Context: an optimization exercise on an open-source flow, tuned for a short achievable clock period and few clock cycles. The choices shown serve that exercise and are no tape-out recipe.
In this exercise RTL edits were held to simulation tests only and were not proved equivalent to the original.
The series may have gaps, and a smaller design here may also do less where the tests do not look.
Power figures rest on the tool's default switching activity, not on a simulated workload.

File: design/flow/config.mk
export PLATFORM = sky130hd
export DESIGN_NAME = TopLevel
export DESIGN_NICKNAME = TopLevel
export VERILOG_FILES = /design/flow/design.v
export SDC_FILE = /design/flow/constraint.sdc
export NUM_CORES = 4
export LEC_CHECK = 0
export CAP_MARGIN = 40
export CORE_MARGIN = 2
export CORE_UTILIZATION = 40
export CTS_CLUSTER_DIAMETER = 100
export CTS_CLUSTER_SIZE = 20
export GPL_ROUTABILITY_DRIVEN = 1
export PLACE_DENSITY = 0.6
export SLEW_MARGIN = 20
File: design/flow/constraint.sdc
create_clock -name core_clock -period 15.0 [get_ports {Clk}]
set_input_delay 3.0000 -clock core_clock [delete_from_list [all_inputs] [get_ports {Clk}]]
set_output_delay 3.0000 -clock core_clock [all_outputs]
set_load 0.01 [all_outputs]
File: design/flow/standard.sh
#!/bin/bash
# synth_recipe.tcl (not shown) runs the flow's synth.tcl, then flattens the netlist and writes it again
# the make line also repeats each setting of config.mk as NAME=value (left out here)
make -C /OpenROAD-flow-scripts/flow DESIGN_CONFIG=/design/flow/config.mk WORK_HOME=/design/flow/orfs CLKGATE_MAP_FILE= SYNTH_SCRIPT=/design/flow/synth_recipe.tcl "${@:-finish}"
File: design/flow/flow/run.sh
#!/bin/bash
set -euo pipefail
bash standard.sh SETUP_SLACK_MARGIN=10.9 "BUFFER_PORTS_ARGS=-buffer_cell sky130_fd_sc_hd__buf_4" finish > standard.log 2>&1
File: design/flow/design.v
module TopLevel(
	input logic Clk,
	input logic Rst,
	output logic[31:0] Imem_Addr,
	input logic[31:0] Imem_Data,
	output logic[31:0] Dmem_Addr,
	output logic[31:0] Dmem_Wr_Data,
	output logic Dmem_Write,
	output logic Dmem_Read,
	input logic[31:0] Dmem_Rd_Data);
	localparam logic[6:0] OP_R     = 7'b0110011;
	localparam logic[6:0] OP_I     = 7'b0010011;
	localparam logic[6:0] OP_LUI   = 7'b0110111;
	localparam logic[6:0] OP_AUIPC = 7'b0010111;
	localparam logic[6:0] OP_JAL   = 7'b1101111;
	localparam logic[6:0] OP_JALR  = 7'b1100111;
	localparam logic[6:0] OP_BR    = 7'b1100011;
	localparam logic[6:0] OP_LW    = 7'b0000011;
	localparam logic[6:0] OP_SW    = 7'b0100011;
	logic[31:0] pc;
	logic d_valid;
	logic[31:0] d_ir, d_pc;
	logic d_pred;
	logic e_valid;
	logic[31:0] e_a, e_b, e_sd, e_alt, e_const;
	logic[15:2] e_pc, e_btgt;
	logic e_btb_ok;
	logic[4:0] e_rd;
	logic e_wen, e_load, e_read, e_store, e_mul, e_br, e_jal, e_jalr, e_ptaken, e_auipc;
	logic[2:0] e_f3;
	logic e_x_eq, e_x_neq, e_x_lt, e_x_nlt, e_x_ltu, e_x_nltu;
	logic e_sel_add, e_sel_sub, e_sel_and, e_sel_or, e_sel_xor, e_sel_sll, e_sel_srl, e_sel_slt, e_sel_sltu, e_sel_const;
	logic e_sra;
	logic e_addv;
	logic[4:0] m_rd;
	logic m_wen, m_load, m_read, m_store, m_mul;
	logic[31:0] m_res, m_sdata;
	logic[4:0] w_rd;
	logic w_wen;
	logic[31:0] w_res;
	logic stall;
	logic d_redirect;
	logic[31:0] d_target;
	logic e_redirect;
	logic[31:0] e_target;
	logic btb_v[16];
	logic[9:0] btb_tag[16];
	logic[13:0] btb_tgt[16];
	logic[3:0] f_idx;
	logic btb_hit;
	logic[31:0] btb_target;
	logic[31:0] pc_plus4;
	logic[31:0] pc_next;
	assign f_idx = pc[5:2];
	assign btb_hit = btb_v[f_idx] && (btb_tag[f_idx] == pc[15:6]) && (pc[31:16] == 16'b0);
	assign btb_target = {16'b0, btb_tgt[f_idx], 2'b00};
	assign pc_plus4 = pc + 32'd4;
	always_comb begin
		if (e_redirect) pc_next = e_target;
		else if (stall) pc_next = pc;
		else if (d_redirect) pc_next = d_target;
		else if (btb_hit) pc_next = btb_target;
		else pc_next = pc_plus4;
	end
	always_ff @(posedge Clk) begin
		if (Rst) pc <= 32'b0;
		else pc <= pc_next;
	end
	assign Imem_Addr = pc;
	always_ff @(posedge Clk) begin
		if (Rst) d_valid <= 1'b0;
		else if (e_redirect) d_valid <= 1'b0;
		else if (!stall) d_valid <= !d_redirect;
	end
	always_ff @(posedge Clk) begin
		if (!stall) begin
			d_ir <= Imem_Data;
			d_pc <= pc;
			d_pred <= btb_hit;
		end
	end
	logic[6:0] opc;
	logic[2:0] f3;
	logic[6:0] f7;
	logic[4:0] rs1, rs2, rd;
	assign opc = d_ir[6:0];
	assign f3 = d_ir[14:12];
	assign f7 = d_ir[31:25];
	assign rs1 = d_ir[19:15];
	assign rs2 = d_ir[24:20];
	assign rd = d_ir[11:7];
	logic is_r, is_i, is_lui, is_auipc, is_jal, is_jalr, is_br, is_lw, is_sw, is_mul;
	assign is_r = (opc == OP_R);
	assign is_i = (opc == OP_I);
	assign is_lui = (opc == OP_LUI);
	assign is_auipc = (opc == OP_AUIPC);
	assign is_jal = (opc == OP_JAL);
	assign is_jalr = (opc == OP_JALR);
	assign is_br = (opc == OP_BR);
	assign is_lw = (opc == OP_LW);
	assign is_sw = (opc == OP_SW);
	assign is_mul = is_r && (f7 == 7'b0000001);
	logic uses_rs1, uses_rs2, writes_rd, uses_imm;
	assign uses_rs1 = is_r || is_i || is_jalr || is_br || is_lw || is_sw;
	assign uses_rs2 = is_r || is_br || is_sw;
	assign writes_rd = (is_r || is_i || is_lui || is_auipc || is_jal || is_jalr || is_lw) && (rd != 5'd0);
	assign uses_imm = is_i || is_jalr || is_lw || is_sw;
	logic[31:0] imm_i, imm_s, imm_b, imm_u, imm_j;
	assign imm_i = {{20{d_ir[31]}}, d_ir[31:20]};
	assign imm_s = {{20{d_ir[31]}}, d_ir[31:25], d_ir[11:7]};
	assign imm_b = {{19{d_ir[31]}}, d_ir[31], d_ir[7], d_ir[30:25], d_ir[11:8], 1'b0};
	assign imm_u = {d_ir[31:12], 12'b0};
	assign imm_j = {{11{d_ir[31]}}, d_ir[31], d_ir[19:12], d_ir[20], d_ir[30:21], 1'b0};
	logic[31:0] d_imm;
	assign d_imm = is_sw ? imm_s : imm_i;
	logic[31:0] d_pc4, d_btgt, d_auipc;
	assign d_pc4 = d_pc + 32'd4;
	assign d_btgt = d_pc + (is_jal ? imm_j : imm_b);
	assign d_auipc = d_pc + imm_u;
	logic[31:0] rf[32];
	always_ff @(posedge Clk) begin
		if (Rst) begin
			for (int i = 0; i < 32; i++) rf[i] <= 32'b0;
		end else if (w_wen) begin
			rf[w_rd] <= w_res;
		end
	end
	logic[31:0] rs1v, rs2v;
	always_comb begin
		if (rs1 == 5'd0) rs1v = 32'b0;
		else if (w_wen && (w_rd == rs1)) rs1v = w_res;
		else rs1v = rf[rs1];
		if (rs2 == 5'd0) rs2v = 32'b0;
		else if (w_wen && (w_rd == rs2)) rs2v = w_res;
		else rs2v = rf[rs2];
	end
	assign stall = d_valid && e_valid && (e_load || e_mul) &&
		((uses_rs1 && (rs1 == e_rd)) || (uses_rs2 && (rs2 == e_rd)));
	logic fe1, fm1, fe2, fm2;
	assign fe1 = e_wen && (e_rd == rs1);
	assign fm1 = m_wen && (m_rd == rs1);
	assign fe2 = e_wen && (e_rd == rs2);
	assign fm2 = m_wen && (m_rd == rs2);
	logic[31:0] alu, w_next, op1, op2;
	assign op1 = fe1 ? alu : (fm1 ? w_next : rs1v);
	assign op2 = fe2 ? alu : (fm2 ? w_next : rs2v);
	logic same_rs, same_taken;
	assign same_rs = (rs1 == rs2);
	assign same_taken = (f3 == 3'b000) || (f3 == 3'b101) || (f3 == 3'b111);
	logic zero_cand, sum_zero;
	assign zero_cand = is_br && (f3[2:1] == 2'b00) && e_wen && e_addv &&
		(((e_rd == rs1) && (rs2 == 5'd0)) || ((e_rd == rs2) && (rs1 == 5'd0)));
	always_comb begin
		sum_zero = !(e_a[0] ^ e_b[0]);
		for (int i = 0; i < 31; i++) sum_zero = sum_zero && ((e_a[i+1] ^ e_b[i+1]) == (e_a[i] | e_b[i]));
	end
	logic d_ptaken;
	assign d_ptaken = is_jal || (is_br && (same_rs ? same_taken :
		(zero_cand ? (sum_zero ^ f3[0]) : (d_pred || d_ir[31]))));
	logic jfuse;
	assign jfuse = is_jalr && e_auipc && (e_rd == rs1);
	logic[31:0] d_jtgt;
	assign d_jtgt = e_const + imm_i;
	always_comb begin
		d_redirect = 1'b0;
		d_target = d_btgt;
		if (d_valid && !stall) begin
			if (is_jal || is_br) begin
				d_redirect = (d_ptaken != d_pred);
				if (!d_ptaken) d_target = d_pc4;
			end else if (jfuse) begin
				d_redirect = 1'b1;
				d_target = d_jtgt;
			end else begin
				d_redirect = d_pred;
				d_target = d_pc4;
			end
		end
	end
	always_ff @(posedge Clk) begin
		if (Rst) begin
			e_valid <= 1'b0;
			e_wen <= 1'b0;
			e_load <= 1'b0;
			e_read <= 1'b0;
			e_store <= 1'b0;
			e_mul <= 1'b0;
			e_br <= 1'b0;
			e_jal <= 1'b0;
			e_jalr <= 1'b0;
			e_auipc <= 1'b0;
			e_x_eq <= 1'b0;
			e_x_neq <= 1'b0;
			e_x_lt <= 1'b0;
			e_x_nlt <= 1'b0;
			e_x_ltu <= 1'b0;
			e_x_nltu <= 1'b0;
		end else if (e_redirect || stall || !d_valid) begin
			e_valid <= 1'b0;
			e_wen <= 1'b0;
			e_load <= 1'b0;
			e_read <= 1'b0;
			e_store <= 1'b0;
			e_mul <= 1'b0;
			e_br <= 1'b0;
			e_jal <= 1'b0;
			e_jalr <= 1'b0;
			e_auipc <= 1'b0;
			e_x_eq <= 1'b0;
			e_x_neq <= 1'b0;
			e_x_lt <= 1'b0;
			e_x_nlt <= 1'b0;
			e_x_ltu <= 1'b0;
			e_x_nltu <= 1'b0;
		end else begin
			e_valid <= 1'b1;
			e_wen <= writes_rd;
			e_load <= is_lw && (rd != 5'd0);
			e_read <= is_lw;
			e_store <= is_sw;
			e_mul <= is_mul && (rd != 5'd0);
			e_br <= is_br;
			e_jal <= is_jal;
			e_jalr <= is_jalr && !jfuse;
			e_auipc <= is_auipc && (rd != 5'd0);
			e_x_eq <= is_br && ((f3 == 3'b000 && !d_ptaken) || (f3 == 3'b001 && d_ptaken));
			e_x_neq <= is_br && ((f3 == 3'b001 && !d_ptaken) || (f3 == 3'b000 && d_ptaken));
			e_x_lt <= is_br && ((f3 == 3'b100 && !d_ptaken) || (f3 == 3'b101 && d_ptaken));
			e_x_nlt <= is_br && ((f3 == 3'b101 && !d_ptaken) || (f3 == 3'b100 && d_ptaken));
			e_x_ltu <= is_br && ((f3 == 3'b110 && !d_ptaken) || (f3 == 3'b111 && d_ptaken));
			e_x_nltu <= is_br && ((f3 == 3'b111 && !d_ptaken) || (f3 == 3'b110 && d_ptaken));
		end
	end
	always_ff @(posedge Clk) begin
		e_a <= op1;
		e_b <= uses_imm ? d_imm : op2;
		e_sd <= op2;
		e_rd <= rd;
		e_f3 <= f3;
		e_pc <= d_pc[15:2];
		e_alt <= d_ptaken ? d_pc4 : d_btgt;
		e_btgt <= d_btgt[15:2];
		e_btb_ok <= (d_pc[31:16] == 16'b0) && (d_btgt[31:16] == 16'b0) && (d_btgt[1:0] == 2'b0);
		e_const <= is_lui ? imm_u : (is_auipc ? d_auipc : d_pc4);
		e_ptaken <= d_ptaken;
		e_addv <= (is_r && !is_mul && f3 == 3'b000 && !d_ir[30]) || (is_i && f3 == 3'b000);
		e_sel_add <= ((is_r && !is_mul && f3 == 3'b000 && !d_ir[30]) || (is_i && f3 == 3'b000) || is_lw || is_sw);
		e_sel_sub <= (is_r && f3 == 3'b000 && d_ir[30]);
		e_sel_sll <= ((is_r || is_i) && f3 == 3'b001);
		e_sel_slt <= ((is_r || is_i) && f3 == 3'b010);
		e_sel_sltu <= ((is_r || is_i) && f3 == 3'b011);
		e_sel_xor <= ((is_r || is_i) && f3 == 3'b100);
		e_sel_srl <= ((is_r || is_i) && f3 == 3'b101);
		e_sel_or <= ((is_r || is_i) && f3 == 3'b110);
		e_sel_and <= ((is_r || is_i) && f3 == 3'b111);
		e_sel_const <= is_lui || is_auipc || is_jal || is_jalr;
		e_sra <= d_ir[30];
	end
	logic[31:0] a, b, sd;
	assign a = e_a;
	assign b = e_b;
	assign sd = e_sd;
	logic[31:0] sum, diff, sh_l, sh_r;
	logic lt, ltu, eq;
	assign sum = a + b;
	assign diff = a - b;
	assign sh_l = a << b[4:0];
	assign sh_r = 32'($signed({e_sra & a[31], a}) >>> b[4:0]);
	assign eq = (a == b);
	logic[31:0] cl0, ce0, sl0, se0;
	logic[15:0] cl1, ce1, sl1, se1;
	logic[7:0] cl2, ce2, sl2, se2;
	logic[3:0] cl3, ce3, sl3, se3;
	logic[1:0] cl4, ce4, sl4, se4;
	always_comb begin
		cl0 = ~a & b;
		ce0 = ~(a ^ b);
		sl0 = {a[31] & ~b[31], cl0[30:0]};
		se0 = ce0;
		for (int i = 0; i < 16; i++) begin
			cl1[i] = cl0[2*i+1] | (ce0[2*i+1] & cl0[2*i]);
			ce1[i] = ce0[2*i+1] & ce0[2*i];
			sl1[i] = sl0[2*i+1] | (se0[2*i+1] & sl0[2*i]);
			se1[i] = se0[2*i+1] & se0[2*i];
		end
		for (int i = 0; i < 8; i++) begin
			cl2[i] = cl1[2*i+1] | (ce1[2*i+1] & cl1[2*i]);
			ce2[i] = ce1[2*i+1] & ce1[2*i];
			sl2[i] = sl1[2*i+1] | (se1[2*i+1] & sl1[2*i]);
			se2[i] = se1[2*i+1] & se1[2*i];
		end
		for (int i = 0; i < 4; i++) begin
			cl3[i] = cl2[2*i+1] | (ce2[2*i+1] & cl2[2*i]);
			ce3[i] = ce2[2*i+1] & ce2[2*i];
			sl3[i] = sl2[2*i+1] | (se2[2*i+1] & sl2[2*i]);
			se3[i] = se2[2*i+1] & se2[2*i];
		end
		for (int i = 0; i < 2; i++) begin
			cl4[i] = cl3[2*i+1] | (ce3[2*i+1] & cl3[2*i]);
			ce4[i] = ce3[2*i+1] & ce3[2*i];
			sl4[i] = sl3[2*i+1] | (se3[2*i+1] & sl3[2*i]);
			se4[i] = se3[2*i+1] & se3[2*i];
		end
		ltu = cl4[1] | (ce4[1] & cl4[0]);
		lt = sl4[1] | (se4[1] & sl4[0]);
	end
	assign alu = ({32{e_sel_add}} & sum) |
		({32{e_sel_sub}} & diff) |
		({32{e_sel_and}} & (a & b)) |
		({32{e_sel_or}} & (a | b)) |
		({32{e_sel_xor}} & (a ^ b)) |
		({32{e_sel_sll}} & sh_l) |
		({32{e_sel_srl}} & sh_r) |
		({32{e_sel_slt}} & {31'b0, lt}) |
		({32{e_sel_sltu}} & {31'b0, ltu}) |
		({32{e_sel_const}} & e_const);
	logic taken;
	always_comb begin
		case (e_f3)
			3'b000: taken = eq;
			3'b001: taken = !eq;
			3'b100: taken = lt;
			3'b101: taken = !lt;
			3'b110: taken = ltu;
			3'b111: taken = !ltu;
			default: taken = 1'b0;
		endcase
	end
	assign e_redirect = e_jalr || (e_x_eq && eq) || (e_x_neq && !eq) || (e_x_lt && lt) || (e_x_nlt && !lt) ||
		(e_x_ltu && ltu) || (e_x_nltu && !ltu);
	assign e_target = e_jalr ? sum : e_alt;
	logic u_set, u_clr;
	logic[3:0] u_idx;
	logic[9:0] u_tag;
	logic[13:0] u_tgt;
	always_ff @(posedge Clk) begin
		if (Rst) begin
			u_set <= 1'b0;
			u_clr <= 1'b0;
		end else begin
			u_set <= e_valid && (e_jal || (e_br && taken)) && e_btb_ok;
			u_clr <= e_valid && e_br && !taken;
		end
	end
	always_ff @(posedge Clk) begin
		u_idx <= e_pc[5:2];
		u_tag <= e_pc[15:6];
		u_tgt <= e_btgt;
	end
	always_ff @(posedge Clk) begin
		if (Rst) begin
			for (int i = 0; i < 16; i++) btb_v[i] <= 1'b0;
		end else if (u_set) begin
			btb_v[u_idx] <= 1'b1;
		end else if (u_clr) begin
			btb_v[u_idx] <= 1'b0;
		end
	end
	always_ff @(posedge Clk) begin
		if (u_set) begin
			btb_tag[u_idx] <= u_tag;
			btb_tgt[u_idx] <= u_tgt;
		end
	end
	logic[31:0][31:0] pp;
	logic[21:0][31:0] r1;
	logic[14:0][31:0] r2;
	logic[9:0][31:0] r3;
	logic[6:0][31:0] r4;
	logic[4:0][31:0] r5;
	logic[3:0][31:0] r6;
	always_comb begin
		for (int i = 0; i < 32; i++) pp[i] = b[i] ? (a << i) : 32'b0;
		for (int i = 0; i < 10; i++) begin
			r1[2*i] = pp[3*i] ^ pp[3*i+1] ^ pp[3*i+2];
			r1[2*i+1] = ((pp[3*i] & pp[3*i+1]) | (pp[3*i] & pp[3*i+2]) | (pp[3*i+1] & pp[3*i+2])) << 1;
		end
		r1[20] = pp[30];
		r1[21] = pp[31];
		for (int i = 0; i < 7; i++) begin
			r2[2*i] = r1[3*i] ^ r1[3*i+1] ^ r1[3*i+2];
			r2[2*i+1] = ((r1[3*i] & r1[3*i+1]) | (r1[3*i] & r1[3*i+2]) | (r1[3*i+1] & r1[3*i+2])) << 1;
		end
		r2[14] = r1[21];
		for (int i = 0; i < 5; i++) begin
			r3[2*i] = r2[3*i] ^ r2[3*i+1] ^ r2[3*i+2];
			r3[2*i+1] = ((r2[3*i] & r2[3*i+1]) | (r2[3*i] & r2[3*i+2]) | (r2[3*i+1] & r2[3*i+2])) << 1;
		end
		for (int i = 0; i < 3; i++) begin
			r4[2*i] = r3[3*i] ^ r3[3*i+1] ^ r3[3*i+2];
			r4[2*i+1] = ((r3[3*i] & r3[3*i+1]) | (r3[3*i] & r3[3*i+2]) | (r3[3*i+1] & r3[3*i+2])) << 1;
		end
		r4[6] = r3[9];
		for (int i = 0; i < 2; i++) begin
			r5[2*i] = r4[3*i] ^ r4[3*i+1] ^ r4[3*i+2];
			r5[2*i+1] = ((r4[3*i] & r4[3*i+1]) | (r4[3*i] & r4[3*i+2]) | (r4[3*i+1] & r4[3*i+2])) << 1;
		end
		r5[4] = r4[6];
		r6[0] = r5[0] ^ r5[1] ^ r5[2];
		r6[1] = ((r5[0] & r5[1]) | (r5[0] & r5[2]) | (r5[1] & r5[2])) << 1;
		r6[2] = r5[3];
		r6[3] = r5[4];
	end
	logic[3:0][31:0] m_mr;
	always_ff @(posedge Clk) begin
		if (Rst) begin
			m_wen <= 1'b0;
			m_load <= 1'b0;
			m_read <= 1'b0;
			m_store <= 1'b0;
			m_mul <= 1'b0;
		end else begin
			m_wen <= e_wen;
			m_load <= e_load;
			m_read <= e_read;
			m_store <= e_store;
			m_mul <= e_mul;
		end
	end
	always_ff @(posedge Clk) begin
		m_rd <= e_rd;
		m_res <= alu;
		m_sdata <= sd;
		m_mr <= r6;
	end
	assign Dmem_Addr = m_res;
	assign Dmem_Wr_Data = m_sdata;
	assign Dmem_Write = m_store;
	assign Dmem_Read = m_read;
	logic[31:0] q1s, q1c, q2s, q2c, mul_res;
	assign q1s = m_mr[0] ^ m_mr[1] ^ m_mr[2];
	assign q1c = ((m_mr[0] & m_mr[1]) | (m_mr[0] & m_mr[2]) | (m_mr[1] & m_mr[2])) << 1;
	assign q2s = q1s ^ q1c ^ m_mr[3];
	assign q2c = ((q1s & q1c) | (q1s & m_mr[3]) | (q1c & m_mr[3])) << 1;
	assign mul_res = q2s + q2c;
	assign w_next = m_load ? Dmem_Rd_Data : (m_mul ? mul_res : m_res);
	always_ff @(posedge Clk) begin
		if (Rst) w_wen <= 1'b0;
		else w_wen <= m_wen;
	end
	always_ff @(posedge Clk) begin
		w_rd <= m_rd;
		w_res <= w_next;
	end
endmodule
**Run 1: clock wires, drivers and flops**

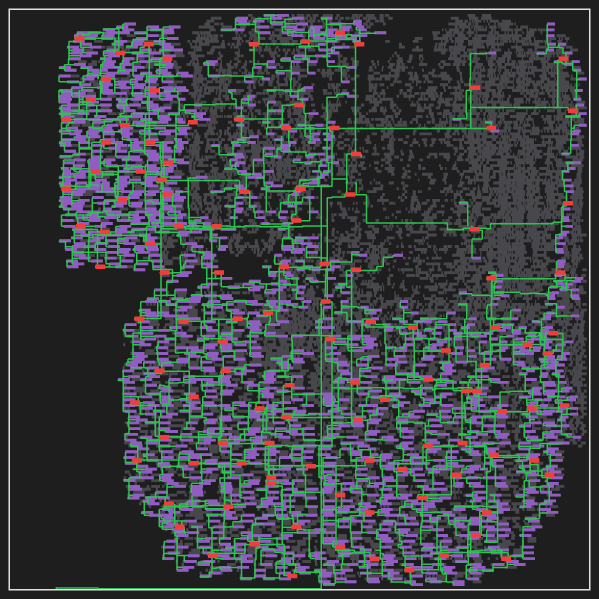
[red] clock-net drivers | count: 116
[purple] flip-flops | count: 1971
[green] clock wires | length: 24.4 mm
routed clock nets: 117
Worst-Skew Late Latency: 0.85 ns
Clk power: 0.00356 W
power share of the clock group: 21.1%
Setup Skew: 0.0645 ns

**Run 1: clock tree after CTS**

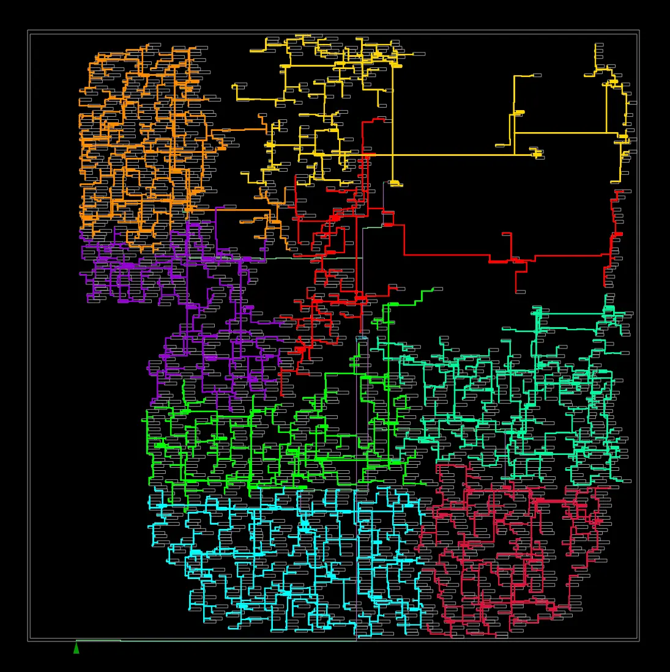
H-tree depth: 3
CTS Buf Count: 116
Root Driver: clkbuf_16

**Run 1: port wiring**

Bar = 200 um.
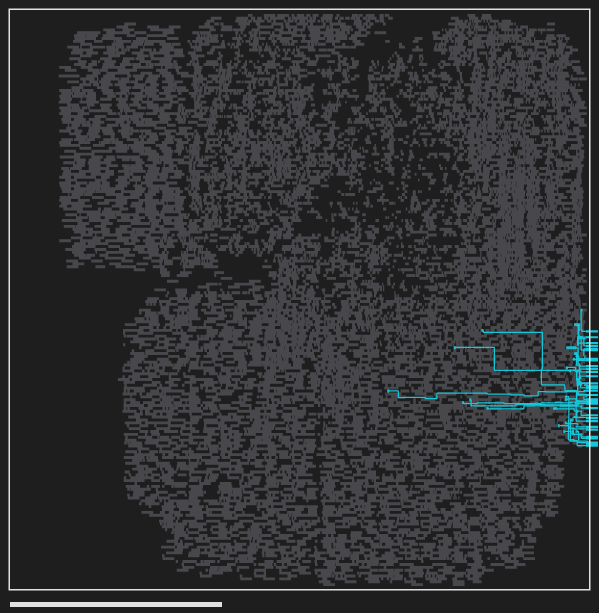
| colour | port | bits | direction | edge | end cells | buffers | wire |
|---|---|---|---|---|---|---|---|
| cyan | Dmem_Rd_Data | 32 | input | right | 32 | 32 | 1620 um |

==> flow_metrics.tcl, run 1 <==
set metrics [dict create \
    status "timing/DRC/antenna clean" \
    chipWidth_um 545 \
    worst_slack_ns 10.53 \
    grt_max_degree 113 \
    first_global_vias 84900 \
    synthFlopType "edfxtp_1" \
    p_sw_share_pct 37.3 \
    final-seq-area_sq_mm 0.0548 \
    multi_input_area_sq_mm 0.0622 \
    synth_edf_count 1489 \
    cts_tree "done" \
    start_util_pct 40.2 \
    slew_headroom_pct 33.5 \
    drv_slew 0 \
    n_fill_cell 25300 \
    netlist-cell-type-count 96 \
    cp.arrival_ns 5.22 \
    yosysMostFrequentCell "edfxtp_1" \
    start_kind "flip-flop" \
    nNetsFinal 10600 \
    cp_slowest_cell "fa_1" \
    ys_seq_elements 1971 \
    gp_congestion 1.00 \
    fin_tns_setup_ns 0 \
    dp_hpwl_mm 312 \
    finalNonFillerCells 13800 \
    ios 164 \
    synth_compound_area_share_pct 6.70 \
    route.detailed.drc 0 \
    slowest_delay_ns 0.57 \
    syn_to_final_growth_pct 19.5 \
    regMostFlops "rf" \
    overflow 0 \
    drv_cap 0 \
    ant_nets 0 \
    clk_pin_slew_worst_paths_ns 0.08 \
    p_seq_share_pct 38.0 \
    comb_power_share_pct 40.9 \
    p_per_area_mw_per_mm2 121 \
    fp-row-count 198 \
    top_regs "rf (1024), btb_tgt (224), btb_tag (160)" \
    critical_path.cell_chain "inv_2, buf_12, nor2_2, fa_1, inv_1, fa_1, fa_1, fa_1, inv_2, fa_2, xnor2_2, xnor2_1, xnor2_1, xnor2_1, xnor2_1, xnor2_1" \
    synth_area_leaders "edfxtp_1, mux4_2, dfxtp_1, fa_1, and2_1" \
    postSynthAreaPerCell_sq_um 12.5 \
    top_power_group "combinational logic" \
    pre_cts_slack_ns 8.92 \
    critPathKind "reg -> reg" \
    wl_mm 475 \
    power.switching_w 0.00629 \
    min_period_ns 4.47 \
    async_flop_share_pct 0 \
    crit_path_end_kind "flip-flop" \
    first_pass_iters 6 \
    synth_simple_gate_area_share_pct 12.0 \
    pg_comb_w 0.00690 \
    yosysSeqAreaShare_pct 46.4 \
    synth_top_area_share_pct 38.2 \
    hold_viol_final 0 \
    rsz0062_at_grt "true" \
    dr_total_vias 85900 \
    ir_worst_vdd_v 0.000228 \
    placed_cells 13000 \
    crit_top_cell "xnor2_1" \
    clockBufferDepth 3 \
    hold_path_class "reg -> reg" \
    yosys_warnings 1 \
    drive_above_1_share_pct 30.3 \
    post-cts-setup-buffers 381 \
    drtIter0Drc 11800 \
    intPower_w 0.0106 \
    dieArea_sq_mm 0.297 \
]
Testbench counts for the RTL of run 1, summed over its fixed seeds: cycles 27,001.
[run 1: placed cells by master, fill, tap and decap left out, types with 46 or more instances in the layout]
cell type	synthesis	routed
a211oi_1	77	53
a21o_1	51	51
a21oi_1	350	312
and2_1	1041	1038
buf_12	0	121
buf_4	5	558
buf_6	2	219
buf_8	0	48
clkbuf_1	515	74
clkbuf_16	0	124
dfxtp_1	482	315
dfxtp_2	0	93
dfxtp_4	0	74
edfxtp_1	1489	1489
fa_1	420	351
fa_2	0	69
ha_1	326	258
ha_4	0	55
inv_1	566	458
inv_2	2	61
mux2i_1	175	167
mux4_2	824	824
nand2_1	507	484
nand3_1	86	81
nor2_1	811	619
nor2_2	0	92
nor2_4	0	101
nor3_1	90	76
o21ai_0	246	174
o22ai_1	50	46
xnor2_1	214	189
xor2_1	102	96
[run 1: through the flow]
stage,area [sq um],total power [W]
2_1_floorplan,118000,0.0100
3_3_place_gp,123000,0.0120
3_5_place_dp,125000,0.0121
4_1_cts,137000,0.0165
5_1_grt,140000,0.0176
6_report,140000,0.0169
[run 1: layer usage]
| layer | wire [um] | up-vias | global-route usage, % | part of all wire (%) |
|---|---|---|---|---|
| li1 | - | 34700 | - | - |
| met1 | 176000 | 44300 | 40.5 | 37 |
| met2 | 210000 | 5514 | 47.5 | 44 |
| met3 | 52800 | 1306 | 7.77 | 11 |
| met4 | 36100 | 8 | 19.8 | 7.6 |
| met5 | 46 | - | 0 | 0.0097 |
[run 1: final timing paths]
path / start / to / slack, ns / cells past startpoint
max: e_b[7]$_DFF_P_ / m_mr[31]$_DFF_P_ / 10.53 / 16
min: e_btgt[5]$_DFF_P_ / u_tgt[3]$_DFF_P_ / 0.31 / 0
max reg2reg: e_b[7]$_DFF_P_ / m_mr[31]$_DFF_P_ / 10.53 / 16
min reg2reg: e_btgt[5]$_DFF_P_ / u_tgt[3]$_DFF_P_ / 0.31 / 0
[run 1: worst max-delay path, delay by kind of cell, from the launching register on]
kind                       cells  cell delay, ns
xor gates and xnor gates       6            1.02
adders and majority gates      5            2.43
buffers and inverters          4            0.42
DFF                            1            0.40
and+or+nand+nor                1            0.06
[run 1: layout make-up]
type	instances	area share (%)
multi-input cells	6090	44.4
flip-flops and latches	1971	39.1
clock inverters	26	0.307
repair inverters	4	0.0358
repair buffers	1033	8.45
well taps	3900	3.49
clock buffers	194	2.33
inverters	583	1.78
diodes	14	0.0250
## Run 2: what changed since run 1
--- a/design/flow/design.v
+++ b/design/flow/design.v
@@ -266,44 +266,7 @@
 	assign diff = a - b;
 	assign sh_l = a << b[4:0];
 	assign sh_r = 32'($signed({e_sra & a[31], a}) >>> b[4:0]);
-	assign eq = (a == b);
-	logic[31:0] cl0, ce0, sl0, se0;
-	logic[15:0] cl1, ce1, sl1, se1;
-	logic[7:0] cl2, ce2, sl2, se2;
-	logic[3:0] cl3, ce3, sl3, se3;
-	logic[1:0] cl4, ce4, sl4, se4;
-	always_comb begin
-		cl0 = ~a & b;
-		ce0 = ~(a ^ b);
-		sl0 = {a[31] & ~b[31], cl0[30:0]};
-		se0 = ce0;
-		for (int i = 0; i < 16; i++) begin
-			cl1[i] = cl0[2*i+1] | (ce0[2*i+1] & cl0[2*i]);
-			ce1[i] = ce0[2*i+1] & ce0[2*i];
-			sl1[i] = sl0[2*i+1] | (se0[2*i+1] & sl0[2*i]);
-			se1[i] = se0[2*i+1] & se0[2*i];
-		end
-		for (int i = 0; i < 8; i++) begin
-			cl2[i] = cl1[2*i+1] | (ce1[2*i+1] & cl1[2*i]);
-			ce2[i] = ce1[2*i+1] & ce1[2*i];
-			sl2[i] = sl1[2*i+1] | (se1[2*i+1] & sl1[2*i]);
-			se2[i] = se1[2*i+1] & se1[2*i];
-		end
-		for (int i = 0; i < 4; i++) begin
-			cl3[i] = cl2[2*i+1] | (ce2[2*i+1] & cl2[2*i]);
-			ce3[i] = ce2[2*i+1] & ce2[2*i];
-			sl3[i] = sl2[2*i+1] | (se2[2*i+1] & sl2[2*i]);
-			se3[i] = se2[2*i+1] & se2[2*i];
-		end
-		for (int i = 0; i < 2; i++) begin
-			cl4[i] = cl3[2*i+1] | (ce3[2*i+1] & cl3[2*i]);
-			ce4[i] = ce3[2*i+1] & ce3[2*i];
-			sl4[i] = sl3[2*i+1] | (se3[2*i+1] & sl3[2*i]);
-			se4[i] = se3[2*i+1] & se3[2*i];
-		end
-		ltu = cl4[1] | (ce4[1] & cl4[0]);
-		lt = sl4[1] | (se4[1] & sl4[0]);
-	end
+	Compare cmp(.a(a), .b(b), .eq(eq), .lt(lt), .ltu(ltu));
 	assign alu = ({32{e_sel_add}} & sum) |
 		({32{e_sel_sub}} & diff) |
 		({32{e_sel_and}} & (a & b)) |
@@ -362,45 +325,8 @@
 			btb_tgt[u_idx] <= u_tgt;
 		end
 	end
-	logic[31:0][31:0] pp;
-	logic[21:0][31:0] r1;
-	logic[14:0][31:0] r2;
-	logic[9:0][31:0] r3;
-	logic[6:0][31:0] r4;
-	logic[4:0][31:0] r5;
 	logic[3:0][31:0] r6;
-	always_comb begin
-		for (int i = 0; i < 32; i++) pp[i] = b[i] ? (a << i) : 32'b0;
-		for (int i = 0; i < 10; i++) begin
-			r1[2*i] = pp[3*i] ^ pp[3*i+1] ^ pp[3*i+2];
-			r1[2*i+1] = ((pp[3*i] & pp[3*i+1]) | (pp[3*i] & pp[3*i+2]) | (pp[3*i+1] & pp[3*i+2])) << 1;
-		end
-		r1[20] = pp[30];
-		r1[21] = pp[31];
-		for (int i = 0; i < 7; i++) begin
-			r2[2*i] = r1[3*i] ^ r1[3*i+1] ^ r1[3*i+2];
-			r2[2*i+1] = ((r1[3*i] & r1[3*i+1]) | (r1[3*i] & r1[3*i+2]) | (r1[3*i+1] & r1[3*i+2])) << 1;
-		end
-		r2[14] = r1[21];
-		for (int i = 0; i < 5; i++) begin
-			r3[2*i] = r2[3*i] ^ r2[3*i+1] ^ r2[3*i+2];
-			r3[2*i+1] = ((r2[3*i] & r2[3*i+1]) | (r2[3*i] & r2[3*i+2]) | (r2[3*i+1] & r2[3*i+2])) << 1;
-		end
-		for (int i = 0; i < 3; i++) begin
-			r4[2*i] = r3[3*i] ^ r3[3*i+1] ^ r3[3*i+2];
-			r4[2*i+1] = ((r3[3*i] & r3[3*i+1]) | (r3[3*i] & r3[3*i+2]) | (r3[3*i+1] & r3[3*i+2])) << 1;
-		end
-		r4[6] = r3[9];
-		for (int i = 0; i < 2; i++) begin
-			r5[2*i] = r4[3*i] ^ r4[3*i+1] ^ r4[3*i+2];
-			r5[2*i+1] = ((r4[3*i] & r4[3*i+1]) | (r4[3*i] & r4[3*i+2]) | (r4[3*i+1] & r4[3*i+2])) << 1;
-		end
-		r5[4] = r4[6];
-		r6[0] = r5[0] ^ r5[1] ^ r5[2];
-		r6[1] = ((r5[0] & r5[1]) | (r5[0] & r5[2]) | (r5[1] & r5[2])) << 1;
-		r6[2] = r5[3];
-		r6[3] = r5[4];
-	end
+	MulTree mul_tree(.a(a), .b(b), .rows(r6));
 	logic[3:0][31:0] m_mr;
 	always_ff @(posedge Clk) begin
 		if (Rst) begin
@@ -443,3 +369,91 @@
 		w_res <= w_next;
 	end
 endmodule
+module MulTree(
+	input logic[31:0] a,
+	input logic[31:0] b,
+	output logic[3:0][31:0] rows);
+	logic[31:0][31:0] pp;
+	logic[21:0][31:0] r1;
+	logic[14:0][31:0] r2;
+	logic[9:0][31:0] r3;
+	logic[6:0][31:0] r4;
+	logic[4:0][31:0] r5;
+	always_comb begin
+		for (int i = 0; i < 32; i++) pp[i] = b[i] ? (a << i) : 32'b0;
+		for (int i = 0; i < 10; i++) begin
+			r1[2*i] = pp[3*i] ^ pp[3*i+1] ^ pp[3*i+2];
+			r1[2*i+1] = ((pp[3*i] & pp[3*i+1]) | (pp[3*i] & pp[3*i+2]) | (pp[3*i+1] & pp[3*i+2])) << 1;
+		end
+		r1[20] = pp[30];
+		r1[21] = pp[31];
+		for (int i = 0; i < 7; i++) begin
+			r2[2*i] = r1[3*i] ^ r1[3*i+1] ^ r1[3*i+2];
+			r2[2*i+1] = ((r1[3*i] & r1[3*i+1]) | (r1[3*i] & r1[3*i+2]) | (r1[3*i+1] & r1[3*i+2])) << 1;
+		end
+		r2[14] = r1[21];
+		for (int i = 0; i < 5; i++) begin
+			r3[2*i] = r2[3*i] ^ r2[3*i+1] ^ r2[3*i+2];
+			r3[2*i+1] = ((r2[3*i] & r2[3*i+1]) | (r2[3*i] & r2[3*i+2]) | (r2[3*i+1] & r2[3*i+2])) << 1;
+		end
+		for (int i = 0; i < 3; i++) begin
+			r4[2*i] = r3[3*i] ^ r3[3*i+1] ^ r3[3*i+2];
+			r4[2*i+1] = ((r3[3*i] & r3[3*i+1]) | (r3[3*i] & r3[3*i+2]) | (r3[3*i+1] & r3[3*i+2])) << 1;
+		end
+		r4[6] = r3[9];
+		for (int i = 0; i < 2; i++) begin
+			r5[2*i] = r4[3*i] ^ r4[3*i+1] ^ r4[3*i+2];
+			r5[2*i+1] = ((r4[3*i] & r4[3*i+1]) | (r4[3*i] & r4[3*i+2]) | (r4[3*i+1] & r4[3*i+2])) << 1;
+		end
+		r5[4] = r4[6];
+		rows[0] = r5[0] ^ r5[1] ^ r5[2];
+		rows[1] = ((r5[0] & r5[1]) | (r5[0] & r5[2]) | (r5[1] & r5[2])) << 1;
+		rows[2] = r5[3];
+		rows[3] = r5[4];
+	end
+endmodule
+module Compare(
+	input logic[31:0] a,
+	input logic[31:0] b,
+	output logic eq,
+	output logic lt,
+	output logic ltu);
+	assign eq = (a == b);
+	logic[31:0] cl0, ce0, sl0, se0;
+	logic[15:0] cl1, ce1, sl1, se1;
+	logic[7:0] cl2, ce2, sl2, se2;
+	logic[3:0] cl3, ce3, sl3, se3;
+	logic[1:0] cl4, ce4, sl4, se4;
+	always_comb begin
+		cl0 = ~a & b;
+		ce0 = ~(a ^ b);
+		sl0 = {a[31] & ~b[31], cl0[30:0]};
+		se0 = ce0;
+		for (int i = 0; i < 16; i++) begin
+			cl1[i] = cl0[2*i+1] | (ce0[2*i+1] & cl0[2*i]);
+			ce1[i] = ce0[2*i+1] & ce0[2*i];
+			sl1[i] = sl0[2*i+1] | (se0[2*i+1] & sl0[2*i]);
+			se1[i] = se0[2*i+1] & se0[2*i];
+		end
+		for (int i = 0; i < 8; i++) begin
+			cl2[i] = cl1[2*i+1] | (ce1[2*i+1] & cl1[2*i]);
+			ce2[i] = ce1[2*i+1] & ce1[2*i];
+			sl2[i] = sl1[2*i+1] | (se1[2*i+1] & sl1[2*i]);
+			se2[i] = se1[2*i+1] & se1[2*i];
+		end
+		for (int i = 0; i < 4; i++) begin
+			cl3[i] = cl2[2*i+1] | (ce2[2*i+1] & cl2[2*i]);
+			ce3[i] = ce2[2*i+1] & ce2[2*i];
+			sl3[i] = sl2[2*i+1] | (se2[2*i+1] & sl2[2*i]);
+			se3[i] = se2[2*i+1] & se2[2*i];
+		end
+		for (int i = 0; i < 2; i++) begin
+			cl4[i] = cl3[2*i+1] | (ce3[2*i+1] & cl3[2*i]);
+			ce4[i] = ce3[2*i+1] & ce3[2*i];
+			sl4[i] = sl3[2*i+1] | (se3[2*i+1] & sl3[2*i]);
+			se4[i] = se3[2*i+1] & se3[2*i];
+		end
+		ltu = cl4[1] | (ce4[1] & cl4[0]);
+		lt = sl4[1] | (se4[1] & sl4[0]);
+	end
+endmodule
--- a/design/flow/config.mk
+++ b/design/flow/config.mk
@@ -13,3 +13,4 @@
 export GPL_ROUTABILITY_DRIVEN = 1
 export PLACE_DENSITY = 0.6
 export SLEW_MARGIN = 20
+export SYNTH_HIERARCHICAL = 1
**Run 2: port wiring**

Bar = 200 um.
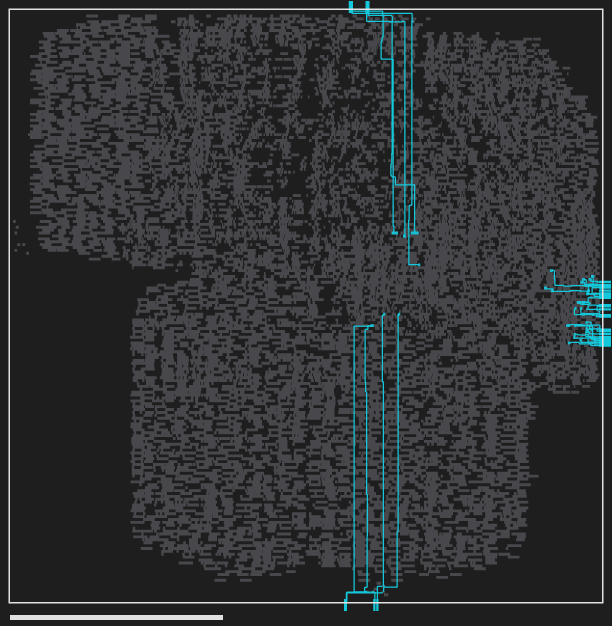
port bufs: 163
I/O pin total: 164

==> flow_metrics.tcl, run 2 <==
set metrics [dict create \
    chipWidth_um 556 \
    hold_viol_final 0 \
    layout_commonest_cell "edfxtp_1" \
    cts_max_level 3 \
    dr_total_vias 88600 \
    status "timing/DRC/antenna clean" \
    start_util_pct 40.3 \
    drtIter0Drc 12800 \
    cts_tree "done" \
    nNetsFinal 11000 \
    cts-root-buf "clkbuf_16" \
    top_regs "rf (1024), btb_tgt (224), btb_tag (160)" \
    grt_use_met2_pct 44.3 \
    synthFlopType "edfxtp_1" \
    yosysSeqAreaShare_pct 45.5 \
    crit_top_cell "buf_6" \
    multi_input_area_sq_mm 0.0653 \
    synth_compound_area_share_pct 7.24 \
    async_flop_share_pct 0 \
    crit_path_end_kind "output port" \
    fin_tns_setup_ns 0 \
    cp.arrival_ns 1.56 \
    wl_mm 480 \
    path_buf_inv 2 \
    syn_to_final_growth_pct 17.0 \
    clock_latency_ns 0.97 \
    postSynthAreaPerCell_sq_um 12.5 \
    critical_path.cell_chain "buf_6, buf_6" \
    route.detailed.drc 0 \
    cp_slowest_cell "dfxtp_2" \
    ir_worst_vdd_v 0.000161 \
    first_pass_iters 8 \
    drive_above_1_share_pct 27.8 \
    synth_edf_count 1489 \
    clk_pin_slew_worst_paths_ns 0.09 \
    layout_common_cells "edfxtp_1, and2_1, mux4_2" \
    pre_cts_slack_ns 9.10 \
    drv_slew 0 \
    p_per_area_mw_per_mm2 131 \
    crit_family "flip-flops" \
    synth_top_area_share_pct 36.6 \
    netlist-cell-type-count 113 \
    slowest_delay_ns 0.33 \
    synth_area_leaders "edfxtp_1, mux4_2, dfxtp_1, fa_1, and2_1" \
    worst_slack_ns 10.44 \
    globalRouteMet3Util_pct 8.82 \
    clockBufferDepth 4 \
    yosys_warnings 9 \
    dp_hpwl_mm 308 \
    hold_path_class "reg -> reg" \
    clock_skew_ns 0.137 \
    post-cts-setup-buffers 275 \
    drv_cap 0 \
    grt_max_degree 98 \
    gp_congestion 1.02 \
    rsz0062_at_grt "true" \
    critPathKind "reg -> out" \
    busiest_layer "met2" \
    fp-row-count 202 \
    synth_simple_gate_area_share_pct 12.9 \
    slew_headroom_pct 24.0 \
]
Testbench counts for the RTL of run 2, summed over its fixed seeds: cycles 27,001.
**Run 2: layout detail**

Bar = 10 um. Window x 405 to 430, y 127 to 152 um. Cells in grey, sequential cells in the stronger grey; small squares are vias.
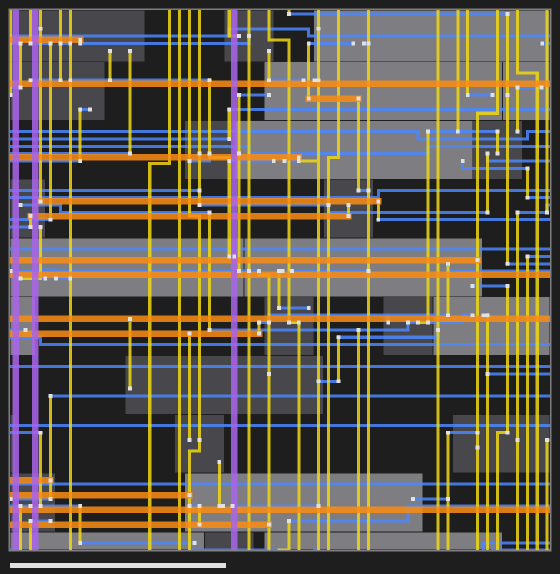
| colour | layer |
|---|---|
| purple | M4 |
| yellow | M2 |
| orange | M3 |
| blue | M1 |
most frequent: and2_1 (9), edfxtp_1 (6), mux4_2 (3)
sequential cells in the window: 6
netlist names of flops here include: rf (6)
cells with their middle in the window: 19

-- run 2: changes by cell type in the layout (fill, tap and decap cells not counted), moves of 53 or more --
cell | previous run | this run
and2_1 | 1038 | 1284
a21oi_1 | 312 | 259
conb_1 | 0 | 60
nor2_1 | 619 | 405
nand2_1 | 484 | 560
buf_4 | 558 | 493
and2_4 | 2 | 60
inv_1 | 458 | 539
o21ai_0 | 174 | 242
-- run 2: final cells by class --
class                      instances  area share, %
sequential                      2031           39.3
multi-input combinational       6480           45.7
timing repair buffer             896           7.39
clock inverter                    24          0.224
clock buffer                     171           2.33
antenna                           17         0.0298
inverter                         598           1.59
tap                             3978           3.48
-- run 2: Yosys stat by module, one instance, submodules excluded --
module / area (sq um) / cells / times used / flip-flops and latches
Compare: 842 / 115 / 1 / 0
TopLevel: 107000 / 8123 / 1 / 2031
MulTree: 14100 / 1529 / 1 / 0
-- run 2: logic make-up (layout without fill, tap and decap cells) --
group / after synthesis / after routing
other cells: 1 / 77
mux: 1017 / 1017
simple gates: 2962 / 3017
xor+xnor: 299 / 299
flops: 2031 / 2031
buf+inv: 1370 / 1689
compound gates: 1317 / 1317
fa+ha+maj: 770 / 770
-- run 2: path summary, 6_finish.rpt --
path	startpoint	to	slack, ns	depth (start not counted)
setup reg to reg	m_mr[75]$_DFF_P_	e_a[20]$_DFF_P_	10.61	15
hold reg to reg	e_sd[28]$_DFF_P_	m_sdata[28]$_DFF_P_	0.33	0
hold / removal	e_sd[28]$_DFF_P_	m_sdata[28]$_DFF_P_	0.33	0
setup / recovery	pc[6]$_SDFFE_PP0N_	Imem_Addr[6]	10.44	2
-- run 2: layer usage --
metal | vias up | part of all wire, % | routed length [um]
li1 | 36100 | - | -
met1 | 45400 | 37 | 180000
met2 | 5824 | 43 | 205000
met3 | 1270 | 13 | 61300
met4 | 34 | 7.0 | 33700
met5 | - | 0.050 | 238
-- run 2: per-stage QoR --
stage	total power, W	instances	util [%]	area [sq um]	hold WS [ns]
global placement	0.0132	13400	42.0	127000	0.312
finish	0.0188	14200	47.1	143000	0.330
CTS	0.0179	14000	45.8	139000	0.332
floorplan	0.0110	9826	-	123000	0.310
global route	0.0196	14200	47.1	143000	0.334
detailed placement	0.0133	13400	42.2	128000	0.312
-- run 2: where the power goes --
part	internal [W]	leakage (nW)	switching, W
registers	0.00637	19.5	0.000345
clock network	0.00160	1.76	0.00201
logic	0.00359	32.3	0.00484
## Run 3: what changed since run 2
--- a/design/flow/design.v
+++ b/design/flow/design.v
@@ -20,7 +20,7 @@
 	logic[31:0] pc;
 	logic d_valid;
 	logic[31:0] d_ir, d_pc;
-	logic d_pred;
+	logic d_pred, d_fhibad;
 	logic e_valid;
 	logic[31:0] e_a, e_b, e_sd, e_alt, e_const;
 	logic[15:2] e_pc, e_btgt;
@@ -55,13 +55,26 @@
 	assign btb_hit = btb_v[f_idx] && (btb_tag[f_idx] == pc[15:6]) && (pc[31:16] == 16'b0);
 	assign btb_target = {16'b0, btb_tgt[f_idx], 2'b00};
 	assign pc_plus4 = pc + 32'd4;
+	logic f_is_jal, f_pt, f_cj, f_cb, f_hibad;
+	logic[15:0] f_imm_j, f_imm_b, f_lo_j, f_lo_b;
+	FetchDecode f_dec(.ins(Imem_Data), .is_jal(f_is_jal), .pt(f_pt));
+	assign f_imm_j = {Imem_Data[15:12], Imem_Data[20], Imem_Data[30:21], 1'b0};
+	assign f_imm_b = {{4{Imem_Data[31]}}, Imem_Data[7], Imem_Data[30:25], Imem_Data[11:8], 1'b0};
+	FetchAdd f_add_j(.a(pc[15:0]), .b(f_imm_j), .s(f_lo_j), .co(f_cj));
+	FetchAdd f_add_b(.a(pc[15:0]), .b(f_imm_b), .s(f_lo_b), .co(f_cb));
+	assign f_hibad = f_is_jal ? ((f_cj != Imem_Data[31]) || (Imem_Data[19:16] != {4{Imem_Data[31]}})) :
+		(f_cb != Imem_Data[31]);
+	logic[31:0] pc_rest;
+	logic f_use;
 	always_comb begin
-		if (e_redirect) pc_next = e_target;
-		else if (stall) pc_next = pc;
-		else if (d_redirect) pc_next = d_target;
-		else if (btb_hit) pc_next = btb_target;
-		else pc_next = pc_plus4;
-	end
+		if (stall) pc_rest = pc;
+		else if (d_redirect) pc_rest = d_target;
+		else if (btb_hit) pc_rest = btb_target;
+		else pc_rest = pc_plus4;
+	end
+	assign f_use = f_pt && !(e_redirect || stall || d_redirect || btb_hit);
+	PcSel pc_sel(.use_e(e_redirect), .use_j(f_use && f_is_jal), .use_b(f_use && !f_is_jal),
+		.e_target(e_target), .hi(pc[31:16]), .lo_j(f_lo_j), .lo_b(f_lo_b), .rest(pc_rest), .y(pc_next));
 	always_ff @(posedge Clk) begin
 		if (Rst) pc <= 32'b0;
 		else pc <= pc_next;
@@ -76,7 +89,8 @@
 		if (!stall) begin
 			d_ir <= Imem_Data;
 			d_pc <= pc;
-			d_pred <= btb_hit;
+			d_pred <= btb_hit || f_pt;
+			d_fhibad <= !btb_hit && f_pt && f_hibad;
 		end
 	end
 	logic[6:0] opc;
@@ -115,7 +129,7 @@
 	assign d_imm = is_sw ? imm_s : imm_i;
 	logic[31:0] d_pc4, d_btgt, d_auipc;
 	assign d_pc4 = d_pc + 32'd4;
-	assign d_btgt = d_pc + (is_jal ? imm_j : imm_b);
+	assign d_btgt = d_pc + (d_ir[3] ? imm_j : imm_b);   
 	assign d_auipc = d_pc + imm_u;
 	logic[31:0] rf[32];
 	always_ff @(posedge Clk) begin
@@ -166,7 +180,7 @@
 		d_target = d_btgt;
 		if (d_valid && !stall) begin
 			if (is_jal || is_br) begin
-				d_redirect = (d_ptaken != d_pred);
+				d_redirect = (d_ptaken != d_pred) || (d_ptaken && d_fhibad);
 				if (!d_ptaken) d_target = d_pc4;
 			end else if (jfuse) begin
 				d_redirect = 1'b1;
@@ -457,3 +471,34 @@
 		lt = sl4[1] | (se4[1] & sl4[0]);
 	end
 endmodule
+module FetchAdd(
+	input logic[15:0] a,
+	input logic[15:0] b,
+	output logic[15:0] s,
+	output logic co);
+	assign {co, s} = {1'b0, a} + {1'b0, b};
+endmodule
+module FetchDecode(
+	input logic[31:0] ins,
+	output logic is_jal,
+	output logic pt);
+	logic is_br, same, same_taken;
+	assign is_jal = (ins[6:0] == 7'b1101111);
+	assign is_br = (ins[6:0] == 7'b1100011);
+	assign same = (ins[19:15] == ins[24:20]);
+	assign same_taken = (ins[14:12] == 3'b000) || (ins[14:12] == 3'b101) || (ins[14:12] == 3'b111);
+	assign pt = is_jal || (is_br && (same ? same_taken : ins[31]));
+endmodule
+module PcSel(
+	input logic use_e,
+	input logic use_j,
+	input logic use_b,
+	input logic[31:0] e_target,
+	input logic[15:0] hi,
+	input logic[15:0] lo_j,
+	input logic[15:0] lo_b,
+	input logic[31:0] rest,
+	output logic[31:0] y);
+	assign y = ({32{use_e}} & e_target) | ({32{use_j}} & {hi, lo_j}) | ({32{use_b}} & {hi, lo_b}) |
+		({32{!use_e && !use_j && !use_b}} & rest);
+endmodule
**Run 3: layout detail**

Bar = 10 um. Window x 408 to 433, y 128 to 153 um. Cells in grey, sequential cells in the stronger grey; small squares are vias.
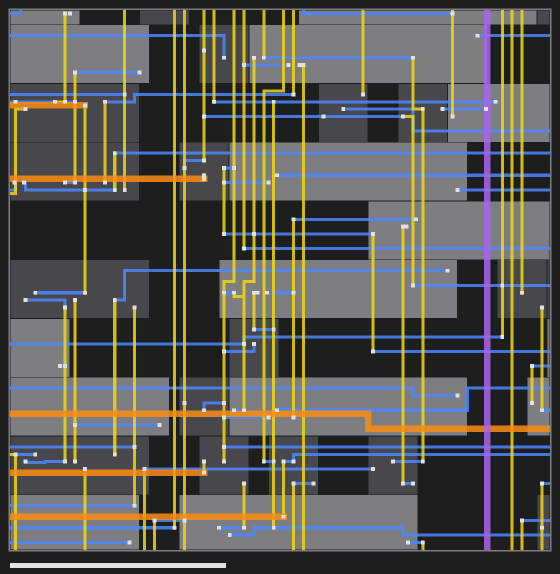
| colour | layer |
|---|---|
| orange | M3 |
| blue | M1 |
| yellow | M2 |
| purple | M4 |
sequential cells in the window: 9
netlist names of flops here include: rf (9)
cells with their middle in the window: 23
most frequent: and2_1 (10), edfxtp_1 (9), mux4_2 (4)

==> flow_metrics.tcl, run 3 <==
set metrics [dict create \
    status "timing/DRC/antenna clean" \
    ant_nets 0 \
    critPathKind "in -> reg" \
    ctsHoldBuffers 0 \
    worst_slew_pin_slew_ns 1.06 \
    path_buf_inv 1 \
    first_pass_iters 9 \
    fp-row-count 204 \
    rrSetupSlack_ns 10.53 \
    drv_cap 0 \
    cp_slowest_cell "a2111oi_0" \
    power.switching_w 0.00782 \
    ir_worst_vdd_v 0.000174 \
    total_power_w 0.0197 \
    die_h_um 561 \
    yosysTopAreaCell "edfxtp_1" \
    cp-endpoint "pc[14]$_SDFF_PP0_" \
    rsz0062_at_grt "true" \
    drtIter0Drc 12500 \
    first_global_vias 89700 \
    synth_top_area_share_pct 36.0 \
    finalNonFillerCells 14800 \
    n_fill_cell 27000 \
    nNetsFinal 11400 \
    numPortBuffers 163 \
    wl_mm 513 \
    p_per_area_mw_per_mm2 133 \
    synth_area_leaders "edfxtp_1, mux4_2, dfxtp_1, fa_1, and2_1" \
    fin_tns_setup_ns 0 \
    crit_path_end_kind "flip-flop" \
    placed_area_sq_mm 0.130 \
    gp_congestion 1.03 \
    p_sw_share_pct 39.7 \
    overflow 0 \
    drv_slew 0 \
    cp.arrival_ns 5.19 \
    rr_endpoint "pc[4]$_SDFF_PP0_" \
    utilization_pct 47.9 \
    rr_worst_depth 21 \
    worst_slack_ns 10.47 \
    start_kind "input port" \
    synth_compound_area_share_pct 7.72 \
    cts_tree "done" \
    start_util_pct 40.2 \
    clockPowerShare_pct 18.5 \
    layout_common_cells "edfxtp_1, and2_1, mux4_2" \
    clock_skew_ns 0.108 \
    grt_max_degree 87 \
    slowest_delay_ns 0.51 \
    p_seq_share_pct 34.1 \
    ys_seq_elements 2028 \
    top_regs "rf (1024), btb_tgt (224), btb_tag (160)" \
    clock_latency_ns 0.88 \
    intPower_w 0.0119 \
    dieArea_sq_mm 0.315 \
    cts-root-buf "clkbuf_16" \
    synth.cells.most_frequent "edfxtp_1, and2_1, mux4_2, nand2_1, inv_1" \
    drive_above_1_share_pct 28.6 \
    hold_path_class "reg -> reg" \
    placed_cells 13900 \
    synthXorXnorAreaFrac_pct 2.36 \
    fmax_ghz 0.221 \
    multi_input_area_sq_mm 0.0675 \
    hold_start "e_pc[4]$_DFF_P_" \
    dp_hpwl_mm 326 \
    hold_ws_ns 0.286 \
    regMostFlops "rf" \
    dr_total_vias 92000 \
    synthFlopType "edfxtp_1" \
    wl_per_cell_um 34.7 \
    postSynthAreaPerCell_sq_um 12.3 \
    clk_pin_slew_worst_paths_ns 0.09 \
    syn_to_final_growth_pct 19.1 \
    comb_power_share_pct 47.5 \
    antenna_found_initial 44 \
    chipWidth_um 561 \
    route.detailed.drc 0 \
    synth_simple_gate_area_share_pct 13.1 \
    yosysSeqAreaShare_pct 44.7 \
    min_period_ns 4.53 \
    async_flop_share_pct 0 \
    synth_edf_count 1490 \
    crit_family "compound AO/OA/AOI/OAI gates" \
    cts_max_level 3 \
    cp.depth 9 \
    final_cell_area_sq_mm 0.148 \
    r2r_start "e_b[24]$_DFF_P_" \
    slew_headroom_pct 29.1 \
    critical_path.cell_chain "buf_4, ha_1, and2_2, nor3_1, a2111oi_0, o311ai_1, a222oi_1, o21ai_2, nor2b_1" \
    setup.worst_path.start "Imem_Data[31]" \
    final-seq-area_sq_mm 0.0560 \
    p_leak_nw 55.7 \
    pre_cts_slack_ns 8.63 \
    yosys_warnings 9 \
    hold_viol_final 0 \
    synth_top_family_by_area "multiplexers" \
    ios 164 \
    yosysMostFrequentCell "edfxtp_1" \
    layout_commonest_cell "edfxtp_1" \
    netlist-cell-type-count 112 \
    clockBufferDepth 3 \
]
Testbench counts for the RTL of run 3, summed over its fixed seeds: cycles 26,396.
**Run 3: clock tree after CTS**

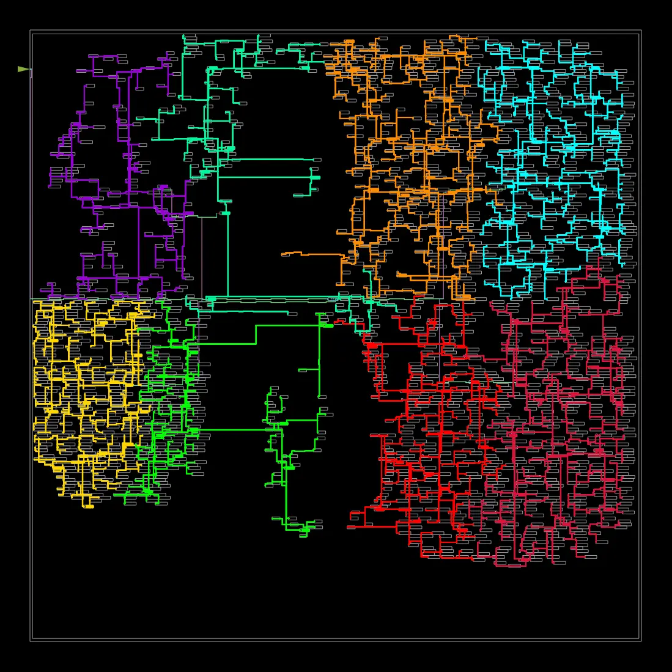
FFs & Latches: 2028
clock sinks: 2028
CTS Buf Count: 120

## run 3: worst register-to-register path, stage by stage (launching register included)
cell	delay, ns
dfxtp_1	0.34
buf_6	0.24
inv_1	0.15
ha_4	0.37
xnor2_1	0.18
nor4_2	0.31
nand4_1	0.16
nor2_2	0.15
mux2i_2	0.35
a311o_1	0.29
o21ai_4	0.09
or2_4	0.25
buf_12	0.13
nor2_4	0.16
nand3_4	0.12
nor2_4	0.14
buf_6	0.15
buf_12	0.11
buf_16	0.12
or3_4	0.22
o21ai_1	0.09
nor2b_1	0.14
## run 3: layout make-up
class	instances	share of cell area, %
Antenna cell	26	0.0440
Clock buffer	201	2.27
Clock inverter	24	0.233
Inverter	589	1.51
Multi-Input combinational cell	6768	45.6
Sequential cell	2028	37.8
Tap cell	4120	3.48
Timing Repair Buffer	1044	9.02
## run 3: power by group through the flow
| stage | logic [W] | clock network, W | registers, W |
|---|---|---|---|
| 2_1_floorplan | 0.00444 | 0 | 0.00667 |
| 3_3_place_gp | 0.00692 | 0 | 0.00685 |
| 3_5_place_dp | 0.00703 | 0 | 0.00687 |
| 4_1_cts | 0.00836 | 0.00366 | 0.00670 |
| 5_1_grt | 0.00983 | 0.00384 | 0.00673 |
| 6_report | 0.00936 | 0.00364 | 0.00671 |
## run 3: worst min-delay path by stage
stage,slack (ns),cells after the start,to
floorplan,0.31,0,m_sdata[0]$_DFF_P_
global placement,0.31,0,u_tgt[12]$_DFF_P_
detailed placement,0.31,0,u_idx[3]$_DFF_P_
CTS,0.28,0,u_idx[2]$_DFF_P_
global route,0.28,0,u_idx[2]$_DFF_P_
finish,0.29,0,u_idx[2]$_DFF_P_
## run 3: per-layer routing
metal,up-vias,track usage (%),part of all wire (%)
li1,37400,-,-
met1,47200,38.3,36
met2,5955,49.9,45
met3,1477,7.76,10
met4,22,21.3,8.7
met5,-,0.0452,0.034
## run 3: timing repair
action,4_1_cts,5_1_grt
resized for setup,1118,467
pin swaps,319,302
cloned,87,16
setup endpoints to repair,2170,611
buffers inserted,376,149
## run 3: per-module statistics from Yosys (local to each module, per instance)
| module | flip-flops and latches | cells inside | times used |
|---|---|---|---|
| Compare | 0 | 115 | 1 |
| TopLevel | 2028 | 8128 | 1 |
| MulTree | 0 | 1529 | 1 |
| FetchDecode | 0 | 19 | 1 |
| FetchAdd | 0 | 110 | 2 |
| PcSel | 0 | 98 | 1 |
## Run 4: what changed since run 3
--- a/design/flow/design.v
+++ b/design/flow/design.v
@@ -20,7 +20,7 @@
 	logic[31:0] pc;
 	logic d_valid;
 	logic[31:0] d_ir, d_pc;
-	logic d_pred, d_fhibad;
+	logic d_pred, d_fpred;
 	logic e_valid;
 	logic[31:0] e_a, e_b, e_sd, e_alt, e_const;
 	logic[15:2] e_pc, e_btgt;
@@ -55,15 +55,13 @@
 	assign btb_hit = btb_v[f_idx] && (btb_tag[f_idx] == pc[15:6]) && (pc[31:16] == 16'b0);
 	assign btb_target = {16'b0, btb_tgt[f_idx], 2'b00};
 	assign pc_plus4 = pc + 32'd4;
-	logic f_is_jal, f_pt, f_cj, f_cb, f_hibad;
+	logic f_is_jal, f_pt;
 	logic[15:0] f_imm_j, f_imm_b, f_lo_j, f_lo_b;
 	FetchDecode f_dec(.ins(Imem_Data), .is_jal(f_is_jal), .pt(f_pt));
 	assign f_imm_j = {Imem_Data[15:12], Imem_Data[20], Imem_Data[30:21], 1'b0};
 	assign f_imm_b = {{4{Imem_Data[31]}}, Imem_Data[7], Imem_Data[30:25], Imem_Data[11:8], 1'b0};
-	FetchAdd f_add_j(.a(pc[15:0]), .b(f_imm_j), .s(f_lo_j), .co(f_cj));
-	FetchAdd f_add_b(.a(pc[15:0]), .b(f_imm_b), .s(f_lo_b), .co(f_cb));
-	assign f_hibad = f_is_jal ? ((f_cj != Imem_Data[31]) || (Imem_Data[19:16] != {4{Imem_Data[31]}})) :
-		(f_cb != Imem_Data[31]);
+	FetchAdd f_add_j(.a(pc[15:0]), .b(f_imm_j), .s(f_lo_j));
+	FetchAdd f_add_b(.a(pc[15:0]), .b(f_imm_b), .s(f_lo_b));
 	logic[31:0] pc_rest;
 	logic f_use;
 	always_comb begin
@@ -90,7 +88,7 @@
 			d_ir <= Imem_Data;
 			d_pc <= pc;
 			d_pred <= btb_hit || f_pt;
-			d_fhibad <= !btb_hit && f_pt && f_hibad;
+			d_fpred <= !btb_hit && f_pt;
 		end
 	end
 	logic[6:0] opc;
@@ -171,6 +169,9 @@
 	logic d_ptaken;
 	assign d_ptaken = is_jal || (is_br && (same_rs ? same_taken :
 		(zero_cand ? (sum_zero ^ f3[0]) : (d_pred || d_ir[31]))));
+	logic d_hibad;
+	assign d_hibad = d_fpred && (((pc[15:0] < d_pc[15:0]) != d_ir[31]) ||
+		(d_ir[3] && (d_ir[19:16] != {4{d_ir[31]}})));
 	logic jfuse;
 	assign jfuse = is_jalr && e_auipc && (e_rd == rs1);
 	logic[31:0] d_jtgt;
@@ -180,7 +181,7 @@
 		d_target = d_btgt;
 		if (d_valid && !stall) begin
 			if (is_jal || is_br) begin
-				d_redirect = (d_ptaken != d_pred) || (d_ptaken && d_fhibad);
+				d_redirect = (d_ptaken != d_pred) || (d_ptaken && d_hibad);
 				if (!d_ptaken) d_target = d_pc4;
 			end else if (jfuse) begin
 				d_redirect = 1'b1;
@@ -474,9 +475,8 @@
 module FetchAdd(
 	input logic[15:0] a,
 	input logic[15:0] b,
-	output logic[15:0] s,
-	output logic co);
-	assign {co, s} = {1'b0, a} + {1'b0, b};
+	output logic[15:0] s);
+	assign s = a + b;
 endmodule
 module FetchDecode(
 	input logic[31:0] ins,
**Run 4: clock tree after CTS**

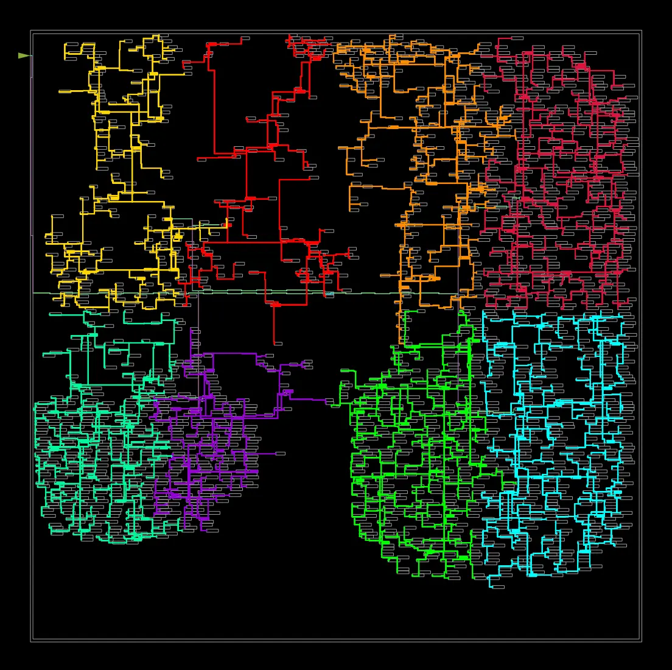

==> flow_metrics.tcl, run 4 <==
set metrics [dict create \
    status "timing/DRC/antenna clean" \
    first_global_vias 89600 \
    syn_to_final_growth_pct 18.8 \
    route.met2.wl_mm 227 \
    globalRouteMet3Util_pct 9.60 \
    overflow 0 \
    chipWidth_um 561 \
    critPathKind "reg -> reg" \
    nNetsFinal 11400 \
    netlist-cell-type-count 104 \
    gp_congestion 1.02 \
    layout_common_cells "edfxtp_1, and2_1, mux4_2" \
    layout_commonest_cell "edfxtp_1" \
    p_per_area_mw_per_mm2 129 \
    route.detailed.drc 0 \
    synth_edf_count 1490 \
    clock_skew_ns 0.0813 \
    ir_worst_vdd_v 0.000133 \
    path_buf_inv 4 \
    dp_hpwl_mm 335 \
    cts-root-buf "clkbuf_16" \
    holdPathStages 0 \
    cp.arrival_ns 5.34 \
    busiest_layer "met2" \
    cts-resized-gates 1251 \
    worst_slew_pin_slew_ns 0.998 \
    ys_seq_elements 2028 \
    ant_nets 0 \
    drv_slew 0 \
    final-seq-area_sq_mm 0.0559 \
    dieArea_sq_mm 0.315 \
    met3_length_mm 57.6 \
    slowest_delay_ns 0.55 \
    hold_path_class "reg -> reg" \
    yosysMostFrequentCell "edfxtp_1" \
    topRoutingLayerUsed "met5" \
    post-cts-setup-buffers 374 \
    postSynthAreaPerCell_sq_um 12.4 \
    wl_met1_mm 188 \
    drv_cap 0 \
    crit_path_end_kind "flip-flop" \
    cp.depth 18 \
    placed_cells 13900 \
    cp_slowest_cell "fa_1" \
    fmax_ghz 0.215 \
    yosys_warnings 9 \
    clkSinkCount 2028 \
    rsz0062_at_grt "true" \
    yosysSeqAreaShare_pct 44.8 \
    fp-row-count 204 \
    synthFlopType "edfxtp_1" \
    grt_max_degree 118 \
    start_kind "flip-flop" \
    synth_top_area_share_pct 36.1 \
    start_util_pct 40.2 \
    dr_total_vias 91300 \
    crit_top_cell "buf_6" \
]
Testbench counts for the RTL of run 4, summed over its fixed seeds: cycles 26,396.
**Run 4: layout detail**

Bar = 10 um. Window x 408 to 433, y 128 to 153 um. Cells in grey, sequential cells in the stronger grey; small squares are vias.
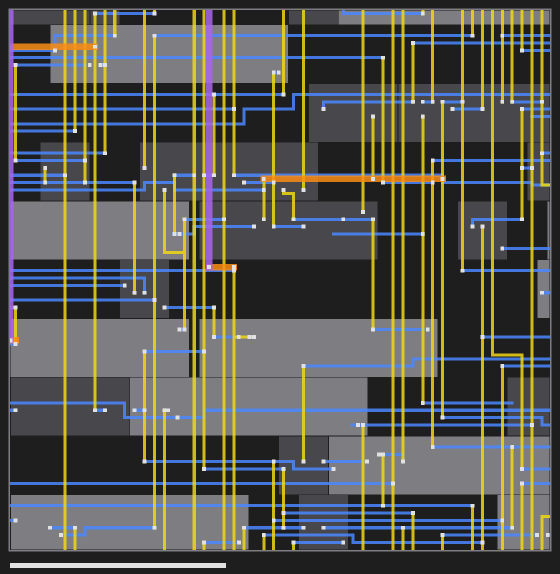
| colour | layer |
|---|---|
| blue | M1 |
| yellow | M2 |
| purple | M4 |
| orange | M3 |
most frequent: edfxtp_1 (7), and2_1 (5), mux4_2 (3)
cells with their middle in the window: 17
netlist names of flops here include: rf (7)
sequential cells in the window: 7

run 4: cell count changes after synthesis, sizes merged, moves of 19 or more:
cell	change
a211oi	-23
inv	+41
buf	-35
a221oi	-19
a21o	-44
nand2	-38
o21bai	+20
mux4	+29
nor2	+21
run 4: final timing paths:
check / from / end / slack [ns]
max reg2reg: m_mr[65]$_DFF_P_ / e_b[26]$_DFF_P_ / 10.36
max: m_mr[65]$_DFF_P_ / e_b[26]$_DFF_P_ / 10.36
min reg2reg: e_pc[2]$_DFF_P_ / u_idx[0]$_DFF_P_ / 0.32
min: e_pc[2]$_DFF_P_ / u_idx[0]$_DFF_P_ / 0.32
run 4: metrics by stage:
stage / utilization, % / cell area [sq um] / total power [W] / setup slack, ns
after floorplan: - / 125000 / 0.0110 / 10.02
after global placement: 42.1 / 130000 / 0.0135 / 7.23
after global routing: 47.7 / 147000 / 0.0198 / 10.29
final: 47.8 / 147000 / 0.0191 / 10.36
after detailed placement: 42.4 / 131000 / 0.0136 / 8.02
after CTS: 46.9 / 145000 / 0.0185 / 10.32
run 4: Yosys stat by module, one instance, submodules excluded:
module | times used | flip-flops and latches
TopLevel | 1 | 2028
MulTree | 1 | 0
Compare | 1 | 0
FetchAdd | 2 | 0
PcSel | 1 | 0
FetchDecode | 1 | 0
run 4: layout make-up:
| cell class | instances | share of cell area, % |
|---|---|---|
| well taps | 4120 | 3.50 |
| multi-input cells | 6695 | 45.6 |
| repair buffers | 1031 | 8.75 |
| flip-flops and latches | 2028 | 37.9 |
| clock inverters | 30 | 0.289 |
| inverters | 627 | 1.61 |
| clock buffers | 177 | 2.22 |
| diodes | 34 | 0.0577 |
run 4: logic make-up (layout without fill, tap and decap cells):
| kind of cell | Yosys count | after routing | synth area share, % |
|---|---|---|---|
| multiplexers | 1056 | 1056 | 16.9 |
| XOR/XNOR | 336 | 336 | 2.40 |
| buffers and inverters | 1407 | 1865 | 4.56 |
| adder cells (fa/ha/maj) | 817 | 817 | 11.1 |
| flip-flops | 2028 | 2028 | 44.8 |
| AO/OA/AOI/OAI | 1381 | 1382 | 7.30 |
| other | 2 | 96 | 0.00605 |
| AND/OR/NAND/NOR | 3005 | 3042 | 13.0 |
run 4: where the power goes:
part / total, W / leakage [nW] / switching, W / internal, W
clock network: 0.00365 / 1.78 / 0.00205 / 0.00160
logic: 0.00880 / 34.4 / 0.00507 / 0.00373
registers: 0.00663 / 19.5 / 0.000270 / 0.00636

==> gallery <==
Clock wires, drivers and flops.
(a)
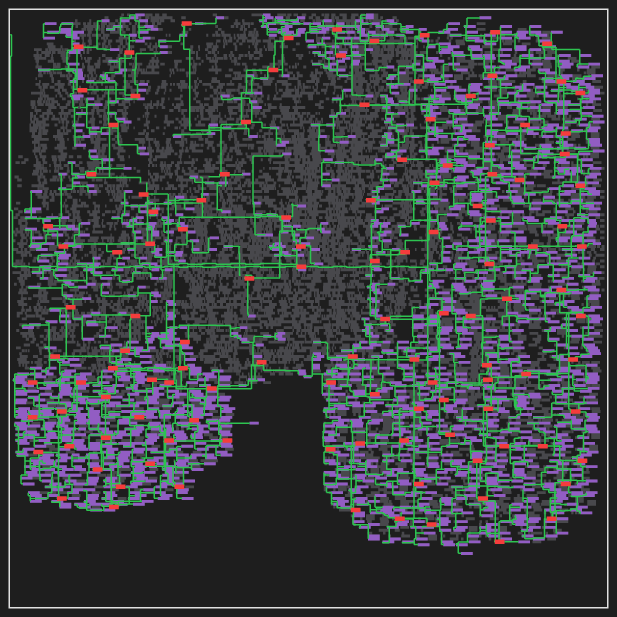
(b)
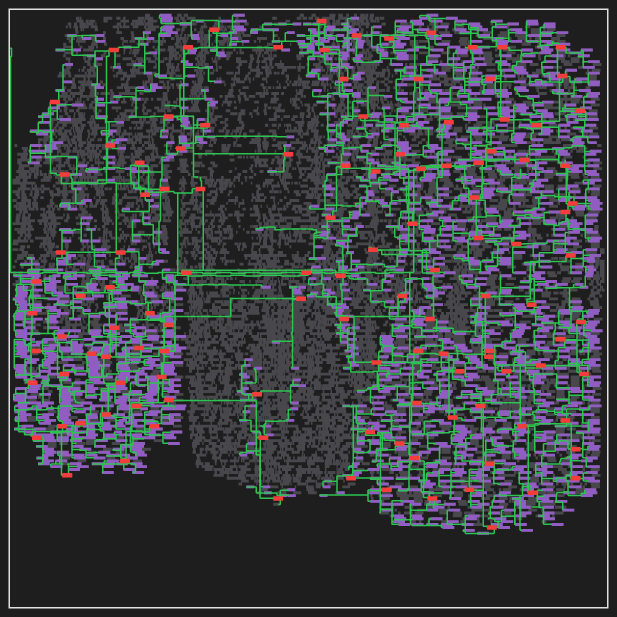
(c)
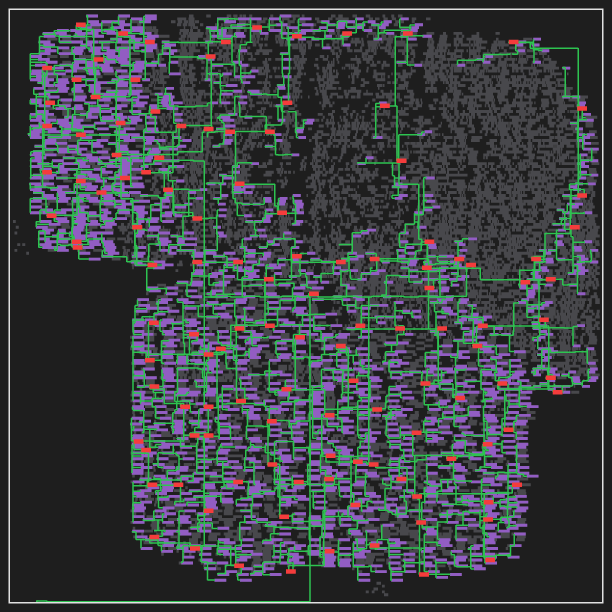
run 4 -> (a)
run 2 -> (c)
run 3 -> (b)

Key to (b):
[purple] flip-flops | count: 2028
[red] clock-net drivers | count: 120
[green] clock wires | length: 25.3 mm
routed clock nets: 121


==> gallery <==
Register map, names as in the netlist.
Plate I
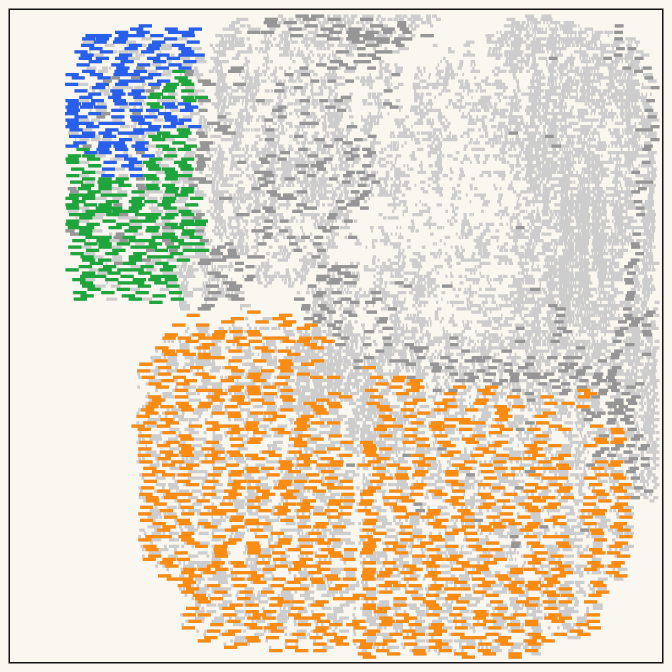
Plate II
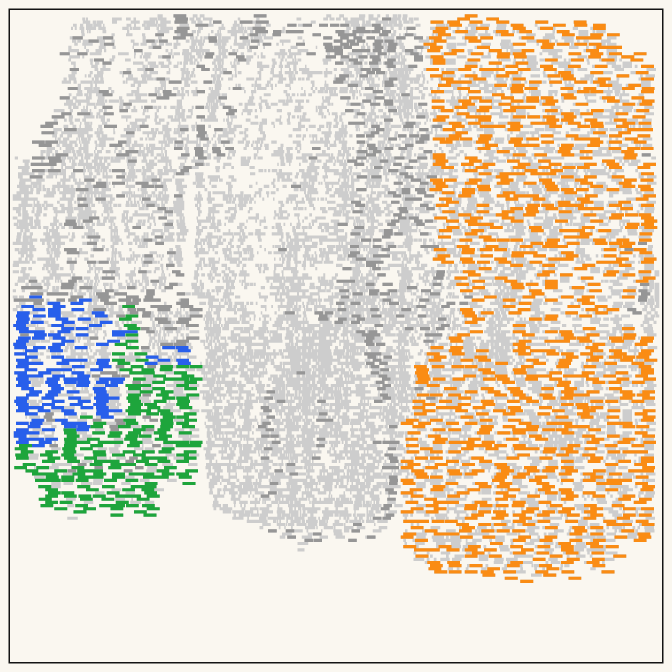
Plate III
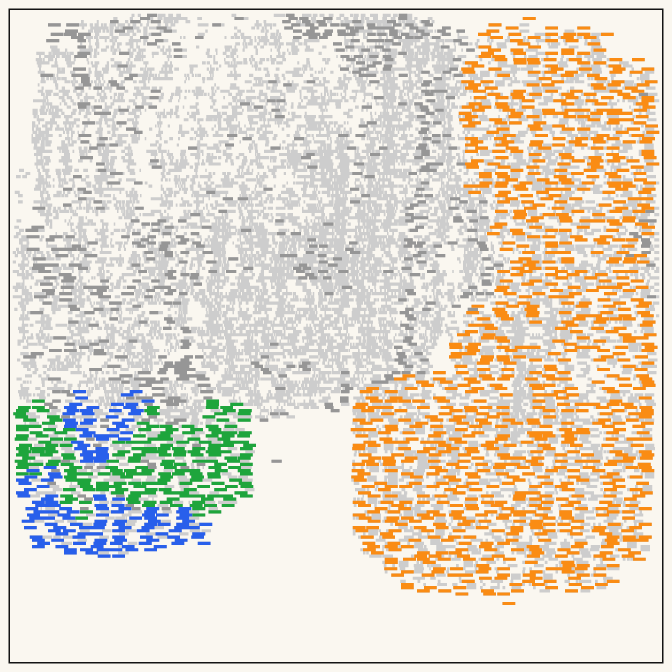
Plate II is run 3.
Plate I is run 1.
Plate III is run 4.

Key to Plate I:
| colour | signal | sequential cells |
|---|---|---|
| blue | btb_tag | 160 |
| green | btb_tgt | 224 |
| orange | rf | 1024 |

-- static timing again, ports no longer ideal --
The flow's constraints put no driver on any port. The routed layouts listed below were extracted and timed again, unchanged, in two steps.
Step 1 (the two cells are an assumption about what drives the block):
set clk [get_ports {Clk}]
set_driving_cell -lib_cell sky130_fd_sc_hd__clkbuf_16 $clk
set_driving_cell -lib_cell sky130_fd_sc_hd__buf_2 [delete_from_list [all_inputs] $clk]
Step 2 adds t to the input delays and takes it off the output delays; t is the mean of the earliest and latest rising clock arrival at the registers after step 1. Input paths then give back, and output paths get back, about the clock's delay inside the block.
Three values: no drivers, after step 1, after step 2; two values: the first two.
run	t, ns	setup WS [ns]	hold slack, ns	worst setup path at the end	slew at the worst register clock pin (ns)
run 1	0.920	10.530 / 10.454 / 9.999	0.306 / 0.306 / 0.306	input to register	0.10 / 0.10
run 2	1.008	10.436 / 10.334 / 9.880	0.330 / 0.330 / 0.330	input to register	0.10 / 0.10
run 3	0.930	10.473 / 10.380 / 9.591	0.286 / 0.286 / 0.286	input to register	0.10 / 0.10
run 4	0.918	10.357 / 10.280 / 9.571	0.319 / 0.319 / 0.319	input to register	0.10 / 0.10
After both steps every run listed still meets setup and hold. The setup slack of run 3, which loses most, moves by -0.093 ns with the drivers and by -0.882 ns with both steps.
